Source: an optimization exercise on an open RTL-to-GDS flow (aim: small area, a short achievable clock period and few clock cycles per item). Production flows keep margins and buffers that such runs may drop. At most, simulation tests tie the RTL to the original design; equivalence was not proved. Not every run is shown, and edits may drop behaviour that the tests do not exercise. The RTL of runs 1 to 4 and 16 was laid out without a check of its function.

Fig. 1: run 1, routing congestion map
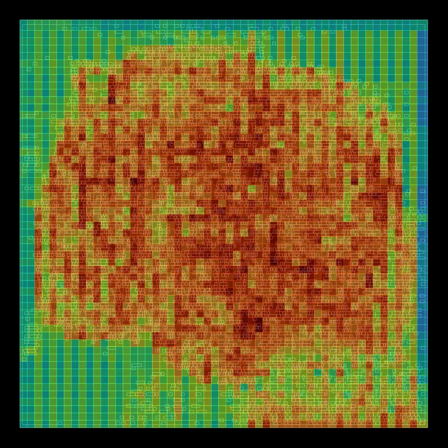
Fig. 2: run 1, signal wires on met3
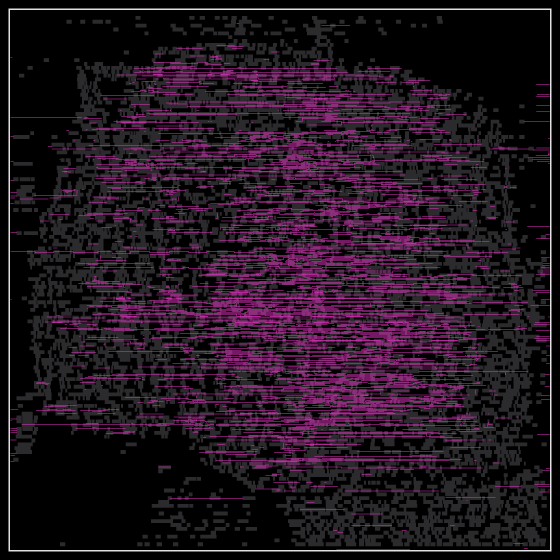
Fig. 3: run 1, the metal 4 layer
Bar = 100 um.
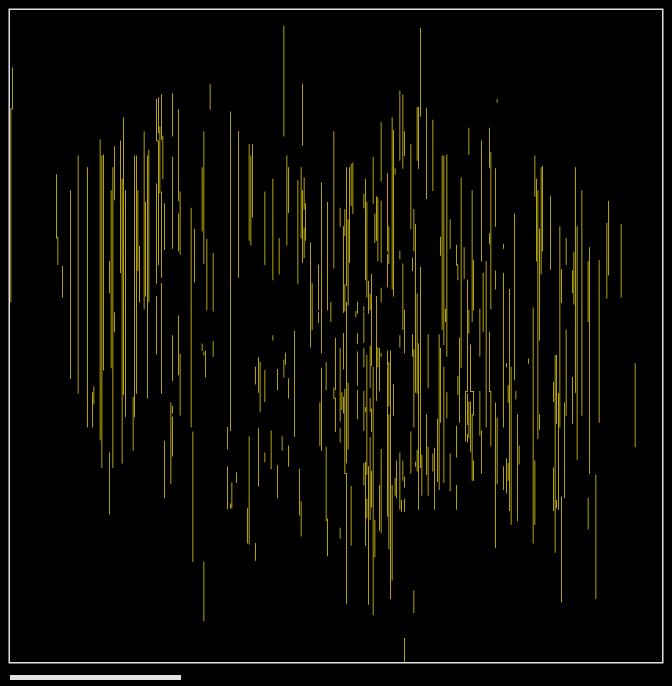
Fig. 4: run 1, signal wires on met2
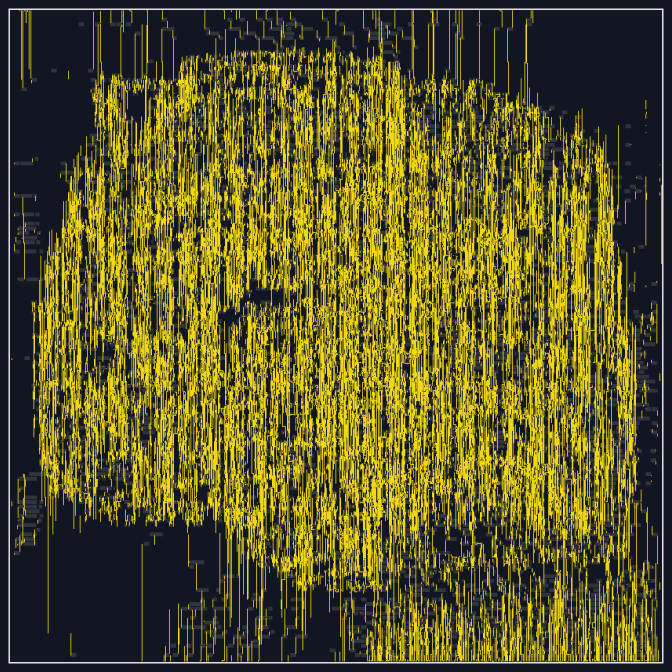
--- flow/design.v: outline only ---
// module Raptor64Mult: 1642 lines
module Raptor64Mult(rst, clk, ld, sgn, isMuli, a, b, imm, o, done);
  // ...
==> flow/run.sh <==
#!/bin/bash
# synth_recipe.tcl (not shown) runs the flow's synth.tcl, then flattens the netlist and writes it again
# the make line also repeats each setting of config.mk as NAME=value (left out here)
make -C /OpenROAD-flow-scripts/flow DESIGN_CONFIG=/design/flow/config.mk WORK_HOME=/design/flow/orfs CLKGATE_MAP_FILE= SYNTH_SCRIPT=/design/flow/synth_recipe.tcl finish
==> flow/config.mk <==
export PLATFORM = sky130hd
export DESIGN_NAME = Raptor64Mult
export DESIGN_NICKNAME = Raptor64Mult
export VERILOG_FILES = /design/flow/design.v
export SDC_FILE = /design/flow/constraint.sdc
export NUM_CORES = 4
export LEC_CHECK = 0
export CAP_MARGIN = 20
export CORE_MARGIN = 2
export CORE_UTILIZATION = 40
export SLEW_MARGIN = 20
==> flow/constraint.sdc <==
create_clock -name core_clock -period 10.0 [get_ports {clk}]
set_input_delay 2.0000 -clock core_clock [delete_from_list [all_inputs] [get_ports {clk}]]
set_output_delay 2.0000 -clock core_clock [all_outputs]
set_load 0.01 [all_outputs]
==> flow_metrics.py, run 1 <==
metrics = {
    "global_route": {
        "antenna_found_initial": 9,
        "overflow": 0,
        "first_global_vias": 54300,
        "grt_pass1_wl_um": 369600,
    },
    "routing": {
        "wl_met1_um": 96970,
        "highest_layer": "met5",
        "drt_pass1_iterations": 9,
        "drtIter0Drc": 8119,
        "drc": 0,
        "ant_nets": 0,
        "dr_wl_met3_um": 34370,
        "post_drt_wl_per_cell_um": 27.96,
    },
    "hold_path": {
        "hold_path.class": "register to register",
    },
    "setup_path": {
        "crit_type": "register to register",
        "cp_max_fo": 64,
        "required_ns": 10.48,
        "worstPathCellList": "clkinv_2, nand2_1, nand3b_1, o21ai_4, buf_4, a22oi_1, xor2_1, fa_1, fa_1, inv_1, fa_1, fa_1, ha_1, a21oi_1, o21ai_0, a21o_1, a21oi_1, o21bai_1, a221oi_1, xor2_1, o21ai_0",
        "critPathTopFamily": "adder cells",
        "critPathSlowestCell": "dfxtp_2",
    },
    "logic_synthesis": {
        "ys.flop_type": "dfxtp_1",
        "synth-edff-count": 0,
        "synth_top_family_by_area": "adder cells",
        "synth_fa_ha_area_share_pct": 33.43,
        "ys_seq_area_share_pct": 8.951,
        "yosys.area_share.simple_pct": 12.40,
        "synthArstFlopShare_pct": 0,
        "syn_avg_cell_area_um2": 7.509,
        "synth-seq-cells": 256,
        "synth_compound_area_share_pct": 30.16,
        "synth_cell_type_count": 81,
    },
    "timing": {
        "slew_violations": 0,
        "finalHoldViolations": 0,
        "fin_skew_ns": 0.02766,
        "slew_headroom_pct": 19.19,
        "setup-violations-final": 0,
    },
    "floorplanning": {
        "die_area_um2": 146200,
        "fp.dieH_um": 382.3,
    },
    "final_layout": {
        "final_cell_mix": "nand2_1 (761), inv_1 (707), a21oi_1 (699), fa_1 (699), o22ai_1 (530)",
        "postLayoutCoreUtil_pct": 43.58,
        "design_area_um2": 61780,
        "largest_reg_flops": 66,
    },
    "clock_tree": {
        "worstSkewPairLatency_ns": 0.63,
        "post_cts_buffers": 0,
    },
    "placed_design": {
        "io_buffers": 325,
    },
    "outcome": {
        "status": "timing/DRC/antenna clean",
    },
    "run": {
        "drv_cap": 0,
    },
}
-- Fig. 1 (at the start) --
grt met1 use: 43.54%
met3 Usage GRT: 11.03%
GRT Max-Usage Layer: met2
GR Util met2: 49.38%

-- Fig. 2 (at the start) --
nets with wire on the layer: 867
wire length on this layer: 34.4 mm
final wirelength: 252700 um
via count: 59010

-- Fig. 3 (at the start) --
share of all routed wire: 5.8%
nets with wire on the layer: 243
main direction: vertical
wire length on this layer: 14700 um

-- Fig. 4 (at the start) --
main direction: vertical
share of all routed wire: 42%
nets with wire on the layer: 6423

-- run 1: per-stage QoR --
| stage | std cells | hold slack, ns | setup WS, ns |
|---|---|---|---|
| final | 9039 | 0.4445 | 2.350 |
| after global routing | 9036 | 0.4633 | 1.966 |
| after CTS | 9035 | 0.4507 | 2.465 |
| after detailed placement | 8964 | 0.4350 | 2.486 |
| after global placement | 8963 | 0.4193 | 2.597 |
| after floorplan | 7625 | 0.3501 | 4.377 |
-- run 1: synthesized netlist by cell type, types with 17 or more instances --
| cell | count | area [um2] |
|---|---|---|
| a21o_1 | 27 | 202.7 |
| xor2_1 | 89 | 779.5 |
| xnor2_1 | 67 | 586.8 |
| clkbuf_1 | 877 | 3292 |
| o21ai_0 | 340 | 1702 |
| nand2_1 | 765 | 2872 |
| o22ai_1 | 530 | 3316 |
| a221oi_1 | 56 | 490.5 |
| fa_1 | 699 | 13990 |
| dfxtp_1 | 256 | 5125 |
| and2_1 | 22 | 137.6 |
| buf_4 | 22 | 165.2 |
| o31ai_1 | 129 | 968.4 |
| mux2i_1 | 57 | 570.6 |
| nor3_1 | 17 | 85.08 |
| o311a_1 | 184 | 1842 |
| a21oi_1 | 699 | 3498 |
| nor2_1 | 344 | 1291 |
| a22oi_1 | 345 | 2590 |
| nor2b_1 | 344 | 2152 |
| o221ai_1 | 40 | 350.3 |
| nand3_1 | 19 | 95.09 |
| maj3_1 | 397 | 3974 |
| buf_1 | 115 | 431.7 |
| inv_1 | 708 | 2658 |
| o21bai_1 | 17 | 127.6 |
| a211oi_1 | 184 | 1381 |
| ha_1 | 94 | 1176 |
-- run 1: cell type report --
cell class / count / area (um2) / share of cell area (%)
multi-input cells: 5629 / 45610 / 73.83
repair buffers: 475 / 4439 / 7.186
well taps: 1890 / 2365 / 3.828
clock inverters: 24 / 359.1 / 0.5813
inverters: 715 / 2685 / 4.346
diodes: 3 / 7.507 / 0.01215
flip-flops and latches: 256 / 5255 / 8.507
clock buffers: 47 / 1056 / 1.709
Fig. 5: run 1, the metal 1 layer
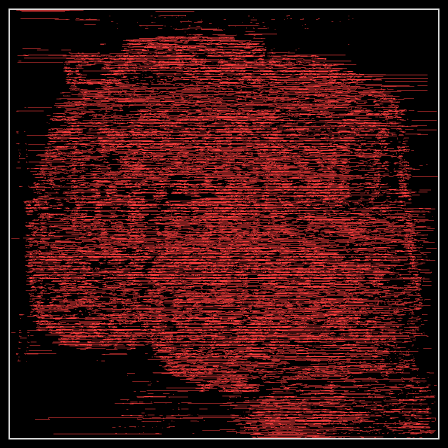

--- run 2: outline of the changes from run 1 ---
flow/design.v: 1642 -> 1066 lines; modules unchanged: 0
  Raptor64Mult: edited, 1642 -> 1044 lines
  bsel: new, 5 lines
  bseln: new, 5 lines
  fa3: new, 6 lines
  fa1c: new, 6 lines
==> module fa3 as of run 2 <==
module fa3(x, y, z, s, c);
input x, y, z;
output s, c;
assign s = x ^ y ^ z;
assign c = (x & y) | (x & z) | (y & z);
endmodule
==> module bsel as of run 2 <==
module bsel(a1, a0, one, two, neg, r);
input a1, a0, one, two, neg;
output r;
assign r = ((one & a1) | (two & a0)) ^ neg;
endmodule
==> module bseln as of run 2 <==
module bseln(a1, a0, one, two, neg, r);
input a1, a0, one, two, neg;
output r;
assign r = ~(((one & a1) | (two & a0)) ^ neg);
endmodule
==> module fa1c as of run 2 <==
module fa1c(x, y, s, c);
input x, y;
output s, c;
assign s = ~(x ^ y);
assign c = x | y;
endmodule
--- a/flow/config.mk
+++ b/flow/config.mk
@@ -6,6 +6,10 @@
 export NUM_CORES = 4
 export LEC_CHECK = 0
+export ABC_CLOCK_PERIOD_IN_PS = 3500
 export CAP_MARGIN = 20
 export CORE_MARGIN = 2
-export CORE_UTILIZATION = 40
+export CORE_UTILIZATION = 55
+export SETUP_SLACK_MARGIN = 5
 export SLEW_MARGIN = 20
+export SYNTH_HIERARCHICAL = 1
+export SYNTH_MINIMUM_KEEP_SIZE = 0
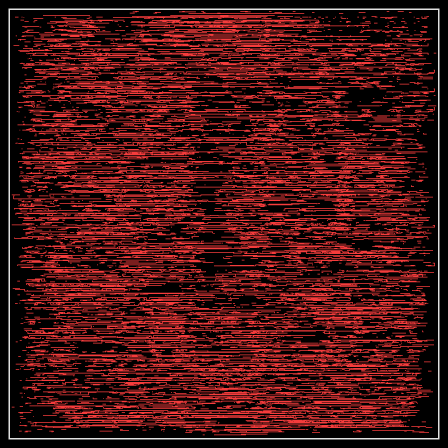
Fig. 6. The metal 1 layer (run 2).
nets with wire on the layer: 3418
share of all routed wire: 41%
grt met1 use: 50.73%
final wirelength: 114500 um
via count: 24360

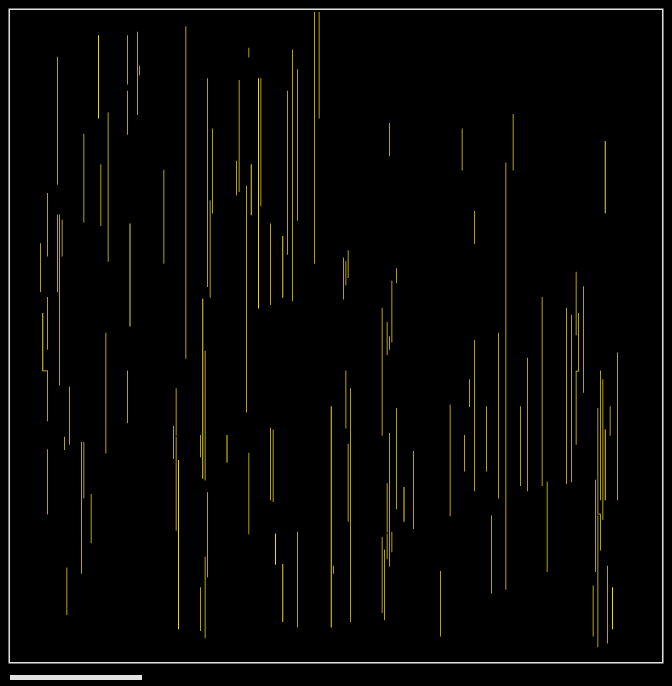
Fig. 7. The metal 4 layer (run 2).
Bar = 50 um.
nets with wire on the layer: 81
wire length on this layer: 4160 um
longest straight run: 162 um

==> flow_metrics.py, run 2 <==
metrics = {
    "logic_synthesis": {
        "ys.flop_type": "dfxtp_1",
        "synth-edff-count": 0,
        "yosysTopAreaCell": "fa_1",
        "synth_cell_type_count": 64,
        "ys_seq_area_share_pct": 22.86,
        "synth-seq-cells": 372,
        "synth_common_cells": "xnor2_1 (500), a22oi_2 (455), fa_1 (454)",
        "synthArstFlopShare_pct": 0,
        "synthTopCellsByArea": "fa_1 (28%), dfxtp_1 (23%), a22oi_2 (17%), xnor2_1 (13%), ha_1 (2.8%)",
    },
    "run": {
        "drv_cap": 0,
    },
    "global_route": {
        "overflow": 0,
        "first_global_vias": 25960,
    },
    "hold_path": {
        "hold_path.class": "register to register",
    },
    "final_layout": {
        "final_cell_mix": "xnor2_1 (500), a22oi_2 (455), fa_1 (451), dfxtp_1 (350), clkdlybuf4s50_1 (323)",
        "fin_cells": 3886,
        "postLayoutCoreUtil_pct": 65.70,
        "largest_reg_flops": 70,
        "design_area_um2": 38630,
    },
    "routing": {
        "post_drt_wl_per_cell_um": 29.46,
        "drt_pass1_iterations": 5,
        "drtIter0Drc": 2277,
        "drc": 0,
    },
    "floorplanning": {
        "fp.dieH_um": 247.4,
    },
    "placed_design": {
        "io_buffers": 325,
        "dp_slack_ns": 4.448,
        "placed_cells": 3797,
    },
    "setup_path": {
        "crit_type": "register to register",
        "cp_max_fo": 4,
    },
    "outcome": {
        "status": "timing/DRC/antenna clean",
    },
    "timing": {
        "hold_slack_ns": 0.4399,
        "slew_headroom_pct": 21.90,
    },
}
[run 2: cell types whose count changed after synthesis, sizes merged, moves of 133 or more]
cell,delta
o311a,-184
o22ai,-528
inv,-652
maj3,-397
a211oi,-180
a21oi,-578
clkbuf,-844
nor2b,-214
o21ai,-272
xnor2,+433
nor2,-247
buf,-133
nand2,-706
fa,-245
[run 2: repair_timing]
item                                   4_1_cts  5_1_grt
endpoints found under the hold margin        0        0
pin swaps                                    3       16
setup endpoints to repair                   24       25
setup buffers                                1        5
resized for setup                            9       21
[run 2: cell type report]
class | instances | area [um2]
antenna | 2 | 5.005
multi-input combinational | 2241 | 24910
sequential | 372 | 7530
inverter | 59 | 221.5
timing repair buffer | 358 | 3500
clock buffer | 57 | 1264
fill | 4570 | 20160
clock inverter | 24 | 236.5
tap | 773 | 967.2
[run 2: logic make-up after synthesis]
logic type	Yosys count	synth area share [%]
compound gates	746	23.00
xor+xnor	536	14.41
fa+ha+maj	527	30.70
buf+inv	107	1.263
flops	372	22.86
mux	65	2.004
other cells	1	0.01151
simple gates	360	5.760
[run 2: critical path: stages (launching register included)]
cell and delay (ns):
dfxtp_1 0.30, inv_1 0.07, fa_1 0.19, inv_1 0.06, fa_2 0.36, a21o_1 0.18
a21oi_2 0.14, o21bai_1 0.09, a21oi_2 0.18, o21bai_2 0.09, nand2b_1 0.10, nand2_2 0.08
o41ai_4 0.36, o21ai_2 0.12, fa_2 0.43, a211oi_4 0.29, o21ai_2 0.12, a21oi_4 0.27
o21ai_4 0.12, a31oi_4 0.34, o21ai_4 0.14, and3_4 0.18, o311ai_2 0.31, a21o_1 0.17
xnor2_1 0.13
[run 2: metal layers]
metal  wire length, um  up-vias  track usage, %
li1                  -    10320               -
met1             46900    12490           50.73
met2             53090     1286           58.22
met3             10320      263           9.040
met4              4161        2           13.47
met5                 9        -               0
Fig. 8: run 2, signal wires on met3
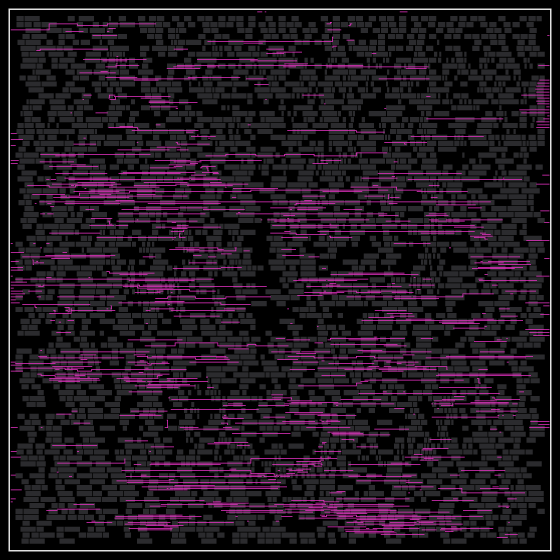

## Run 3: large edit since run 2, in outline
flow/design.v: 1066 -> 1625 lines; modules unchanged: 4
  Raptor64Mult: edited, 1044 -> 1603 lines
--- a/flow/config.mk
+++ b/flow/config.mk
@@ -6,5 +6,5 @@
 export NUM_CORES = 4
 export LEC_CHECK = 0
-export ABC_CLOCK_PERIOD_IN_PS = 3500
+export ABC_CLOCK_PERIOD_IN_PS = 4000
 export CAP_MARGIN = 20
 export CORE_MARGIN = 2
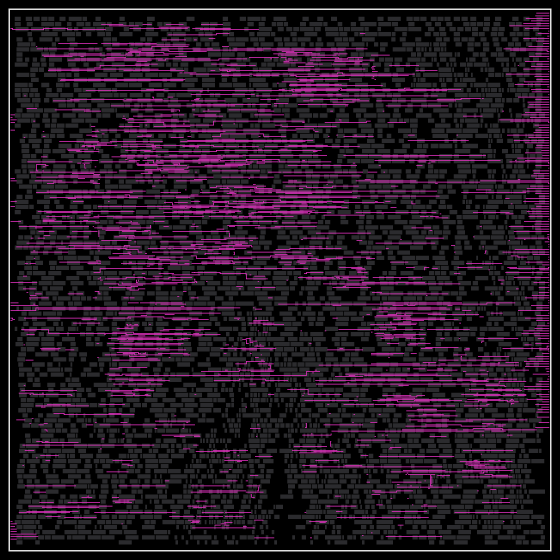
Fig. 9. Signal wires on met3 (run 3).
share of all routed wire: 9.8%
main direction: horizontal
longest straight run: 166 um
via count: 35500
final wirelength: 176500 um
met3 Usage GRT: 9.039%

==> flow_metrics.py, run 3 <==
metrics = {
    "outcome": {
        "status": "timing/DRC/antenna clean",
    },
    "final_layout": {
        "design_area_um2": 53510,
        "fin_cells": 5390,
        "final_cell_mix": "xnor2_1 (736), a22oi_2 (717), fa_1 (706), dfxtp_1 (280), clkdlybuf4s50_1 (247)",
        "largest_reg_flops": 66,
    },
    "logic_synthesis": {
        "post-synth-top-count-cell": "xnor2_1",
        "synth_common_cells": "xnor2_1 (764), a22oi_2 (715), fa_1 (708)",
        "synth_cell_type_count": 81,
        "ys.flop_type": "dfxtp_1",
        "synth-edff-count": 0,
        "synth-seq-cells": 331,
        "synthArstFlopShare_pct": 0,
        "yosysTopAreaCell": "fa_1",
    },
    "timing": {
        "finalWorstSetupSlack_ns": 4.270,
        "finalHoldViolations": 0,
        "setup-violations-final": 0,
        "slew_headroom_pct": 29.77,
    },
    "floorplanning": {
        "die_area_um2": 83540,
    },
    "global_route": {
        "overflow": 0,
        "first_global_vias": 36540,
    },
    "routing": {
        "drt_pass1_iterations": 5,
    },
    "clock_tree": {
        "worstSkewPairLatency_ns": 0.60,
    },
    "placed_design": {
        "dp_slack_ns": 3.763,
        "placed_cells": 5228,
    },
}
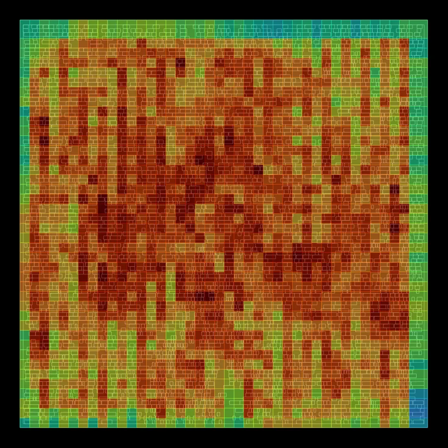
Fig. 10. Routing congestion map (run 3).
Wirelength per Cell: 32.74 um
GRT Util Overall: 41.46%
grt met1 use: 50.75%

-- run 3: cell count changes in the layout (fill, tap and decap cells not counted), sizes merged, moves of 16 or more --
cell	before	now
a21oi	122	153
a22oi	455	718
buf	35	272
clkdlybuf4s50	323	247
dfxtp	372	331
fa	454	708
inv	61	86
nand2	59	121
nand2b	13	36
nand4	12	31
nor2	97	113
nor3	10	26
xnor2	500	764
-- run 3: area by class of cell --
| class | instances | area, um2 |
|---|---|---|
| timing repair buffer | 530 | 4860 |
| sequential | 331 | 6775 |
| inverter | 83 | 311.5 |
| clock inverter | 20 | 178.9 |
| fill | 6448 | 26910 |
| tap | 1060 | 1326 |
| antenna | 3 | 7.507 |
| multi-input combinational | 3307 | 38860 |
| clock buffer | 56 | 1185 |
-- run 3: kinds of logic (layout without fill, tap and decap cells) --
| logic type | after synthesis | in the layout | share of synthesized area, % |
|---|---|---|---|
| other | 1 | 14 | 0.008393 |
| flip-flops | 331 | 331 | 14.83 |
| AND/OR/NAND/NOR | 529 | 529 | 6.063 |
| XOR/XNOR | 809 | 809 | 15.86 |
| adder cells (fa/ha/maj) | 792 | 792 | 34.07 |
| multiplexers | 66 | 66 | 1.487 |
| buffers and inverters | 212 | 689 | 2.190 |
| AO/OA/AOI/OAI | 1100 | 1100 | 25.49 |
-- run 3: what timing repair did --
| item | 4_1_cts | 5_1_grt |
|---|---|---|
| setup endpoints to repair | 90 | 92 |
| gates resized for setup | 537 | 155 |
| buffers inserted | 52 | 31 |
| pin swaps | 89 | 77 |
| endpoints found under the hold margin | 0 | 0 |
-- run 3: critical path, cell delays in order, from the launching register on --
cell       delay (ns)
dfxtp_2          0.33
ha_4             0.27
a2111oi_4        0.34
o221a_1          0.27
nor3_2           0.06
or3_4            0.37
nor4_4           0.31
buf_4            0.17
nor3_4           0.06
o31ai_4          0.26
buf_4            0.18
a2111oi_4        0.06
a311o_1          0.34
buf_2            0.14
Fig. 11: run 3, the metal 1 layer
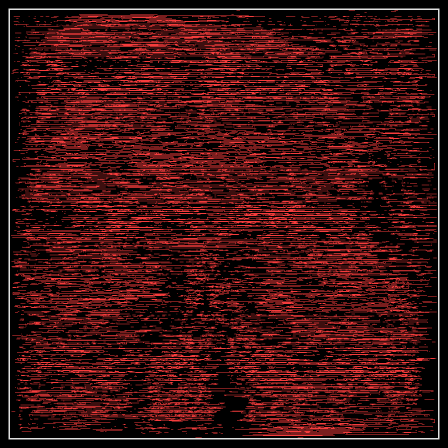

--- run 4: outline of the changes from run 3 ---
flow/design.v: 1625 -> 2014 lines; modules unchanged: 2
  Raptor64Mult: edited, 1603 -> 1981 lines
  bmx: new, 5 lines
  bx: new, 5 lines
  bxn: new, 5 lines
  ha2: new, 6 lines
  removed: bsel, bseln
==> module bmx as of run 4 <==
module bmx(a1, a0, one, two, m);
input a1, a0, one, two;
output m;
assign m = (one & a1) | (two & a0);
endmodule
==> module bxn as of run 4 <==
module bxn(m, neg, r);
input m, neg;
output r;
assign r = ~(m ^ neg);
endmodule
==> module ha2 as of run 4 <==
module ha2(x, y, s, c);
input x, y;
output s, c;
assign s = x ^ y;
assign c = x & y;
endmodule
==> module bx as of run 4 <==
module bx(m, neg, r);
input m, neg;
output r;
assign r = m ^ neg;
endmodule
--- a/flow/config.mk
+++ b/flow/config.mk
@@ -6,5 +6,5 @@
 export NUM_CORES = 4
 export LEC_CHECK = 0
-export ABC_CLOCK_PERIOD_IN_PS = 4000
+export ABC_CLOCK_PERIOD_IN_PS = 3000
 export CAP_MARGIN = 20
 export CORE_MARGIN = 2
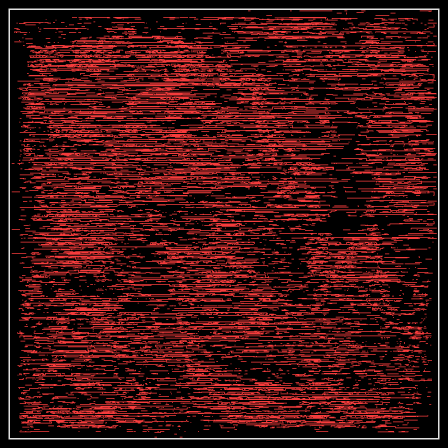
Fig. 12. The metal 1 layer (run 4).
wire length on this layer: 42.0 mm
main direction: horizontal
nets with wire on the layer: 3734
grt met1 use: 44.68%
final wirelength: 112200 um
via count: 26150

==> flow_metrics.py, run 4 <==
metrics = {
    "floorplanning": {
        "die_area_um2": 61760,
        "fp.dieH_um": 248.5,
        "top_level_ports": 326,
    },
    "outcome": {
        "status": "timing/DRC/antenna clean",
    },
    "setup_path": {
        "critPathTopFamily": "adder cells",
        "critPathMaxStageDelay_ns": 0.86,
        "crit_type": "register to register",
        "required_ns": 10.47,
        "cp_max_fo": 47,
        "worstPathCellList": "buf_4, xor2_1, fa_1, fa_1, fa_1, fa_1, nor2b_1",
        "cp_common_cell": "fa_1",
        "critPathSlowestCell": "buf_4",
        "worstSetupPathDepth": 7,
    },
    "logic_synthesis": {
        "synthTopCellsByArea": "fa_1 (28%), dfxtp_1 (23%), xor2_1 (13%), a22o_1 (12%), ha_1 (4.0%)",
        "synth_warnings": 7,
        "synthArstFlopShare_pct": 0,
        "ys_seq_area_share_pct": 23.19,
        "synth-seq-cells": 381,
        "yosys.area.top_type_share_pct": 28.18,
        "post-synth-top-count-cell": "xor2_1",
        "syn_avg_cell_area_um2": 10.99,
        "synth-edff-count": 0,
        "synth_common_cells": "xor2_1 (470), fa_1 (463), a22o_1 (457)",
        "ys.flop_type": "dfxtp_1",
    },
    "timing": {
        "setup-violations-final": 0,
        "finalHoldViolations": 0,
        "slew_violations": 0,
        "slew_headroom_pct": 22.61,
        "fin_skew_ns": 0.02272,
        "fmax_mhz": 238.8,
        "rsz0062_at_grt": "false",
    },
    "global_route": {
        "first_global_vias": 27700,
        "track_usage_pct": 36.07,
        "grt_pass1_wl_um": 170600,
        "antenna_found_initial": 1,
        "overflow": 0,
    },
    "routing": {
        "drtIter0Drc": 2445,
        "drc": 0,
        "ant_nets": 0,
        "post_drt_wl_per_cell_um": 27.21,
        "drt_pass1_iterations": 6,
    },
    "clock_tree": {
        "cts-resized-gates": 0,
        "post_cts_buffers": 0,
        "worstSkewPairLatency_ns": 0.62,
    },
    "placed_design": {
        "io_buffers": 325,
    },
    "run": {
        "drv_cap": 0,
    },
    "final_layout": {
        "antenna_cells": 0,
        "largest_reg_flops": 70,
        "ff_latch_area_um2": 7684,
        "final_cell_mix": "xor2_1 (470), fa_1 (463), a22o_1 (457), dfxtp_1 (360), clkdlybuf4s50_1 (323)",
        "postLayoutCoreUtil_pct": 65.33,
        "fillers": 4763,
        "multiInputGateArea_um2": 24610,
    },
    "hold_path": {
        "hold_path.class": "register to register",
    },
}
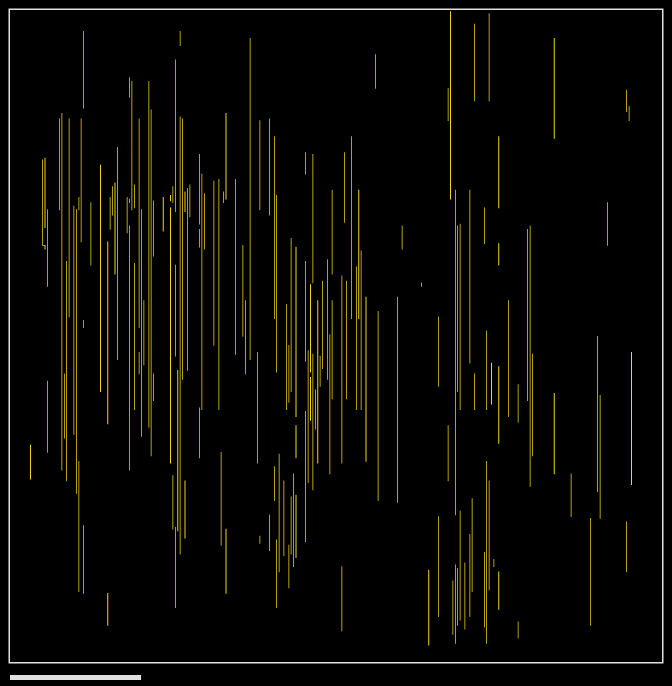
Fig. 13. The metal 4 layer (run 4).
Bar = 50 um.
share of all routed wire: 6.1%
wire length on this layer: 6840 um
nets with wire on the layer: 124
main direction: vertical

-- run 4: cell count changes after synthesis, moves of 43 or more --
cell,change
xnor2_1,-710
xor2_1,+425
a22o_1,+457
nor2b_1,+48
dfxtp_1,+50
a22oi_2,-715
fa_1,-245
nand2_1,-43
-- run 4: through the flow --
step	cells	hold WS [ns]	setup WS [ns]	instance area, um2
final	4124	0.4252	5.812	38560
after global routing	4124	0.4574	5.712	38560
after CTS	4124	0.4305	5.890	38560
after detailed placement	4039	0.4231	5.766	36990
after global placement	4039	0.4260	5.852	36990
after floorplan	2994	0.4138	5.197	32890
-- run 4: routing by layer --
layer / part of all wire [%] / GRT usage, %
met1: 37 / 44.68
met2: 48 / 60.60
met3: 8.2 / 5.757
met4: 6.1 / 19.26
met5: 0.0089 / 0
-- run 4: area by class of cell --
cell class | count | share of cell area (%)
clock buffers | 61 | 3.391
clock inverters | 24 | 0.6685
inverters | 86 | 0.8372
multi-input cells | 2454 | 63.83
flip-flops and latches | 381 | 19.93
well taps | 773 | 2.508
repair buffers | 345 | 8.833
-- run 4: cell families (layout without fill, tap and decap cells) --
| group | count (synthesis) | after routing | synth area share, % |
|---|---|---|---|
| xor+xnor | 524 | 524 | 13.96 |
| simple gates | 488 | 488 | 7.788 |
| compound gates | 808 | 808 | 18.94 |
| buf+inv | 159 | 516 | 1.978 |
| mux | 64 | 64 | 1.952 |
| other cells | 1 | 2 | 0.01140 |
| fa+ha+maj | 568 | 568 | 32.18 |
| flops | 381 | 381 | 23.19 |
Fig. 14: run 4, signal wires on met2
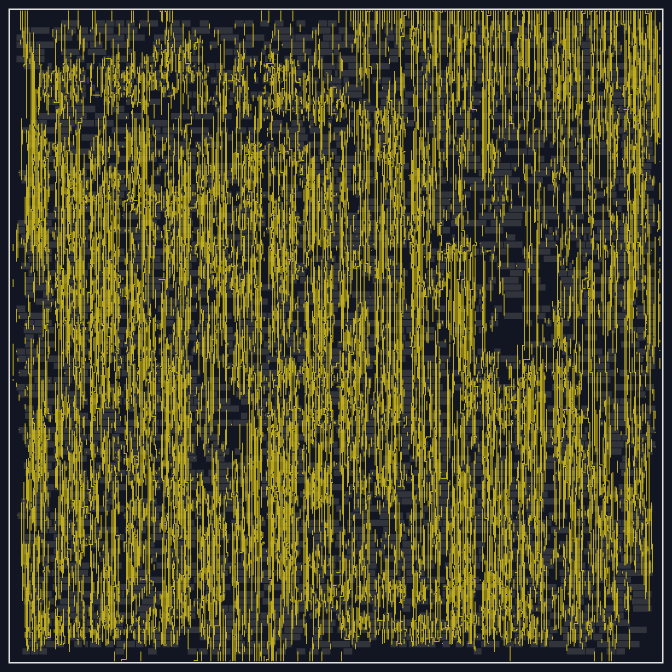

## Run 5: large edit since run 4, in outline
flow/design.v: 2014 -> 2540 lines; modules unchanged: 6
  Raptor64Mult: edited, 1981 -> 2480 lines
  pgc: new, 6 lines
  gpn: new, 6 lines
  gn: new, 5 lines
  digq: new, 10 lines
==> module pgc as of run 5 <==
module pgc(a, b, p, g);
input a, b;
output p, g;
assign p = a ^ b;
assign g = a & b;
endmodule
==> module digq as of run 5 <==
module digq(clk, one_n, two_n, neg_n, one, two, neg);
input clk;
input [6:0] one_n, two_n, neg_n;
output reg [6:0] one, two, neg;
always @(posedge clk) begin
	one <= one_n;
	two <= two_n;
	neg <= neg_n;
end
endmodule
==> module gpn as of run 5 <==
module gpn(gh, ph, gl, pl, go, po);
input gh, ph, gl, pl;
output go, po;
assign go = gh | (ph & gl);
assign po = ph & pl;
endmodule
==> module gn as of run 5 <==
module gn(gh, ph, gl, go);
input gh, ph, gl;
output go;
assign go = gh | (ph & gl);
endmodule
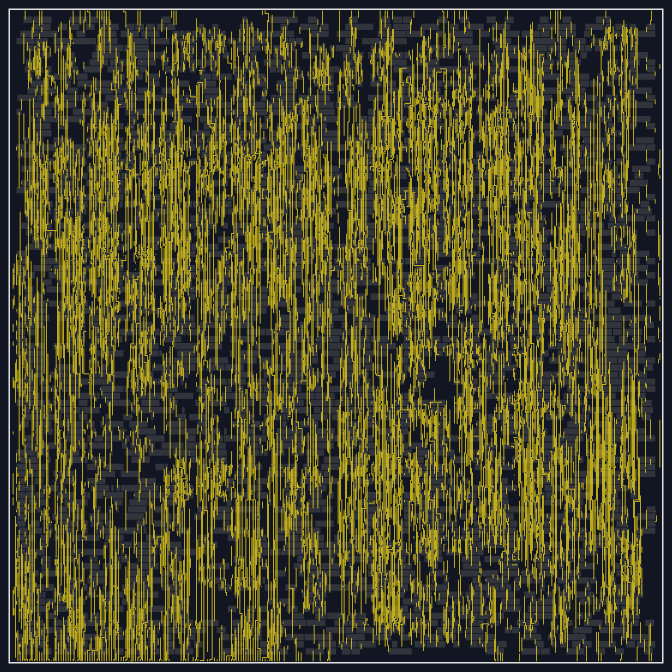
Fig. 15. Signal wires on met2 (run 5).
wire length on this layer: 48.7 mm
share of all routed wire: 47%

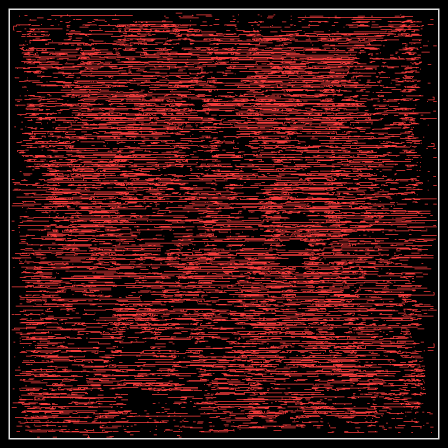
Fig. 16. The metal 1 layer (run 5).
wire length on this layer: 42.1 mm
share of all routed wire: 41%
nets with wire on the layer: 3630
main direction: horizontal
via count: 24480
grt met1 use: 44.11%
final wirelength: 103200 um

==> flow_metrics.py, run 5 <==
metrics = {
    "routing": {
        "ant_nets": 0,
        "post_drt_wl_per_cell_um": 25.50,
        "drtIter0Drc": 1847,
        "drt_pass1_iterations": 6,
        "drc": 0,
    },
    "clock_tree": {
        "post_cts_buffers": 0,
        "cts-resized-gates": 0,
    },
    "outcome": {
        "status": "timing/DRC/antenna clean",
    },
    "logic_synthesis": {
        "yosysTopAreaCell": "fa_1",
        "syn_avg_cell_area_um2": 11.62,
        "synth-edff-count": 0,
        "synth-seq-cells": 425,
        "yosys.area.top_type_share_pct": 27.21,
        "post-synth-top-count-cell": "xor2_1",
        "synth_common_cells": "xor2_1 (512), a22o_1 (455), fa_1 (452)",
    },
    "timing": {
        "slew_violations": 0,
        "fin_skew_ns": 0.04233,
        "setup-violations-final": 0,
        "rsz0062_at_grt": "false",
        "finalHoldViolations": 0,
        "fmax_mhz": 255.9,
    },
    "setup_path": {
        "cp.buffers_inverters": 0,
        "critPathSlowestCell": "dfxtp_1",
        "cp_max_fo": 22,
        "required_ns": 10.53,
        "critPathTopFamily": "adder cells",
    },
    "placed_design": {
        "placed_cells": 3953,
        "dpl_cell_area_um2": 37500,
    },
    "run": {
        "drv_cap": 0,
    },
    "final_layout": {
        "postLayoutCoreUtil_pct": 65.40,
        "final_cell_mix": "xor2_1 (512), a22o_1 (455), fa_1 (452), dfxtp_1 (417), clkdlybuf4s50_1 (324)",
        "largest_reg_flops": 70,
    },
    "global_route": {
        "overflow": 0,
        "antenna_found_initial": 2,
        "grt_pass1_wl_um": 159200,
    },
    "floorplanning": {
        "fp.dieH_um": 249.9,
        "top_level_ports": 326,
        "die_area_um2": 62450,
    },
}
Testbench counts for the RTL of run 5, summed over its fixed seeds: cycles 19,200, items 2,400.
==> run 5: cell count changes in the layout (fill, tap and decap cells not counted), sizes merged, moves of 17 or more <==
cell	delta
a21o	+170
a21oi	-136
and2	+288
dfxtp	+44
inv	-61
nand3	-17
nand4	-21
nor2	-104
nor2b	-163
nor3	-19
xnor2	-39
xor2	+42
==> run 5: final cells by class <==
class	count	area, um2
multi-input cells	2369	24460
well taps	782	978.4
clock inverters	30	392.9
fillers	4752	20770
clock buffers	61	1333
repair buffers	351	3458
diodes	2	5.005
inverters	27	101.3
flip-flops and latches	425	8523
==> run 5: kinds of logic after synthesis <==
family,after synthesis,share of synthesized area (%)
other cells,1,0.01128
xor+xnor,527,13.88
compound gates,770,18.60
buf+inv,69,0.8804
fa+ha+maj,571,31.69
mux,67,2.032
simple gates,432,7.333
flops,425,25.58
==> run 5: per-stage QoR <==
step | hold slack [ns] | setup WS (ns)
global placement | 0.4432 | 5.707
detailed placement | 0.4387 | 5.657
global route | 0.4766 | 6.064
finish | 0.4576 | 6.093
CTS | 0.4610 | 6.143
floorplan | 0.3593 | 6.622
==> run 5: layer usage <==
| metal | up-vias | wire length (um) | GRT usage, % |
|---|---|---|---|
| met3 | 242 | 8335 | 6.373 |
| met4 | 0 | 4043 | 12.00 |
| met1 | 12250 | 42080 | 44.11 |
| met5 | - | 0 | 0 |
| met2 | 1179 | 48740 | 54.56 |
| li1 | 10810 | - | - |
==> run 5: worst reg2reg max path: cells and delay by family (launching register included) <==
kind	cells	cell delay [ns]
DFF	1	1.13
AOI/OAI and AO/OA	1	0.28
adders and majority gates	4	1.99
xor gates and xnor gates	1	0.23
and+or+nand+nor	1	0.18
Fig. 17: run 5, the metal 4 layer
Bar = 50 um.
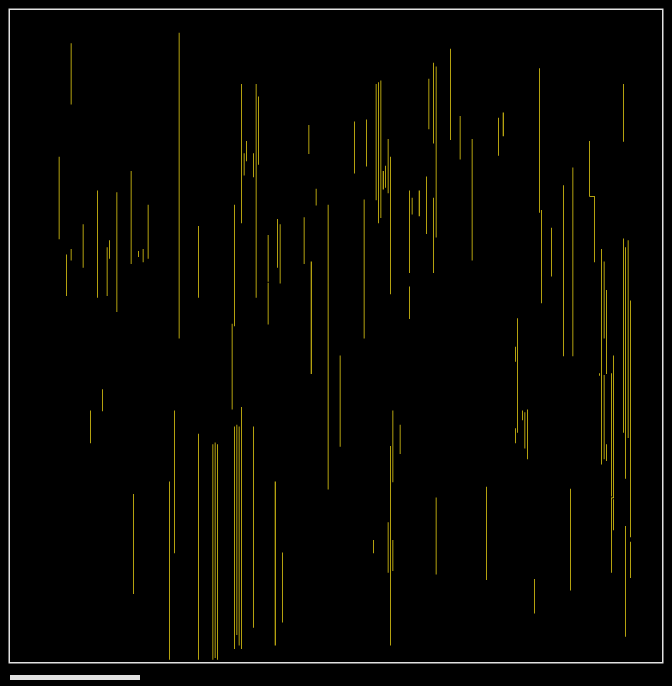

==> run 5 -> run 6 <==
--- a/flow/config.mk
+++ b/flow/config.mk
@@ -6,10 +6,10 @@
 export NUM_CORES = 4
 export LEC_CHECK = 0
 export ABC_CLOCK_PERIOD_IN_PS = 3000
-export CAP_MARGIN = 20
+export CAP_MARGIN = 50
 export CORE_MARGIN = 2
 export CORE_UTILIZATION = 55
 export SETUP_SLACK_MARGIN = 5
-export SLEW_MARGIN = 20
+export SLEW_MARGIN = 70
 export SYNTH_HIERARCHICAL = 1
 export SYNTH_MINIMUM_KEEP_SIZE = 0
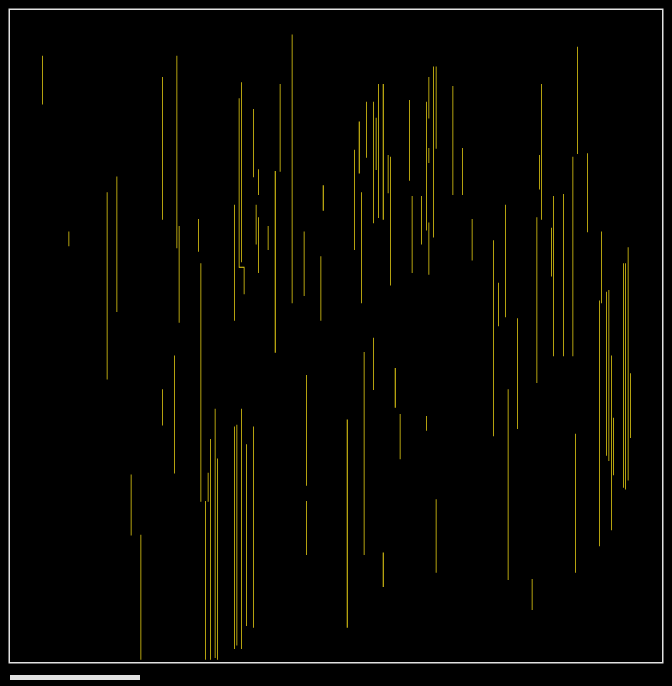
Fig. 18. The metal 4 layer (run 6).
Bar = 50 um.
share of all routed wire: 4.0%
longest straight run: 103 um
wire length on this layer: 4180 um
main direction: vertical
via count: 24630
final wirelength: 104000 um

==> flow_metrics.py, run 6 <==
metrics = {
    "outcome": {
        "status": "timing/DRC/antenna clean",
    },
    "global_route": {
        "grt_pass1_wl_um": 160700,
        "first_global_vias": 26310,
        "overflow": 0,
        "antenna_found_initial": 1,
    },
    "routing": {
        "wl_met1_um": 42590,
        "ant_nets": 0,
        "drt_pass1_iterations": 5,
        "post_drt_wl_per_cell_um": 25.62,
    },
    "final_layout": {
        "design_area_um2": 39970,
        "final_cell_mix": "xor2_1 (512), a22o_1 (455), fa_1 (452), clkdlybuf4s50_1 (324), dfxtp_1 (316)",
        "fin_cells": 4060,
    },
    "setup_path": {
        "cp.buffers_inverters": 1,
        "required_ns": 8.00,
        "critPathSlowestCell": "clkdlybuf4s50_1",
        "worstPathCellList": "clkdlybuf4s50_1",
    },
    "timing": {
        "finalHoldViolations": 0,
        "hold_slack_ns": 0.4541,
    },
    "logic_synthesis": {
        "synth_warnings": 8,
        "muxShareOfSynthArea_pct": 2.032,
        "post-synth-top-count-cell": "xor2_1",
        "synth_cell_type_count": 55,
        "yosys.area.top_type_share_pct": 27.21,
        "syn_avg_cell_area_um2": 11.62,
    },
    "clock_tree": {
        "cts-resized-gates": 0,
    },
    "hold_path": {
        "hold_path.class": "register to register",
    },
    "placed_design": {
        "dpl_cell_area_um2": 38110,
        "io_buffers": 325,
    },
    "floorplanning": {
        "top_level_ports": 326,
    },
}
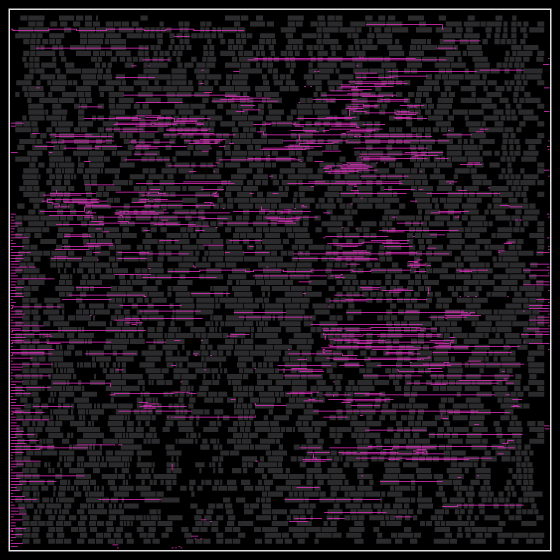
Fig. 19. Signal wires on met3 (run 6).
share of all routed wire: 8.2%
main direction: horizontal
wire length on this layer: 8490 um
nets with wire on the layer: 437
met3 Usage GRT: 6.216%

run 6: cell counts after synthesis:
No cell type changed its count.
run 6: stage by stage:
step	util [%]	worst slack, ns
after detailed placement	63.49	6.039
after floorplan	-	6.622
final	66.60	6.354
after global routing	66.60	6.279
after global placement	62.48	5.707
after CTS	66.48	6.306
run 6: cell type report:
| type | instances | area [um2] |
|---|---|---|
| multi-input combinational | 2369 | 24490 |
| fill | 4627 | 20050 |
| sequential | 425 | 8760 |
| timing repair buffer | 364 | 3847 |
| clock buffer | 61 | 1341 |
| tap | 782 | 978.4 |
| clock inverter | 31 | 455.4 |
| inverter | 27 | 101.3 |
| antenna | 1 | 2.502 |
run 6: cell families (layout without fill, tap and decap cells):
group | Yosys count | count (layout)
buf+inv | 69 | 483
other cells | 1 | 3
simple gates | 432 | 432
xor+xnor | 527 | 527
compound gates | 770 | 770
fa+ha+maj | 571 | 571
mux | 67 | 67
flops | 425 | 425
run 6: metal layers:
metal	up-vias	global-route usage, %
met5	-	0
met4	0	13.03
met3	208	6.216
met2	1204	54.19
met1	12380	44.91
li1	10840	-
Fig. 20: run 6, signal wires on met2
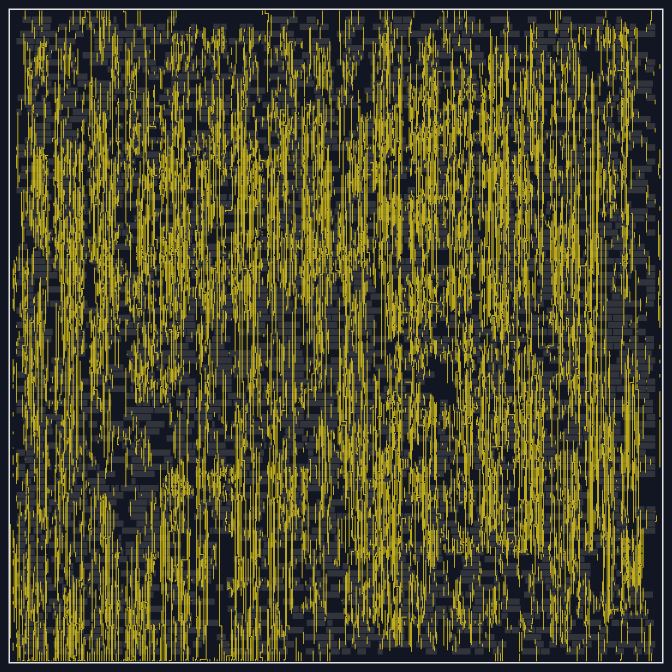

==> run 6 -> run 7 <==
==> flow/flow/run.sh (new file) <==
#!/bin/bash
# Own layout flow: the standard layout (standard.sh, unchanged synthesis and
# steps), run with a larger setup repair margin than config.mk accepts, so that
# repair_timing keeps working on paths until they fit in a shorter period.
# The clock, constraints and design are the standard flow's; only the repair target moves.
set -euo pipefail
MARGIN=$(cat flow/margin.txt)
sed -e "s/SETUP_SLACK_MARGIN=[-0-9.]*/SETUP_SLACK_MARGIN=${MARGIN}/" standard.sh > standard_margin.sh
grep -q "SETUP_SLACK_MARGIN=${MARGIN}" standard_margin.sh
bash standard_margin.sh > standard_margin.log 2>&1
==> flow/flow/margin.txt (new file) <==
6.8
==> flow/standard.sh (new file) <==
#!/bin/bash
# synth_recipe.tcl (not shown) runs the flow's synth.tcl, then flattens the netlist and writes it again
# the make line also repeats each setting of config.mk as NAME=value (left out here)
make -C /OpenROAD-flow-scripts/flow DESIGN_CONFIG=/design/flow/config.mk WORK_HOME=/design/flow/orfs CLKGATE_MAP_FILE= SYNTH_SCRIPT=/design/flow/synth_recipe.tcl "${@:-finish}"
removed: flow/run.sh
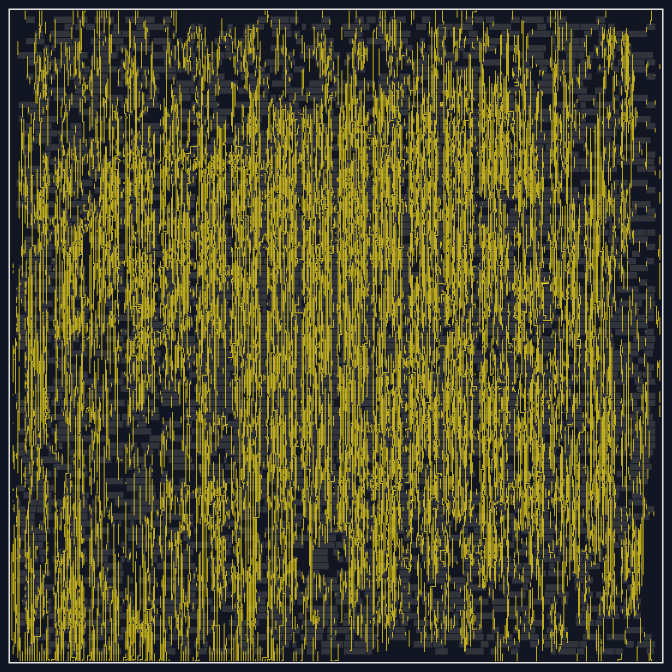
Fig. 21. Signal wires on met2 (run 7).
longest straight run: 86.0 um
share of all routed wire: 46%
wire length on this layer: 54.5 mm
nets with wire on the layer: 3693
via count: 26680
final wirelength: 119300 um

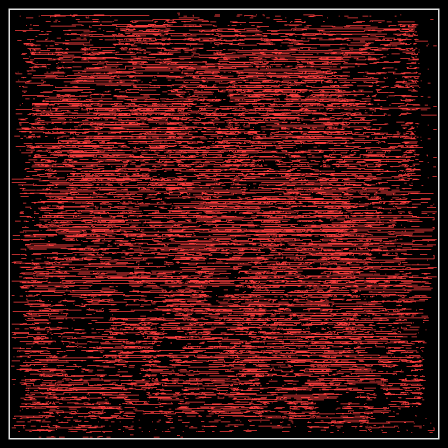
Fig. 22. The metal 1 layer (run 7).
wire length on this layer: 44.3 mm
nets with wire on the layer: 3790
main direction: horizontal
longest straight run: 88.8 um
share of all routed wire: 37%

==> flow_metrics.py, run 7 <==
metrics = {
    "clock_tree": {
        "worstSkewPairLatency_ns": 0.63,
    },
    "routing": {
        "drc": 0,
        "ant_nets": 0,
        "drtIter0Drc": 2818,
        "drt_pass1_iterations": 6,
    },
    "setup_path": {
        "critPathMaxStageDelay_ns": 0.61,
        "worstSetupPathDepth": 8,
        "crit_type": "register to register",
        "cp_max_fo": 11,
        "critPathSlowestCell": "fa_2",
        "required_ns": 10.51,
        "cp_common_cell": "fa_2",
    },
    "logic_synthesis": {
        "syn_avg_cell_area_um2": 11.62,
        "synth_cell_type_count": 55,
        "synth_common_cells": "xor2_1 (512), a22o_1 (455), fa_1 (452)",
        "yosys.area.top_type_share_pct": 27.21,
        "post-synth-top-count-cell": "xor2_1",
        "synth_warnings": 8,
        "synthTopCellsByArea": "fa_1 (27%), dfxtp_1 (26%), xor2_1 (13%), a22o_1 (12%), and2_1 (5.5%)",
        "synth-edff-count": 0,
        "synthArstFlopShare_pct": 0,
        "ys_seq_area_share_pct": 25.58,
    },
    "placed_design": {
        "io_buffers": 325,
        "dp_slack_ns": 6.390,
    },
    "final_layout": {
        "ff_latch_area_um2": 9027,
        "multiInputGateArea_um2": 26490,
        "largest_reg_flops": 70,
        "final_cell_mix": "a22o_1 (441), xor2_1 (327), and2_1 (291), dfxtp_1 (266), fa_1 (253)",
        "fillers": 4054,
    },
    "hold_path": {
        "hold_path.class": "register to register",
    },
    "global_route": {
        "grt_use_met1_pct": 45.58,
        "use_met2_pct": 57.83,
        "grt_pass1_wl_um": 168800,
        "overflow": 0,
        "track_usage_pct": 35.67,
    },
    "timing": {
        "fmax_mhz": 300.0,
        "slew_headroom_pct": 63.43,
        "finalWorstSetupSlack_ns": 6.666,
        "fin_skew_ns": 0.05389,
        "finalHoldViolations": 0,
        "rsz0062_at_grt": "true",
    },
    "floorplanning": {
        "fp.dieH_um": 249.9,
        "top_level_ports": 326,
    },
    "outcome": {
        "status": "timing/DRC/antenna clean",
    },
}
==> run 7: cell counts after synthesis <==
No cell type changed its count.
==> run 7: routing by layer <==
metal / up-vias / share of wire (%)
met5: - / 0.011
met2: 1866 / 46
met1: 13350 / 37
met3: 467 / 11
li1: 11000 / -
met4: 2 / 6.2
==> run 7: area by class of cell <==
class | instances | area share (%)
multi-input combinational | 2369 | 60.01
sequential | 425 | 20.45
timing repair buffer | 531 | 13.34
clock buffer | 57 | 2.891
tap | 782 | 2.216
clock inverter | 33 | 0.8616
inverter | 27 | 0.2296
==> run 7: timing repair <==
item,4_1_cts,5_1_grt
setup buffers,81,82
setup endpoints to repair,175,122
gates resized for setup,564,401
pin swaps,34,221
==> run 7: per-stage QoR <==
step                      cell area (um2)  instances  hold WS, ns
after global placement              37400       3937       0.4326
after global routing                44140       4224       0.4631
after detailed placement            38360       3963       0.4436
after floorplan                     33290       2863       0.3593
final                               44140       4224       0.4381
after CTS                           41190       4134       0.4447
==> run 7: logic make-up (layout without fill, tap and decap cells) <==
kind of cell,count (synthesis),after routing,synth area share (%)
other cells,1,2,0.01128
mux,67,67,2.032
xor+xnor,527,527,13.88
compound gates,770,770,18.60
simple gates,432,432,7.333
flops,425,425,25.58
buf+inv,69,648,0.8804
fa+ha+maj,571,571,31.69
Fig. 23: run 7, routing congestion map
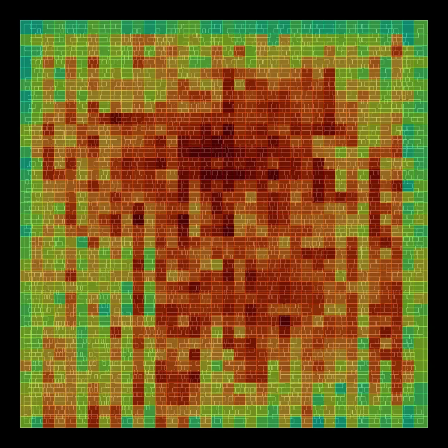

--- run 8: outline of the changes from run 7 ---
flow/design.v: 2540 -> 2551 lines; modules unchanged: 10
  Raptor64Mult: edited, 2480 -> 2491 lines
==> flow/run.sh (new file) <==
#!/bin/bash
# synth_recipe.tcl (not shown) runs the flow's synth.tcl, then flattens the netlist and writes it again
# the make line also repeats each setting of config.mk as NAME=value (left out here)
make -C /OpenROAD-flow-scripts/flow DESIGN_CONFIG=/design/flow/config.mk WORK_HOME=/design/flow/orfs CLKGATE_MAP_FILE= SYNTH_SCRIPT=/design/flow/synth_recipe.tcl finish
removed: flow/flow/run.sh
removed: flow/flow/margin.txt
removed: flow/standard.sh
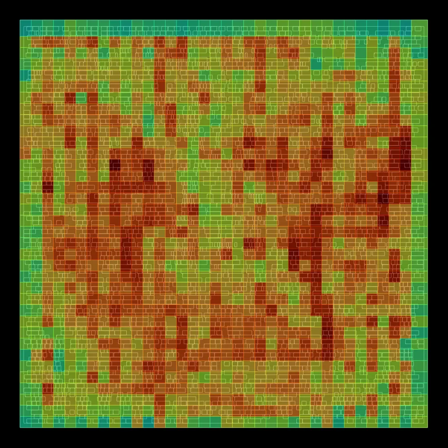
Fig. 24. Routing congestion map (run 8).
Wirelength per Cell: 26.93 um
GR Util met2: 54.89%
met3 Usage GRT: 8.150%
post-layout util: 66.77%
GRT Util Overall: 34.97%

==> flow_metrics.py, run 8 <==
metrics = {
    "logic_synthesis": {
        "synth_common_cells": "xor2_1 (512), a22o_1 (455), fa_1 (452)",
        "synthTopCellsByArea": "fa_1 (27%), dfxtp_1 (25%), xor2_1 (13%), a22o_1 (12%), ha_1 (4.9%)",
        "synth_warnings": 8,
        "ys_seq_area_share_pct": 25.13,
        "syn_avg_cell_area_um2": 11.40,
        "yosys.area.top_type_share_pct": 26.85,
        "synth-seq-cells": 423,
        "synthArstFlopShare_pct": 0,
    },
    "global_route": {
        "first_global_vias": 26950,
        "antenna_found_initial": 0,
    },
    "setup_path": {
        "crit_type": "register to output pin",
        "worstSetupPathDepth": 1,
        "worstPathCellList": "clkdlybuf4s50_1",
        "required_ns": 8.00,
        "cp.buffers_inverters": 1,
        "cp_max_fo": 7,
        "critPathSlowestCell": "clkdlybuf4s50_1",
        "critPathMaxStageDelay_ns": 0.66,
        "critPathTopFamily": "buffers and inverters",
    },
    "routing": {
        "ant_nets": 0,
        "drt_pass1_iterations": 5,
    },
    "run": {
        "drv_cap": 0,
    },
    "clock_tree": {
        "cts-resized-gates": 0,
        "post_cts_buffers": 0,
        "worstSkewPairLatency_ns": 0.62,
    },
    "timing": {
        "finalHoldViolations": 0,
        "slew_headroom_pct": 65.51,
        "fmax_mhz": 260.1,
        "setup-violations-final": 0,
        "slew_violations": 0,
        "hold_slack_ns": 0.4454,
        "fin_skew_ns": 0.02795,
    },
    "final_layout": {
        "ff_latch_area_um2": 8757,
    },
    "floorplanning": {
        "top_level_ports": 326,
        "fp.dieH_um": 251.5,
    },
    "placed_design": {
        "io_buffers": 325,
    },
    "outcome": {
        "status": "timing/DRC/antenna clean",
    },
}
Testbench counts for the RTL of run 8, summed over its fixed seeds: cycles 19,200, items 2,400.
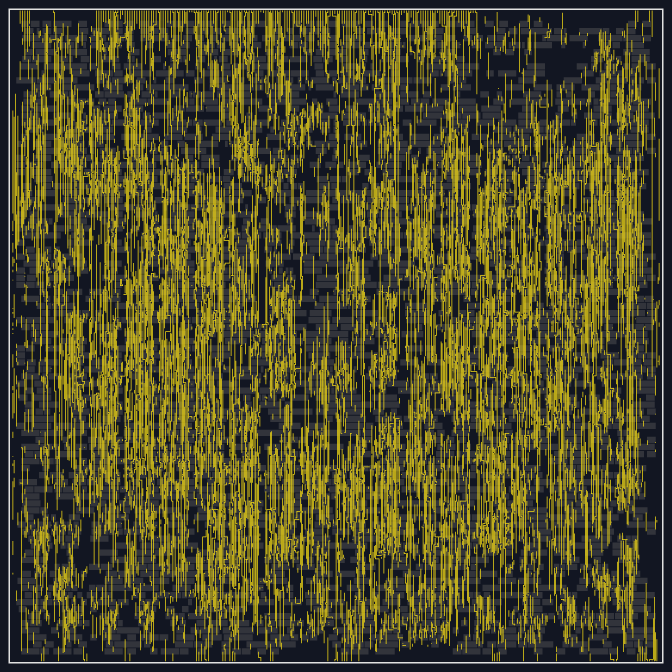
Fig. 25. Signal wires on met2 (run 8).
longest straight run: 121 um
nets with wire on the layer: 3533
share of all routed wire: 46%
via count: 25790
final wirelength: 111700 um

-- run 8: changes by cell type after synthesis, sizes merged, moves of 4 or more --
cell / before / now
nand2: 89 / 135
and2: 294 / 139
clkbuf: 29 / 35
nor2: 16 / 23
o32a: 0 / 6
o21ai: 72 / 95
o21a: 7 / 3
o31ai: 5 / 1
ha: 119 / 131
nor2b: 9 / 161
o22ai: 0 / 7
mux2i: 63 / 57
o211ai: 3 / 9
-- run 8: area by class of cell --
| class | count | share of cell area [%] |
|---|---|---|
| inverter | 29 | 0.2696 |
| timing repair buffer | 363 | 9.659 |
| tap | 782 | 2.423 |
| clock buffer | 69 | 3.502 |
| multi-input combinational | 2457 | 61.76 |
| sequential | 423 | 21.69 |
| clock inverter | 23 | 0.6972 |
-- run 8: metal layers --
| metal | part of all wire, % | vias up | global-route usage, % | wire length, um |
|---|---|---|---|---|
| met2 | 46 | 1398 | 54.89 | 51180 |
| met3 | 9.4 | 256 | 8.150 | 10450 |
| met4 | 3.8 | 0 | 12.30 | 4220 |
| li1 | - | 11160 | - | - |
| met5 | 0 | - | 0 | 0 |
| met1 | 41 | 12970 | 47.59 | 45820 |
-- run 8: worst register-to-register path, stage by stage, from the launching register on --
cell and delay, ns:
dfxtp_4 0.44, inv_1 0.30, nand2_1 0.14, fa_1 0.42, inv_1 0.07, ha_1 0.19
inv_1 0.07, fa_1 0.45, nand2b_1 0.18, a21o_1 0.19, a21oi_2 0.29, a311oi_1 0.16
a211o_1 0.33
-- run 8: cells by family after synthesis --
logic type      count (synthesis)  share of synthesized area [%]
compound gates                803                          18.97
xor+xnor                      527                          13.69
fa+ha+maj                     583                          31.71
buf+inv                        77                         0.9466
flops                         423                          25.13
mux                            59                          1.760
other cells                     1                        0.01113
simple gates                  483                          7.785
-- run 8: per-stage QoR --
step,utilization (%),area [um2],cells,setup slack (ns)
2_1_floorplan,-,33710,2957,6.657
3_3_place_gp,62.67,37900,4036,5.983
3_5_place_dp,63.71,38530,4048,6.332
4_1_cts,66.52,40220,4140,6.116
5_1_grt,66.77,40380,4146,6.121
6_report,66.77,40380,4146,6.155
Fig. 26: run 8, signal wires on met3
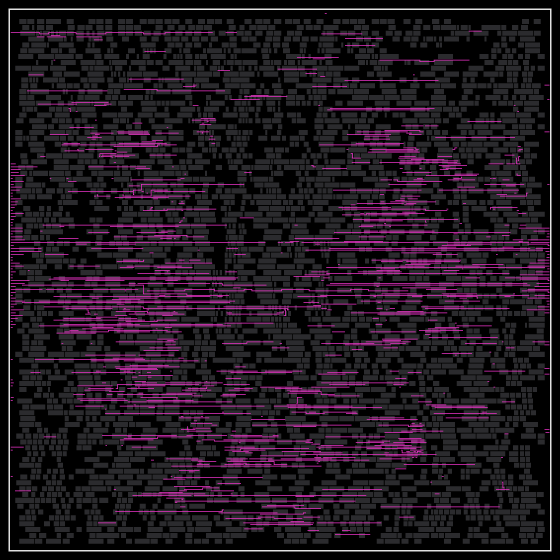

==> run 8 -> run 9 <==
==> flow/flow/run.sh (new file) <==
#!/bin/bash
set -euo pipefail
MARGIN=$(cat flow/margin.txt)
export BUFFER_PORTS_ARGS="-buffer_cell $(cat flow/bufcell.txt)"
sed -e "s/SETUP_SLACK_MARGIN=[-0-9.]*/SETUP_SLACK_MARGIN=${MARGIN}/" standard.sh > standard_margin.sh
grep -q "SETUP_SLACK_MARGIN=${MARGIN}" standard_margin.sh
bash standard_margin.sh > standard_margin.log 2>&1
==> flow/flow/bufcell.txt (new file) <==
sky130_fd_sc_hd__buf_1
==> flow/flow/margin.txt (new file) <==
6.6
==> flow/standard.sh (new file) <==
#!/bin/bash
# synth_recipe.tcl (not shown) runs the flow's synth.tcl, then flattens the netlist and writes it again
# the make line also repeats each setting of config.mk as NAME=value (left out here)
make -C /OpenROAD-flow-scripts/flow DESIGN_CONFIG=/design/flow/config.mk WORK_HOME=/design/flow/orfs CLKGATE_MAP_FILE= SYNTH_SCRIPT=/design/flow/synth_recipe.tcl "${@:-finish}"
removed: flow/run.sh
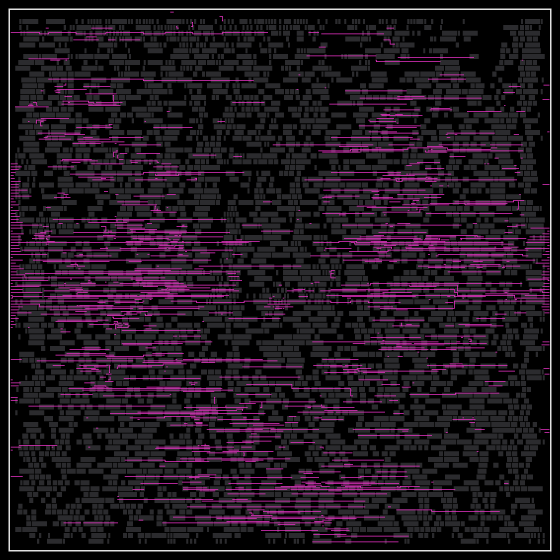
Fig. 27. Signal wires on met3 (run 9).
share of all routed wire: 10%
wire length on this layer: 11200 um
nets with wire on the layer: 477
longest straight run: 111 um

==> flow_metrics.py, run 9 <==
metrics = {
    "global_route": {
        "track_usage_pct": 35.06,
    },
    "timing": {
        "fin_skew_ns": 0.02173,
        "setup-violations-final": 0,
        "fmax_mhz": 297.7,
        "finalHoldViolations": 0,
        "slew_violations": 0,
    },
    "run": {
        "drv_cap": 0,
    },
    "clock_tree": {
        "worstSkewPairLatency_ns": 0.63,
    },
    "floorplanning": {
        "die_area_um2": 63270,
        "top_level_ports": 326,
    },
    "logic_synthesis": {
        "synth_warnings": 8,
        "ys_seq_area_share_pct": 25.13,
        "yosysTopAreaCell": "fa_1",
        "synth-seq-cells": 423,
        "synth-edff-count": 0,
        "post-synth-top-count-cell": "xor2_1",
        "synth_common_cells": "xor2_1 (512), a22o_1 (455), fa_1 (452)",
        "synthTopCellsByArea": "fa_1 (27%), dfxtp_1 (25%), xor2_1 (13%), a22o_1 (12%), ha_1 (4.9%)",
        "synthArstFlopShare_pct": 0,
    },
    "final_layout": {
        "fin_cells": 4158,
        "fillers": 4889,
    },
    "setup_path": {
        "cp_max_fo": 7,
        "cp.buffers_inverters": 1,
        "worstPathCellList": "buf_2",
        "critPathTopFamily": "flip-flops",
    },
    "routing": {
        "drt_pass1_iterations": 8,
        "routed_wl_um": 111600,
        "drc": 0,
    },
    "placed_design": {
        "io_buffers": 325,
        "dp_slack_ns": 6.275,
    },
    "outcome": {
        "status": "timing/DRC/antenna clean",
    },
}
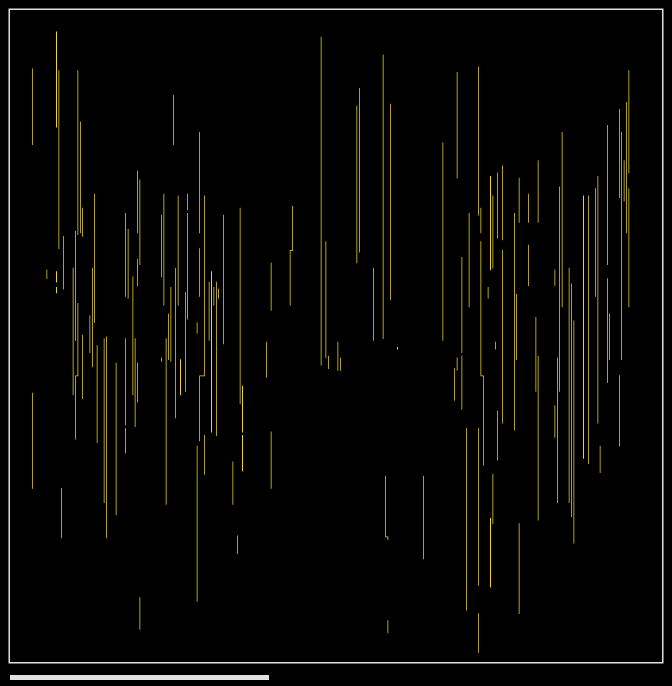
Fig. 28. The metal 4 layer (run 9).
Bar = 100 um.
main direction: vertical
share of all routed wire: 4.6%

[run 9: cells by family after synthesis]
logic type | count (synthesis) | share of synthesized area [%]
compound gates | 803 | 18.97
fa+ha+maj | 583 | 31.71
xor+xnor | 527 | 13.69
simple gates | 483 | 7.785
flops | 423 | 25.13
buf+inv | 77 | 0.9466
mux | 59 | 1.760
other cells | 1 | 0.01113
[run 9: cell type report]
cell class                      instances  area (um2)  area share (%)
Antenna cell                            2       5.005         0.01300
Clock buffer                           68        1461           3.795
Clock inverter                         26       305.3          0.7928
Inverter                               29       112.6          0.2924
Multi-Input combinational cell       2457       24940           64.77
Sequential cell                       423        8740           22.70
Tap cell                              782       978.4           2.541
Timing Repair Buffer                  371        1963           5.098
[run 9: worst reg2reg max path, delay by kind of cell, from the launching register on]
family | cells | cell delay (ns)
buffers and inverters | 2 | 0.53
and+or+nand+nor | 1 | 0.10
DFF | 1 | 0.49
adders and majority gates | 4 | 2.04
[run 9: layer usage]
metal | GRT usage [%] | vias to the layer above | wire [um]
li1 | - | 11170 | -
met1 | 46.94 | 12910 | 45330
met2 | 53.64 | 1444 | 49910
met3 | 9.656 | 301 | 11200
met4 | 14.81 | 12 | 5098
met5 | 0 | - | 78
[run 9: metrics by stage]
step	util [%]	instance area [um2]	hold slack (ns)
floorplan	-	33710	0.4138
global placement	59.40	35920	0.4315
detailed placement	60.40	36520	0.4341
CTS	63.38	38320	0.4477
global route	63.67	38500	0.4658
finish	63.68	38510	0.4445
[run 9: what timing repair did]
| action | in CTS | in global routing |
|---|---|---|
| gates cloned | 0 | 1 |
| setup endpoints to repair | 56 | 26 |
| gates resized for setup | 11 | 7 |
| setup buffers | 0 | 2 |
Fig. 29: run 9, signal wires on met2
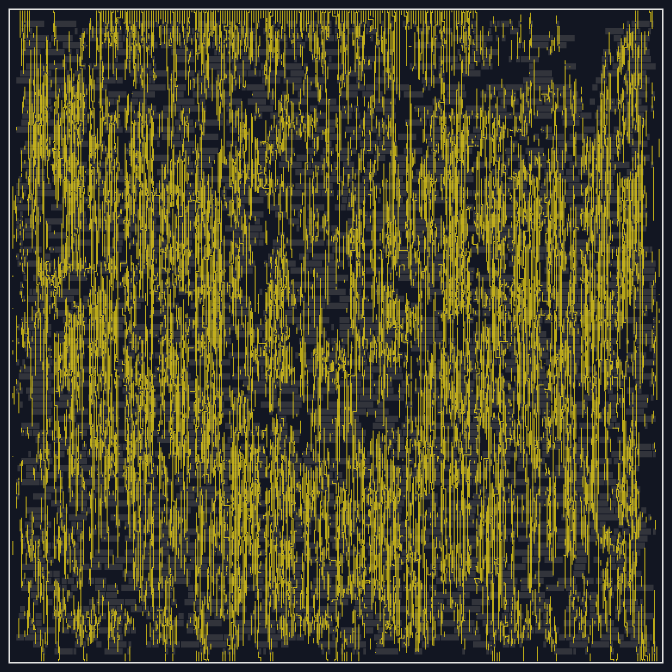

==> run 9 -> run 10 <==
==> flow/flow/run.sh (replaced) <==
#!/bin/bash
# Own layout flow: the standard layout (standard.sh, unchanged synthesis and
# steps), run with a larger setup repair margin than config.mk accepts, so that
# repair_timing keeps working on paths until they fit in a shorter period.
# The clock, constraints and design are the standard flow's; only the repair target moves.
set -euo pipefail
MARGIN=$(cat flow/margin.txt)
sed -e "s/SETUP_SLACK_MARGIN=[-0-9.]*/SETUP_SLACK_MARGIN=${MARGIN}/" standard.sh > standard_margin.sh
grep -q "SETUP_SLACK_MARGIN=${MARGIN}" standard_margin.sh
bash standard_margin.sh > standard_margin.log 2>&1
==> flow/flow/margin.txt (replaced) <==
6.9
removed: flow/flow/bufcell.txt
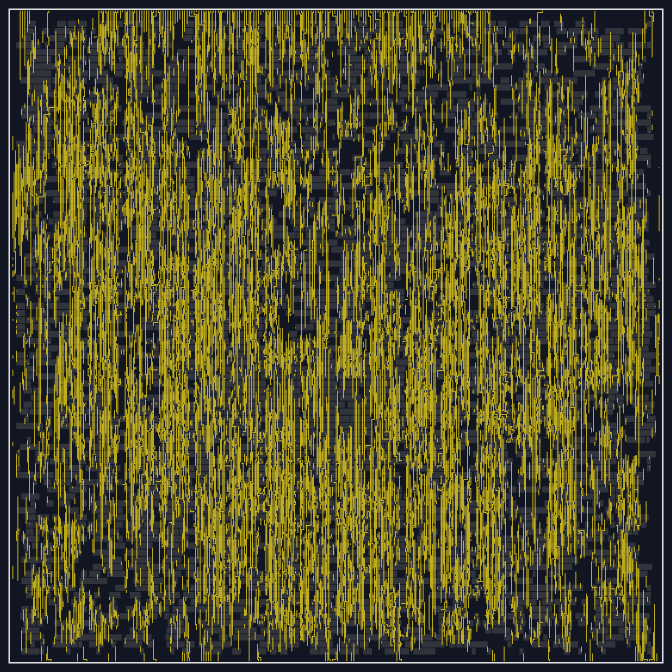
Fig. 30. Signal wires on met2 (run 10).
wire length on this layer: 54.7 mm
longest straight run: 100 um
share of all routed wire: 44%
nets with wire on the layer: 3718

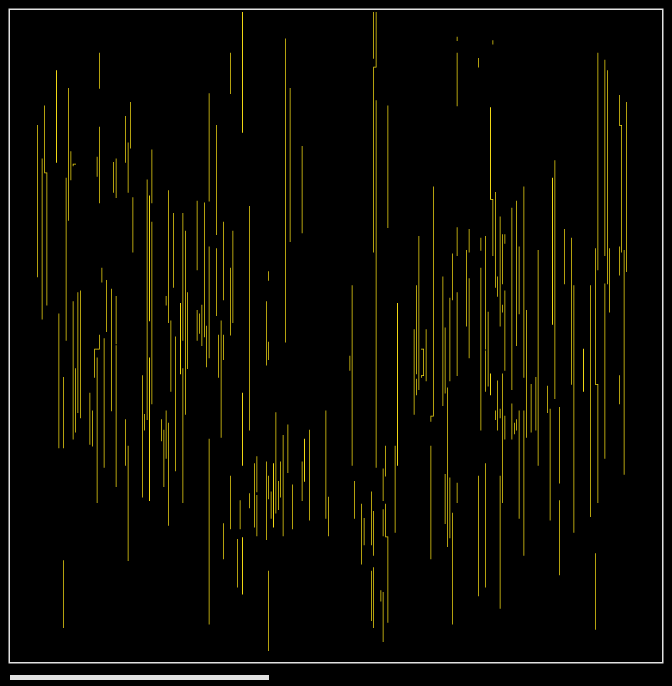
Fig. 31. The metal 4 layer (run 10).
Bar = 100 um.
share of all routed wire: 5.8%
wire length on this layer: 7170 um
nets with wire on the layer: 170
longest straight run: 141 um
main direction: vertical

==> flow_metrics.py, run 10 <==
metrics = {
    "outcome": {
        "status": "timing/DRC/antenna clean",
    },
    "logic_synthesis": {
        "ys_seq_area_share_pct": 25.13,
        "synth_common_cells": "xor2_1 (512), a22o_1 (455), fa_1 (452)",
        "synthTopCellsByArea": "fa_1 (27%), dfxtp_1 (25%), xor2_1 (13%), a22o_1 (12%), ha_1 (4.9%)",
        "yosys.area.top_type_share_pct": 26.85,
        "synth_cell_type_count": 58,
        "ys.flop_type": "dfxtp_1",
        "yosysTopAreaCell": "fa_1",
        "synth-edff-count": 0,
        "synthArstFlopShare_pct": 0,
        "post-synth-top-count-cell": "xor2_1",
        "syn_avg_cell_area_um2": 11.40,
        "synth_warnings": 8,
    },
    "floorplanning": {
        "top_level_ports": 326,
        "die_area_um2": 63270,
    },
    "setup_path": {
        "cp_max_fo": 13,
        "crit_type": "register to register",
        "required_ns": 10.49,
    },
    "global_route": {
        "overflow": 0,
        "antenna_found_initial": 2,
        "track_usage_pct": 37.50,
    },
    "placed_design": {
        "io_buffers": 325,
        "placed_cells": 4052,
    },
    "routing": {
        "drc": 0,
        "routed_wl_um": 123600,
        "vias": 27460,
        "ant_nets": 0,
    },
    "timing": {
        "hold_slack_ns": 0.4444,
        "fmax_mhz": 319.4,
        "rsz0062_at_grt": "true",
        "setup-violations-final": 0,
        "finalHoldViolations": 0,
    },
    "final_layout": {
        "ff_latch_area_um2": 9056,
        "final_cell_mix": "xor2_1 (459), a22o_1 (452), fa_1 (389), dfxtp_1 (229), a21o_1 (200)",
        "largest_reg_flops": 70,
        "multiInputGateArea_um2": 25570,
    },
    "run": {
        "drv_cap": 0,
    },
}
[run 10: cell counts after synthesis]
No cell type changed its count.
[run 10: routing by layer]
metal	wire length [um]	share of wire [%]	track usage (%)
met5	27	0.022	0
met1	47190	38	49.37
met3	14440	12	11.36
met4	7168	5.8	16.80
met2	54750	44	57.12
[run 10: cell families after synthesis]
| logic type | after synthesis | synth area share (%) |
|---|---|---|
| flops | 423 | 25.13 |
| compound gates | 803 | 18.97 |
| fa+ha+maj | 583 | 31.71 |
| mux | 59 | 1.760 |
| other cells | 1 | 0.01113 |
| simple gates | 483 | 7.785 |
| xor+xnor | 527 | 13.69 |
| buf+inv | 77 | 0.9466 |
[run 10: per-stage QoR]
| stage | worst slack, ns | instance area (um2) | utilization, % |
|---|---|---|---|
| 2_1_floorplan | 6.911 | 33750 | - |
| 3_3_place_gp | 5.694 | 37840 | 62.58 |
| 3_5_place_dp | 6.161 | 38800 | 64.17 |
| 4_1_cts | 6.862 | 41590 | 68.78 |
| 5_1_grt | 6.821 | 43040 | 71.18 |
| 6_report | 6.869 | 43040 | 71.18 |
[run 10: critical path: stages, from the launching register on]
cell	delay [ns]
dfxtp_4	0.37
buf_12	0.17
buf_16	0.18
buf_16	0.17
nor2b_1	0.08
fa_1	0.45
fa_1	0.48
fa_1	0.63
fa_1	0.44
[run 10: cell type report]
| cell class | instances | share of cell area (%) |
|---|---|---|
| multi-input cells | 2457 | 59.39 |
| flip-flops and latches | 423 | 21.04 |
| repair buffers | 500 | 12.86 |
| clock buffers | 61 | 3.197 |
| well taps | 782 | 2.273 |
| clock inverters | 32 | 0.9651 |
| inverters | 29 | 0.2616 |
| diodes | 1 | 0.005814 |
[run 10: what timing repair did]
item / in CTS / in global routing
gates cloned: 7 / 4
setup endpoints to repair: 215 / 111
setup buffers: 70 / 53
pin swaps: 24 / 69
gates resized for setup: 731 / 153
Fig. 32: run 10, the metal 1 layer
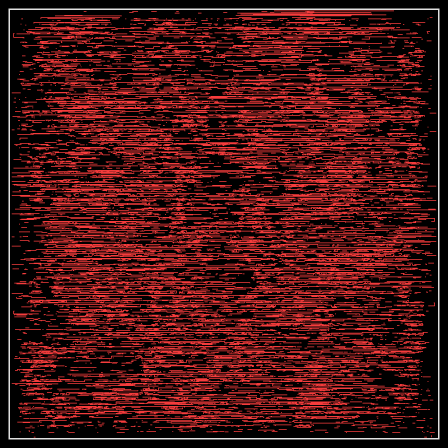

==> run 10 -> run 11 <==
==> flow/flow/margin.txt (replaced) <==
6.6
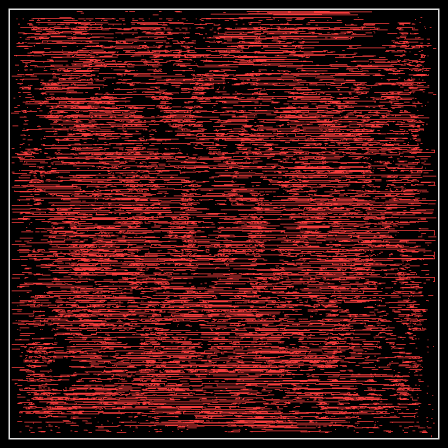
Fig. 33. The metal 1 layer (run 11).
share of all routed wire: 41%
main direction: horizontal
nets with wire on the layer: 3759
wire length on this layer: 45.7 mm
longest straight run: 77.3 um

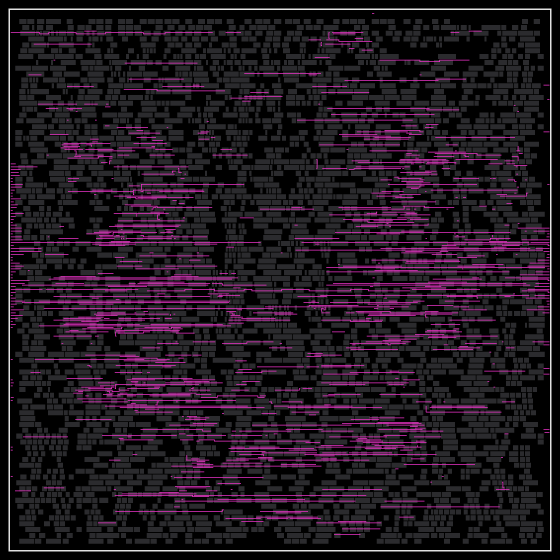
Fig. 34. Signal wires on met3 (run 11).
share of all routed wire: 9.7%
main direction: horizontal
nets with wire on the layer: 448
longest straight run: 116 um
met3 Usage GRT: 8.078%
final wirelength: 111800 um
via count: 25910

==> flow_metrics.py, run 11 <==
metrics = {
    "clock_tree": {
        "worstSkewPairLatency_ns": 0.62,
    },
    "final_layout": {
        "final_cell_mix": "xor2_1 (512), a22o_1 (455), fa_1 (452), dfxtp_1 (291), a21o_1 (203)",
        "ff_latch_area_um2": 8791,
        "largest_reg_flops": 70,
    },
    "logic_synthesis": {
        "synth_warnings": 8,
        "synth-edff-count": 0,
        "post-synth-top-count-cell": "xor2_1",
        "synthArstFlopShare_pct": 0,
        "yosysTopAreaCell": "fa_1",
        "synth_common_cells": "xor2_1 (512), a22o_1 (455), fa_1 (452)",
        "synthTopCellsByArea": "fa_1 (27%), dfxtp_1 (25%), xor2_1 (13%), a22o_1 (12%), ha_1 (4.9%)",
        "synth-seq-cells": 423,
    },
    "global_route": {
        "first_global_vias": 26990,
        "use_met2_pct": 55.00,
        "antenna_found_initial": 0,
        "grt_pass1_wl_um": 166900,
    },
    "setup_path": {
        "worstSetupPathDepth": 1,
        "crit_type": "register to output pin",
        "critPathMaxStageDelay_ns": 0.43,
        "cp.buffers_inverters": 1,
        "cp_max_fo": 7,
    },
    "routing": {
        "drtIter0Drc": 2655,
        "drc": 0,
        "post_drt_wl_per_cell_um": 26.95,
    },
    "placed_design": {
        "dp_slack_ns": 6.332,
    },
    "timing": {
        "slew_headroom_pct": 65.73,
        "finalHoldViolations": 0,
        "hold_slack_ns": 0.4453,
        "slew_violations": 0,
        "finalWorstSetupSlack_ns": 6.634,
        "rsz0062_at_grt": "false",
    },
    "floorplanning": {
        "top_level_ports": 326,
        "die_area_um2": 63270,
    },
    "outcome": {
        "status": "timing/DRC/antenna clean",
    },
    "hold_path": {
        "hold_path.class": "register to register",
    },
}
## run 11: cell counts after synthesis
No cell type changed its count.
## run 11: metrics by stage
step / area, um2 / util, %
after detailed placement: 38530 / 63.71
final: 40280 / 66.61
after floorplan: 33710 / -
after global routing: 40270 / 66.60
after CTS: 40100 / 66.31
after global placement: 37900 / 62.67
## run 11: final cells by class
cell class / count / share of cell area [%]
well taps: 782 / 2.429
clock buffers: 69 / 3.510
flip-flops and latches: 423 / 21.83
diodes: 1 / 0.006213
inverters: 29 / 0.2796
multi-input cells: 2457 / 61.91
repair buffers: 366 / 9.335
clock inverters: 23 / 0.6990
## run 11: logic make-up after synthesis
kind of cell / after synthesis / share of synthesized area (%)
adders and majority gates: 583 / 31.71
buffers and inverters: 77 / 0.9466
AOI/OAI and AO/OA: 803 / 18.97
xor gates and xnor gates: 527 / 13.69
and+or+nand+nor: 483 / 7.785
DFF: 423 / 25.13
other: 1 / 0.01113
muxes: 59 / 1.760
## run 11: repair_timing
item,4_1_cts,5_1_grt
hold endpoints to repair,0,0
endpoints found under the setup margin,129,18
hold buffers,0,0
resized for setup,150,6
buffers inserted,0,3
## run 11: layer usage
| metal | up-vias | wire, um |
|---|---|---|
| met4 | 0 | 4020 |
| met5 | - | 0 |
| met1 | 13070 | 45670 |
| met2 | 1438 | 51340 |
| li1 | 11170 | - |
| met3 | 231 | 10810 |
Fig. 35: run 11, the metal 4 layer
Bar = 100 um.
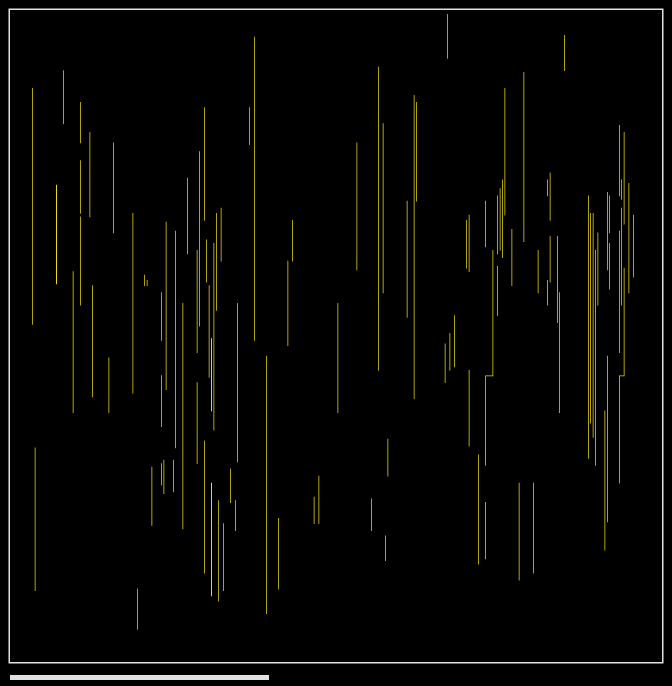

--- run 12: outline of the changes from run 11 ---
flow/design.v: 2551 -> 2443 lines; modules unchanged: 10
  Raptor64Mult: edited, 2491 -> 2383 lines
==> flow/flow/run.sh (replaced) <==
#!/bin/bash
set -euo pipefail
MARGIN=$(cat flow/margin.txt)
export BUFFER_PORTS_ARGS="-buffer_cell $(cat flow/bufcell.txt)"
sed -e "s/SETUP_SLACK_MARGIN=[-0-9.]*/SETUP_SLACK_MARGIN=${MARGIN}/" standard.sh > standard_margin.sh
grep -q "SETUP_SLACK_MARGIN=${MARGIN}" standard_margin.sh
bash standard_margin.sh > standard_margin.log 2>&1
==> flow/flow/bufcell.txt (new file) <==
sky130_fd_sc_hd__buf_1
--- a/flow/config.mk
+++ b/flow/config.mk
@@ -10,4 +10,5 @@
 export CORE_MARGIN = 2
 export CORE_UTILIZATION = 55
+export CTS_BUF_LIST = sky130_fd_sc_hd__clkbuf_4 sky130_fd_sc_hd__clkbuf_8
 export SETUP_SLACK_MARGIN = 5
 export SLEW_MARGIN = 70
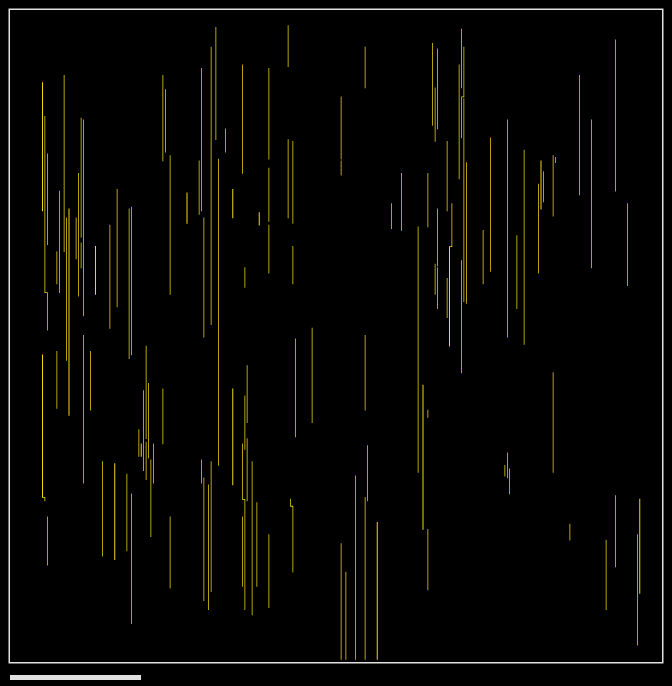
Fig. 36. The metal 4 layer (run 12).
Bar = 50 um.
wire length on this layer: 4500 um
nets with wire on the layer: 97
longest straight run: 117 um
main direction: vertical
share of all routed wire: 4.1%

==> flow_metrics.py, run 12 <==
metrics = {
    "outcome": {
        "status": "timing/DRC/antenna clean",
    },
    "logic_synthesis": {
        "synth_cell_type_count": 58,
        "synth_warnings": 8,
        "synth-edff-count": 0,
        "yosys.area_share.simple_pct": 7.014,
        "synth-seq-cells": 423,
        "muxShareOfSynthArea_pct": 1.795,
        "synthArstFlopShare_pct": 0,
        "synth_xor_area_share_pct": 13.97,
        "synth_top_family_by_area": "adder cells",
        "syn_avg_cell_area_um2": 11.56,
        "synth_fa_ha_area_share_pct": 32.35,
        "post-synth-top-count-cell": "xor2_1",
        "synth_compound_area_share_pct": 18.26,
    },
    "floorplanning": {
        "die_area_um2": 62040,
    },
    "global_route": {
        "overflow": 0,
        "antenna_found_initial": 7,
        "first_global_vias": 27020,
        "grt_pass1_wl_um": 167100,
    },
    "timing": {
        "fmax_mhz": 296.3,
        "slew_headroom_pct": 67.60,
        "finalWorstSetupSlack_ns": 6.625,
        "setup-violations-final": 0,
        "fin_skew_ns": 0.04652,
    },
    "routing": {
        "vias": 25360,
        "drt_pass1_iterations": 5,
        "routed_wl_um": 109400,
        "ant_nets": 0,
        "drtIter0Drc": 2225,
    },
    "final_layout": {
        "final_cell_mix": "xor2_1 (512), a22o_1 (455), fa_1 (452), buf_1 (322), dfxtp_1 (302)",
        "largest_reg_flops": 70,
    },
    "clock_tree": {
        "worstSkewPairLatency_ns": 0.70,
    },
    "setup_path": {
        "worstPathCellList": "buf_1",
        "critPathSlowestCell": "dfxtp_1",
        "critPathMaxStageDelay_ns": 0.50,
        "worstSetupPathDepth": 1,
        "cp_max_fo": 2,
    },
    "placed_design": {
        "io_buffers": 325,
        "dpl_cell_area_um2": 35810,
    },
    "hold_path": {
        "hold_path.class": "register to register",
    },
}
Testbench counts for the RTL of run 12, summed over its fixed seeds: cycles 19,200, items 2,400.
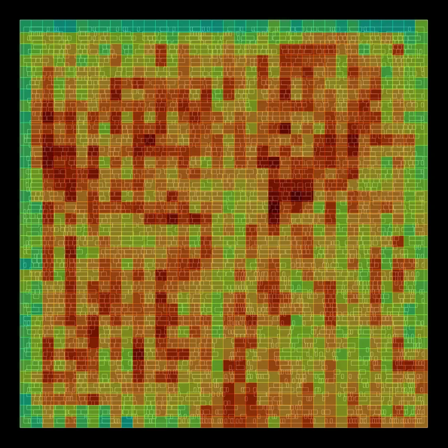
Fig. 37. Routing congestion map (run 12).
met3 Usage GRT: 6.332%
GR Util met2: 55.98%
post-layout util: 63.89%

run 12: cell types whose count changed after synthesis:
cell    before  now
and2_1     139   90
a21o_1     203  155
run 12: stage by stage:
stage / cells / utilization, % / hold WS (ns)
floorplan: 2860 / - / 0.4138
global placement: 3933 / 59.43 / 0.4234
detailed placement: 3945 / 60.45 / 0.4317
CTS: 4084 / 63.57 / 0.4454
global route: 4094 / 63.89 / 0.4631
finish: 4094 / 63.89 / 0.4435
run 12: logic make-up (layout without fill, tap and decap cells):
| family | Yosys count | count (layout) |
|---|---|---|
| multiplexers | 59 | 59 |
| adder cells (fa/ha/maj) | 583 | 583 |
| XOR/XNOR | 527 | 527 |
| other | 1 | 8 |
| buffers and inverters | 77 | 532 |
| AO/OA/AOI/OAI | 755 | 755 |
| AND/OR/NAND/NOR | 434 | 434 |
| flip-flops | 423 | 423 |
run 12: area by class of cell:
| type | count | area, um2 |
|---|---|---|
| Multi-Input combinational cell | 2360 | 24340 |
| Clock inverter | 32 | 396.6 |
| Timing Repair Buffer | 364 | 1847 |
| Fill cell | 4852 | 21390 |
| Tap cell | 773 | 967.2 |
| Antenna cell | 6 | 15.01 |
| Sequential cell | 423 | 8745 |
| Clock buffer | 107 | 1429 |
| Inverter | 29 | 112.6 |
run 12: timing repair:
| item | 4_1_cts | 5_1_grt |
|---|---|---|
| hold buffers | 0 | 0 |
| gates cloned | 0 | 1 |
| resized for setup | 10 | 5 |
| setup buffers | 0 | 0 |
| endpoints found under the setup margin | 10 | 4 |
run 12: per-layer routing:
layer | vias to the layer above | routed length (um) | track usage (%)
li1 | 10880 | - | -
met1 | 12820 | 45510 | 48.32
met2 | 1348 | 50520 | 55.98
met3 | 307 | 8846 | 6.332
met4 | 2 | 4504 | 14.51
met5 | - | 10 | 0
Fig. 38: run 12, the metal 1 layer
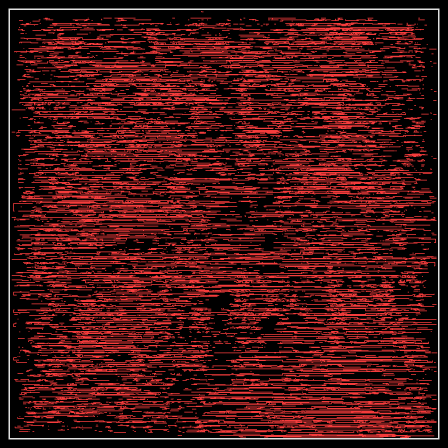

==> run 12 -> run 13 <==
==> flow/flow/margin.txt (replaced) <==
6.8
--- a/flow/config.mk
+++ b/flow/config.mk
@@ -9,7 +9,6 @@
 export CAP_MARGIN = 50
 export CORE_MARGIN = 2
 export CORE_UTILIZATION = 55
-export CTS_BUF_LIST = sky130_fd_sc_hd__clkbuf_4 sky130_fd_sc_hd__clkbuf_8
 export SETUP_SLACK_MARGIN = 5
 export SLEW_MARGIN = 70
 export SYNTH_HIERARCHICAL = 1
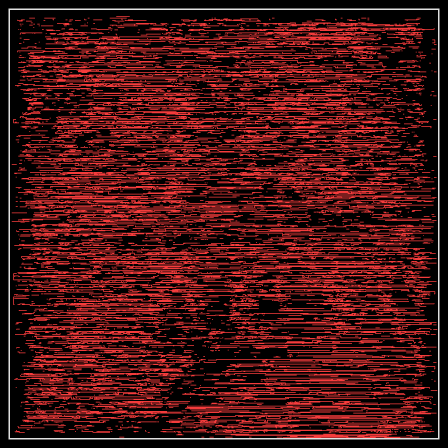
Fig. 39. The metal 1 layer (run 13).
share of all routed wire: 41%
nets with wire on the layer: 3687
wire length on this layer: 46.4 mm
main direction: horizontal
longest straight run: 103 um
grt met1 use: 49.33%
via count: 25470
final wirelength: 111900 um

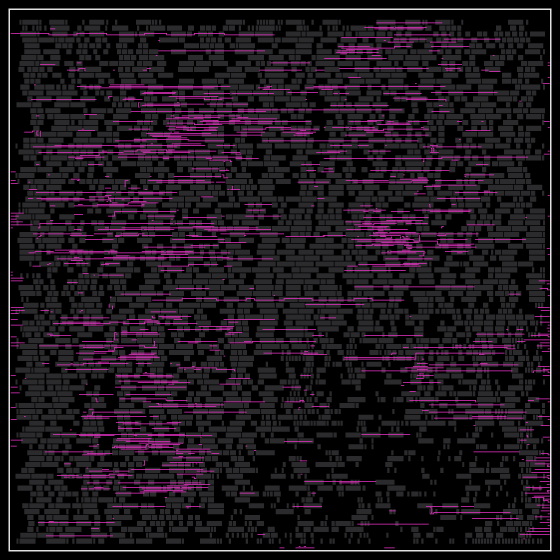
Fig. 40. Signal wires on met3 (run 13).
share of all routed wire: 7.9%
nets with wire on the layer: 413
wire length on this layer: 8870 um

==> flow_metrics.py, run 13 <==
metrics = {
    "final_layout": {
        "multiInputGateArea_um2": 24600,
        "fillers": 4715,
        "fin_cells": 4083,
        "final_cell_mix": "xor2_1 (511), a22o_1 (455), fa_1 (419), buf_1 (298), dfxtp_1 (291)",
        "largest_reg_flops": 70,
        "ff_latch_area_um2": 8776,
        "postLayoutCoreUtil_pct": 64.99,
    },
    "logic_synthesis": {
        "ys_seq_area_share_pct": 25.63,
        "yosysTopAreaCell": "fa_1",
        "synth_common_cells": "xor2_1 (512), a22o_1 (455), fa_1 (452)",
        "yosys.area.top_type_share_pct": 27.39,
        "synth-edff-count": 0,
        "synthTopCellsByArea": "fa_1 (27%), dfxtp_1 (26%), xor2_1 (14%), a22o_1 (12%), ha_1 (5.0%)",
        "synth_fa_ha_area_share_pct": 32.35,
        "synthArstFlopShare_pct": 0,
        "muxShareOfSynthArea_pct": 1.795,
        "yosys.area_share.simple_pct": 7.014,
        "synth-seq-cells": 423,
    },
    "routing": {
        "drtIter0Drc": 2329,
        "drt_pass1_iterations": 5,
        "ant_nets": 0,
        "post_drt_wl_per_cell_um": 27.41,
    },
    "placed_design": {
        "placed_cells": 3950,
    },
    "floorplanning": {
        "die_area_um2": 62040,
        "top_level_ports": 326,
        "fp.dieH_um": 249.1,
    },
    "setup_path": {
        "crit_type": "register to register",
        "critPathSlowestCell": "fa_1",
        "cp_max_fo": 13,
        "worstSetupPathDepth": 8,
        "critPathMaxStageDelay_ns": 0.57,
        "cp.buffers_inverters": 3,
        "worstPathCellList": "buf_16, buf_4, bufbuf_16, nor2b_1, fa_1, fa_1, fa_1, fa_1",
        "critPathTopFamily": "adder cells",
        "required_ns": 10.48,
    },
    "global_route": {
        "grt.busiest_layer": "met2",
        "grt_pass1_wl_um": 167500,
        "overflow": 0,
        "antenna_found_initial": 7,
        "first_global_vias": 26740,
        "use_met3_pct": 5.266,
    },
    "clock_tree": {
        "worstSkewPairLatency_ns": 0.61,
        "cts_hold_buffers": 0,
    },
    "hold_path": {
        "hold_path.class": "register to register",
    },
    "timing": {
        "fin_skew_ns": 0.02699,
        "slew_headroom_pct": 63.91,
        "finalHoldViolations": 0,
        "hold_slack_ns": 0.4541,
        "finalWorstSetupSlack_ns": 6.800,
    },
    "run": {
        "drv_cap": 0,
    },
    "outcome": {
        "status": "timing/DRC/antenna clean",
    },
}
run 13: changes by cell type in the layout (fill, tap and decap cells not counted), sizes merged:
cell      change
bufinv        -5
bufbuf        +3
buf          +32
clkbuf       -46
clkinvlp      +4
clkinv        -3
inv           +4
run 13: timing repair:
item,in CTS,in global routing
pin swaps,15,44
setup endpoints to repair,133,62
gates resized for setup,103,67
buffers inserted,16,11
endpoints found under the hold margin,0,0
gates cloned,6,0
run 13: cell families (layout without fill, tap and decap cells):
family / Yosys count / count (layout)
AOI/OAI and AO/OA: 755 / 755
adders and majority gates: 583 / 583
xor gates and xnor gates: 527 / 527
and+or+nand+nor: 434 / 434
DFF: 423 / 423
buffers and inverters: 77 / 521
muxes: 59 / 59
other: 1 / 8
run 13: per-layer routing:
layer / part of all wire (%) / vias to the layer above
met5: 0.012 / -
met4: 3.9 / 2
met3: 7.9 / 263
met2: 47 / 1323
met1: 41 / 12990
li1: - / 10890
run 13: area by class of cell:
cell class | count | area share (%)
well taps | 773 | 2.512
multi-input cells | 2360 | 63.89
clock buffers | 61 | 3.516
inverters | 29 | 0.2925
flip-flops and latches | 423 | 22.79
clock inverters | 32 | 0.8060
repair buffers | 399 | 6.152
diodes | 6 | 0.03900
run 13: stage by stage:
stage / area [um2]
finish: 38500
global route: 38500
detailed placement: 35870
floorplan: 33050
global placement: 35240
CTS: 38090
Fig. 41: run 13, the metal 4 layer
Bar = 50 um.
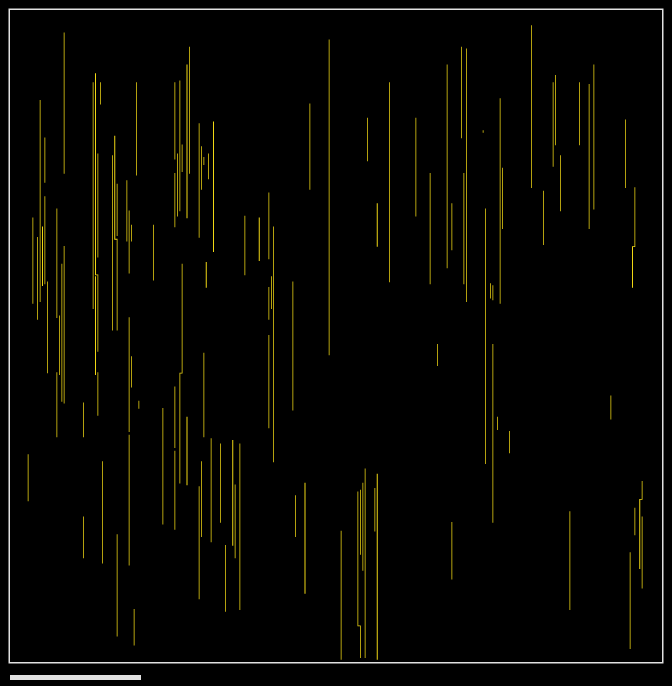

==> run 13 -> run 14 <==
==> flow/flow/margin.txt (replaced) <==
6.6
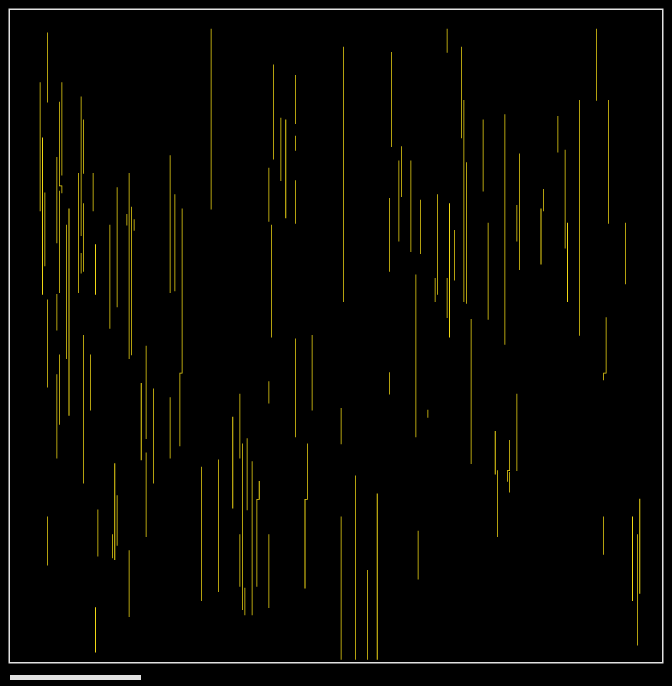
Fig. 42. The metal 4 layer (run 14).
Bar = 50 um.
longest straight run: 97.2 um
share of all routed wire: 3.7%
via count: 25140
final wirelength: 108600 um

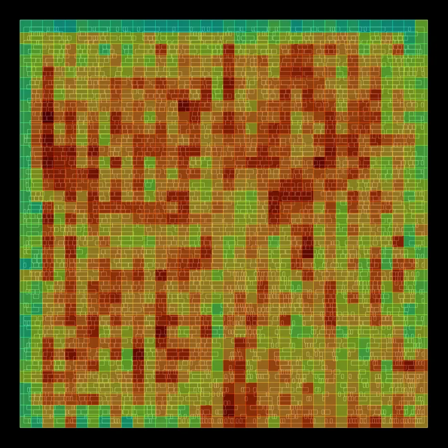
Fig. 43. Routing congestion map (run 14).
Wirelength per Cell: 26.85 um
post-layout util: 63.66%

==> flow_metrics.py, run 14 <==
metrics = {
    "outcome": {
        "status": "timing/DRC/antenna clean",
    },
    "final_layout": {
        "largest_reg_flops": 70,
        "fin_cells": 4044,
        "design_area_um2": 37710,
    },
    "global_route": {
        "first_global_vias": 26690,
        "track_usage_pct": 35.17,
        "grt_pass1_wl_um": 166600,
        "overflow": 0,
    },
    "placed_design": {
        "io_buffers": 325,
        "dpl_cell_area_um2": 35810,
        "placed_cells": 3945,
    },
    "timing": {
        "setup-violations-final": 0,
        "slew_headroom_pct": 67.04,
        "rsz0062_at_grt": "true",
        "slew_violations": 0,
        "hold_slack_ns": 0.4370,
        "finalWorstSetupSlack_ns": 6.674,
        "fmax_mhz": 300.7,
        "finalHoldViolations": 0,
        "fin_skew_ns": 0.03094,
    },
    "logic_synthesis": {
        "yosysTopAreaCell": "fa_1",
        "yosys.area.top_type_share_pct": 27.39,
        "ys_seq_area_share_pct": 25.63,
        "synth_warnings": 8,
        "synth_cell_type_count": 58,
        "synth-seq-cells": 423,
        "ys.flop_type": "dfxtp_1",
        "post-synth-top-count-cell": "xor2_1",
        "syn_avg_cell_area_um2": 11.56,
    },
    "routing": {
        "drt_pass1_iterations": 8,
        "drc": 0,
        "ant_nets": 0,
    },
    "floorplanning": {
        "die_area_um2": 62040,
        "fp.dieH_um": 249.1,
        "top_level_ports": 326,
    },
    "setup_path": {
        "required_ns": 10.47,
        "crit_type": "primary input to register",
    },
    "hold_path": {
        "hold_path.class": "register to register",
    },
    "clock_tree": {
        "cts_hold_buffers": 0,
    },
}
==> run 14: cell type report <==
cell class                 instances  area, um2
fill                            4827      21530
tap                              773      967.2
multi-input combinational       2360      24340
timing repair buffer             364       1864
clock buffer                      65       1441
inverter                          29      112.6
sequential                       423       8733
clock inverter                    25      246.5
antenna                            5      12.51
==> run 14: repair_timing <==
action | in CTS | in global routing
gates cloned | 1 | 0
pin swaps | 0 | 0
setup endpoints to repair | 2 | 2
gates resized for setup | 3 | 4
setup buffers | 0 | 0
==> run 14: layer usage <==
layer  GRT usage, %  part of all wire [%]  up-vias
li1               -                     -    10820
met1          48.49                    42    12770
met2          56.35                    47     1273
met3          5.538                   7.8      267
met4          12.94                   3.7        2
met5              0                0.0092        -
==> run 14: worst max-delay path, cell delays in order <==
cell and delay, ns:
buf_6 0.18, buf_8 0.14, buf_16 0.22, buf_16 0.20, mux2_2 0.39, nand3_4 0.19, o311ai_0 0.15, or3_1 0.31
==> run 14: kinds of logic (layout without fill, tap and decap cells) <==
logic type	after synthesis	count (layout)	synth area share, %
xor gates and xnor gates	527	527	13.97
AOI/OAI and AO/OA	755	755	18.26
buffers and inverters	77	483	0.9657
and+or+nand+nor	434	434	7.014
adders and majority gates	583	583	32.35
muxes	59	59	1.795
DFF	423	423	25.63
other	1	7	0.01135
Fig. 44: run 14, signal wires on met2
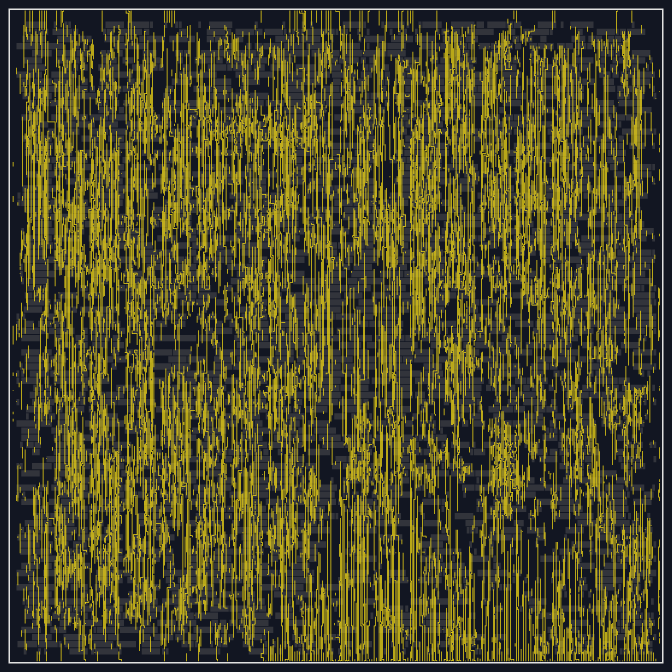

==> run 14 -> run 15 <==
==> flow/flow/margin.txt (replaced) <==
6.7
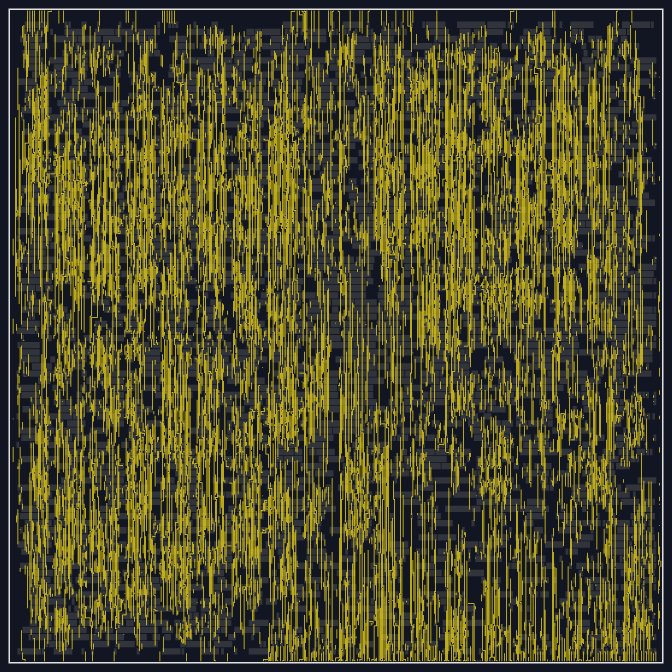
Fig. 45. Signal wires on met2 (run 15).
longest straight run: 103 um
wire length on this layer: 51.3 mm
nets with wire on the layer: 3480
share of all routed wire: 46%
main direction: vertical

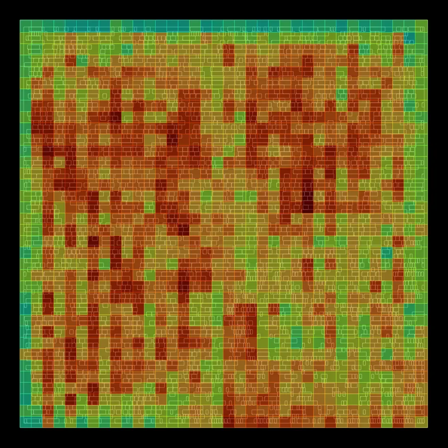
Fig. 46. Routing congestion map (run 15).
grt met1 use: 49.31%
Wirelength per Cell: 27.54 um

==> flow_metrics.py, run 15 <==
metrics = {
    "outcome": {
        "status": "timing/DRC/antenna clean",
    },
    "setup_path": {
        "crit_type": "register to output pin",
        "required_ns": 8.00,
        "cp.buffers_inverters": 1,
        "cp_max_fo": 4,
        "worstPathCellList": "buf_1",
        "critPathMaxStageDelay_ns": 0.44,
        "critPathTopFamily": "flip-flops",
        "critPathSlowestCell": "dfxtp_1",
    },
    "routing": {
        "drtIter0Drc": 2203,
        "drc": 0,
        "routed_via_density": 6.222,
        "ant_nets": 0,
        "vias": 25200,
        "drt_pass1_iterations": 5,
    },
    "final_layout": {
        "final_cell_mix": "xor2_1 (510), a22o_1 (455), fa_1 (452), buf_1 (322), dfxtp_1 (301)",
        "largest_reg_flops": 70,
        "fillers": 4818,
    },
    "logic_synthesis": {
        "synth-seq-cells": 423,
        "syn_avg_cell_area_um2": 11.56,
        "synth-edff-count": 0,
        "yosysTopAreaCell": "fa_1",
        "synth_warnings": 8,
        "ys_seq_area_share_pct": 25.63,
        "synth_common_cells": "xor2_1 (512), a22o_1 (455), fa_1 (452)",
        "synth_cell_type_count": 58,
        "post-synth-top-count-cell": "xor2_1",
        "ys.flop_type": "dfxtp_1",
        "synthArstFlopShare_pct": 0,
        "yosys.area.top_type_share_pct": 27.39,
        "syn_inst": 2859,
    },
    "floorplanning": {
        "die_area_um2": 62040,
        "fp.dieH_um": 249.1,
        "top_level_ports": 326,
        "coreArea_um2": 59240,
        "initial_core_util_pct": 55.77,
    },
    "timing": {
        "setup-violations-final": 0,
        "hold_slack_ns": 0.4520,
        "rsz0062_at_grt": "true",
        "fmax_mhz": 306.9,
        "slew_violations": 0,
        "finalHoldViolations": 0,
    },
    "run": {
        "drv_cap": 0,
    },
    "clock_tree": {
        "cts_hold_buffers": 0,
        "worstSkewPairLatency_ns": 0.62,
    },
    "global_route": {
        "grt_pass1_wl_um": 169200,
        "track_usage_pct": 36.05,
        "first_global_vias": 26710,
        "overflow": 0,
    },
    "placed_design": {
        "io_buffers": 325,
    },
}
==> run 15: cell counts after synthesis <==
No cell type changed its count.
==> run 15: layer usage <==
layer  up-vias  part of all wire, %  wire length [um]  track usage, %
met4        10                  4.3              4836           14.80
met1     12780                   42             46520           49.31
met5         -                0.062                69               0
li1      10820                    -                 -               -
met3       277                  7.9              8759           6.029
met2      1316                   46             51330           57.24
==> run 15: cell families (layout without fill, tap and decap cells) <==
family / after synthesis / after routing / share of synthesized area, %
compound gates: 755 / 755 / 18.26
xor+xnor: 527 / 527 / 13.97
fa+ha+maj: 583 / 583 / 32.35
buf+inv: 77 / 492 / 0.9657
flops: 423 / 423 / 25.63
mux: 59 / 59 / 1.795
other cells: 1 / 4 / 0.01135
simple gates: 434 / 434 / 7.014
==> run 15: metrics by stage <==
step / std cells / setup slack, ns / util, % / cell area [um2]
2_1_floorplan: 2860 / 6.715 / - / 33040
3_3_place_gp: 3933 / 5.830 / 59.43 / 35210
3_5_place_dp: 3951 / 6.402 / 60.75 / 35990
4_1_cts: 4045 / 6.685 / 63.72 / 37750
5_1_grt: 4050 / 6.652 / 63.98 / 37910
6_report: 4050 / 6.742 / 63.98 / 37910
==> run 15: layout make-up <==
type	instances	area (um2)	area share [%]
clock inverters	29	360.3	0.9507
flip-flops and latches	423	8746	23.07
well taps	773	967.2	2.552
diodes	2	5.005	0.01320
multi-input cells	2360	24330	64.18
clock buffers	63	1370	3.614
repair buffers	371	2016	5.318
inverters	29	112.6	0.2971
==> run 15: repair_timing <==
item	4_1_cts	5_1_grt
gates cloned	0	1
buffers inserted	2	0
gates resized for setup	11	8
endpoints found under the hold margin	0	0
setup endpoints to repair	30	26
Fig. 47: run 15, signal wires on met3
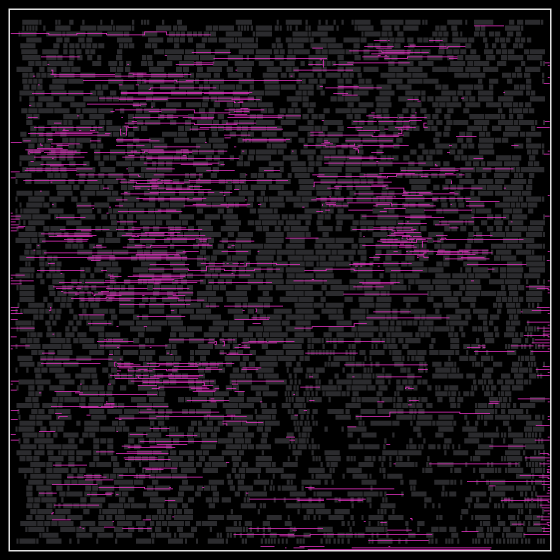

--- run 16: outline of the changes from run 15 ---
flow/design.v: 2443 -> 2429 lines; modules unchanged: 10
  Raptor64Mult: edited, 2383 -> 2369 lines
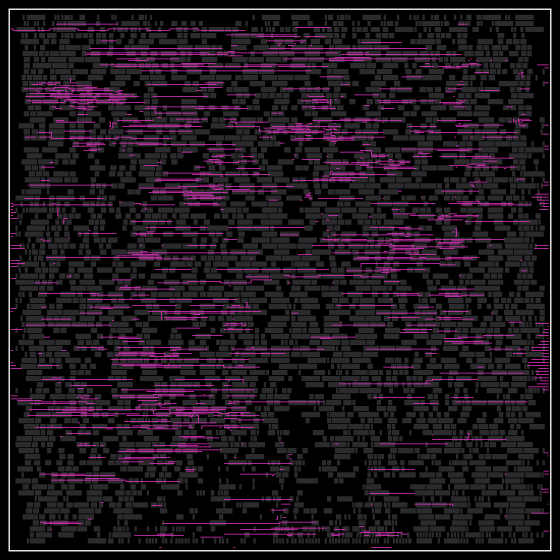
Fig. 48. Signal wires on met3 (run 16).
nets with wire on the layer: 381
longest straight run: 76.4 um
share of all routed wire: 8.3%
final wirelength: 108600 um
met3 Usage GRT: 6.673%
via count: 24980

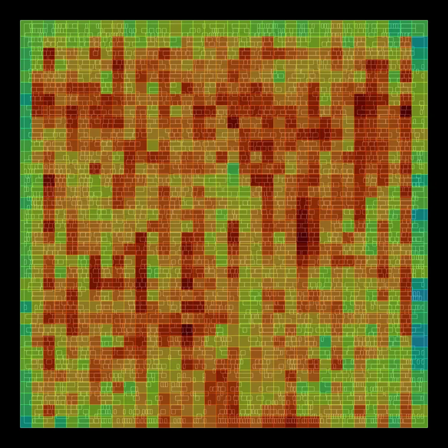
Fig. 49. Routing congestion map (run 16).
post-layout util: 63.82%
Wirelength per Cell: 27.46 um

==> flow_metrics.py, run 16 <==
metrics = {
    "logic_synthesis": {
        "post-synth-top-count-cell": "a22o_1",
        "synth_cell_type_count": 52,
        "synth_warnings": 8,
        "synthArstFlopShare_pct": 0,
        "synth_common_cells": "a22o_1 (460), fa_1 (452), xor2_1 (452)",
        "yosys.area.top_type_share_pct": 28.54,
        "yosysTopAreaCell": "fa_1",
        "syn_avg_cell_area_um2": 11.45,
        "synth-edff-count": 0,
        "synth-seq-cells": 364,
        "synthTopCellsByArea": "fa_1 (29%), dfxtp_1 (23%), a22o_1 (13%), xor2_1 (12%), ha_1 (4.7%)",
        "syn_inst": 2769,
        "ys.flop_type": "dfxtp_1",
        "ys_seq_area_share_pct": 22.98,
    },
    "timing": {
        "fin_setup_tns_ns": 0,
        "fin_skew_ns": 0.03889,
        "finalHoldViolations": 0,
        "setup-violations-final": 0,
        "fmax_mhz": 304.3,
        "rsz0062_at_grt": "false",
        "slew_violations": 0,
    },
    "floorplanning": {
        "fp.dieH_um": 244.1,
        "coreArea_um2": 57370,
        "initial_core_util_pct": 55.27,
        "die_area_um2": 59580,
        "top_level_ports": 326,
    },
    "setup_path": {
        "crit_type": "register to output pin",
        "critPathMaxStageDelay_ns": 0.50,
        "worstPathCellList": "buf_1",
        "cp.buffers_inverters": 1,
        "critPathSlowestCell": "dfxtp_4",
        "required_ns": 8.00,
        "cp_max_fo": 15,
        "setup.worst_path.end_class": "output pin",
        "critPathTopFamily": "flip-flops",
        "worstSetupPathDepth": 1,
    },
    "global_route": {
        "overflow": 0,
        "grt_pass1_wl_um": 164500,
        "antenna_found_initial": 1,
        "track_usage_pct": 36.61,
        "first_global_vias": 26590,
    },
    "final_layout": {
        "final_cell_mix": "a22o_1 (460), xor2_1 (452), fa_1 (452), buf_1 (325), dfxtp_1 (248)",
        "fin_cells": 3955,
        "largest_reg_flops": 70,
        "fillers": 4719,
    },
    "hold_path": {
        "hold_path.class": "register to register",
    },
    "routing": {
        "routed_via_density": 6.315,
        "ant_nets": 0,
        "drt_pass1_iterations": 5,
        "drc": 0,
        "drtIter0Drc": 2189,
    },
    "placed_design": {
        "placed_cells": 3802,
        "io_buffers": 325,
        "globalplace.congestion": 0.9115,
    },
    "clock_tree": {
        "worstSkewPairLatency_ns": 0.64,
        "cts_hold_buffers": 0,
    },
    "outcome": {
        "status": "timing/DRC/antenna clean",
    },
    "run": {
        "drv_cap": 0,
    },
}
run 16: kinds of logic after synthesis:
kind of cell	after synthesis	synth area share [%]
AOI/OAI and AO/OA	771	19.76
xor gates and xnor gates	529	14.61
adders and majority gates	571	33.23
buffers and inverters	136	2.336
DFF	364	22.98
muxes	3	0.09865
other	1	0.01183
and+or+nand+nor	394	6.961
run 16: layout make-up:
| cell class | instances | area (um2) | area share, % |
|---|---|---|---|
| clock inverter | 26 | 270.3 | 0.7382 |
| sequential | 364 | 7705 | 21.04 |
| multi-input combinational | 2270 | 23760 | 64.89 |
| antenna | 1 | 2.502 | 0.006835 |
| inverter | 30 | 115.1 | 0.3144 |
| tap | 765 | 957.2 | 2.614 |
| timing repair buffer | 443 | 2566 | 7.009 |
| clock buffer | 56 | 1239 | 3.383 |
run 16: per-layer routing:
metal / global-route usage (%) / routed length [um]
met5: 0 / 0
met4: 13.61 / 4002
met1: 48.66 / 43710
met2: 59.85 / 51910
met3: 6.673 / 8996
run 16: metrics by stage:
step / setup WS (ns) / hold WS (ns) / instance area [um2] / util (%)
3_5_place_dp: 6.328 / 0.3385 / 34310 / 59.80
4_1_cts: 6.611 / 0.3484 / 36370 / 63.40
6_report: 6.713 / 0.3463 / 36610 / 63.82
5_1_grt: 6.694 / 0.3526 / 36610 / 63.82
2_1_floorplan: 6.702 / 0.3817 / 31740 / -
3_3_place_gp: 6.072 / 0.3325 / 33460 / 58.33
run 16: timing repair:
action | CTS | global route
pin swaps | 0 | 1
endpoints found under the setup margin | 77 | 15
cloned | 1 | 0
setup buffers | 44 | 23
gates resized for setup | 61 | 4

==> gallery <==
Signal wires on met2.
shot_01.png
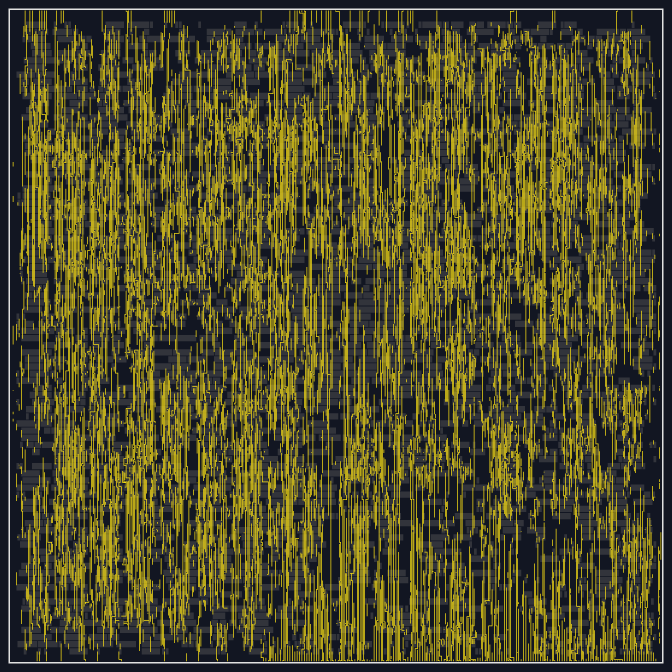
shot_02.png
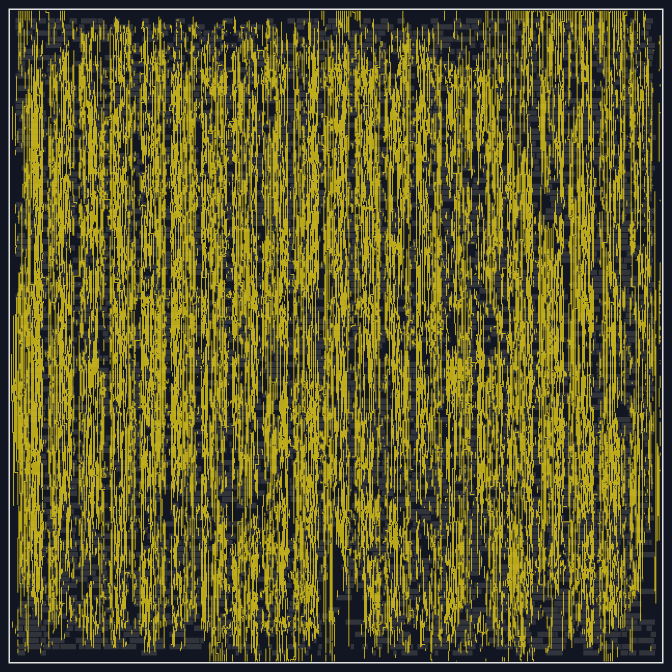
shot_03.png
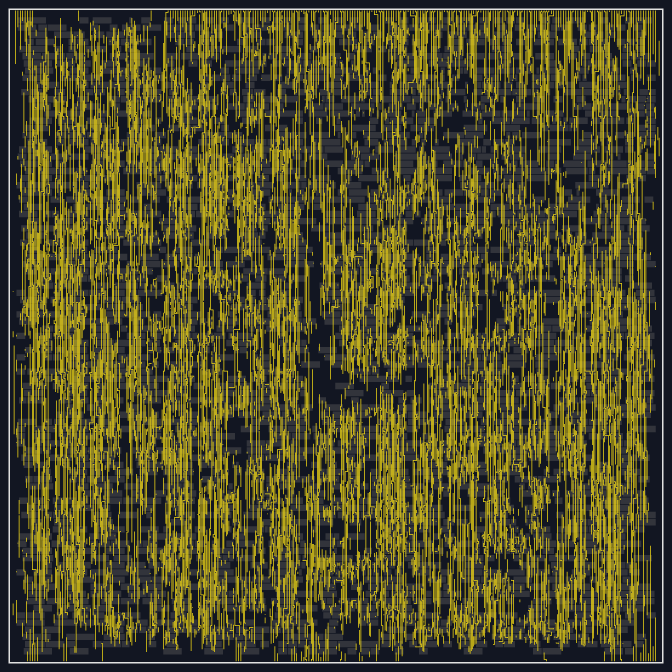
shot_04.png
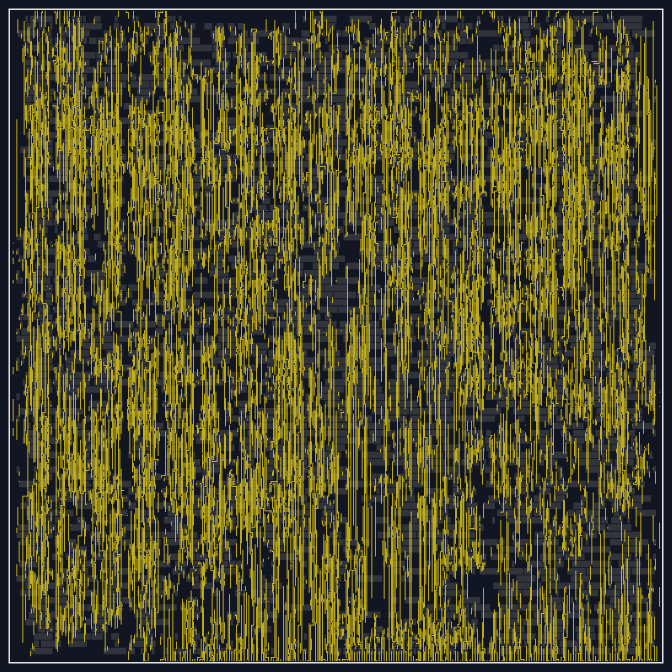
shot_05.png
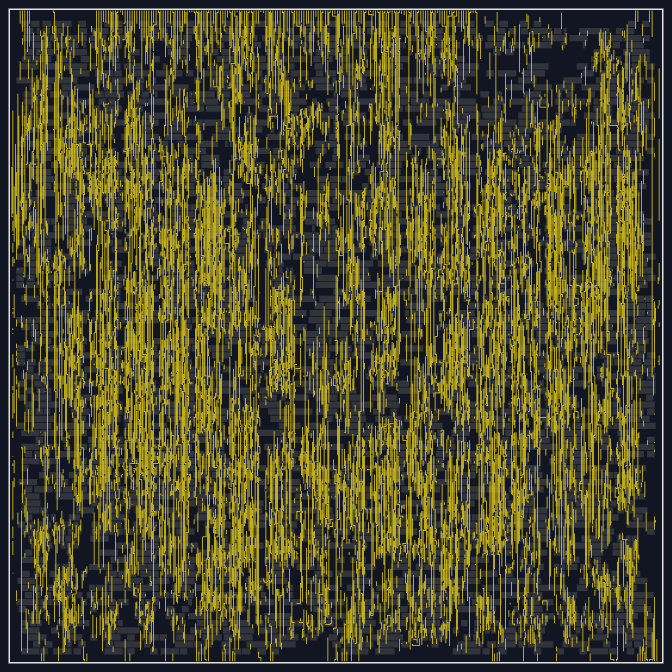
| from | picture |
|---|---|
| run 11 | shot_05.png |
| run 2 | shot_03.png |
| run 12 | shot_01.png |
| run 3 | shot_02.png |
| run 16 | shot_04.png |

Key to shot_03.png:
share of all routed wire: 46%
nets with wire on the layer: 3362
main direction: vertical
wire length on this layer: 53.1 mm

==> port drivers added, routing unchanged <==
How much do the figures lean on ideal ports? The routed layouts below were timed once more, with nothing changed but the port constraints.
Step 1 (the two cells are an assumption about what drives the block):
set clk [get_ports {clk}]
set_driving_cell -lib_cell sky130_fd_sc_hd__clkbuf_16 $clk
set_driving_cell -lib_cell sky130_fd_sc_hd__buf_2 [delete_from_list [all_inputs] $clk]
Step 2 moves the port delays by t, midway between the first and last clock arrival at a register: inputs arrive t later, outputs are due t later. That takes back most of the time a late clock gives input paths.
Slacks: ideal / step 1 / step 2; pairs: ideal / step 1.
run	t (ns)	setup WS [ns]	worst setup path after step 2	slew at the worst register clock pin (ns)	pins driven straight from the clock port
run 1	0.694	2.350 / 2.350 / 2.350	register to register	0.07 / 0.07	1
run 2	0.659	5.144 / 5.144 / 5.144	register to register	0.06 / 0.06	1
run 3	0.658	4.270 / 4.194 / 4.852	register to output	0.08 / 0.08	1
run 4	0.676	5.812 / 5.812 / 5.667	input to register	0.07 / 0.07	1
run 5	0.686	6.093 / 6.093 / 5.657	input to register	0.07 / 0.07	1
run 6	0.679	6.354 / 6.292 / 5.992	input to register	0.07 / 0.07	1
run 7	0.673	6.666 / 6.666 / 6.130	input to register	0.07 / 0.07	1
run 8	0.670	6.155 / 6.090 / 6.280	input to register	0.06 / 0.06	1
run 9	0.688	6.641 / 6.573 / 6.411	input to register	0.07 / 0.07	1
run 10	0.675	6.869 / 6.836 / 6.241	input to register	0.07 / 0.07	1
run 11	0.669	6.634 / 6.568 / 6.287	input to register	0.07 / 0.07	1
run 12	0.738	6.625 / 6.564 / 5.981	input to register	0.08 / 0.08	1
run 13	0.662	6.800 / 6.758 / 6.242	input to register	0.07 / 0.07	1
run 14	0.661	6.674 / 6.615 / 6.035	input to register	0.07 / 0.07	1
run 15	0.680	6.742 / 6.676 / 6.344	input to register	0.07 / 0.07	1
run 16	0.681	6.713 / 6.648 / 6.345	input to register	0.07 / 0.07	1
After both steps every run listed still meets setup and hold. For run 12, which loses most, drivers alone change the setup slack by -0.061 ns; drivers and shift together by -0.644 ns.
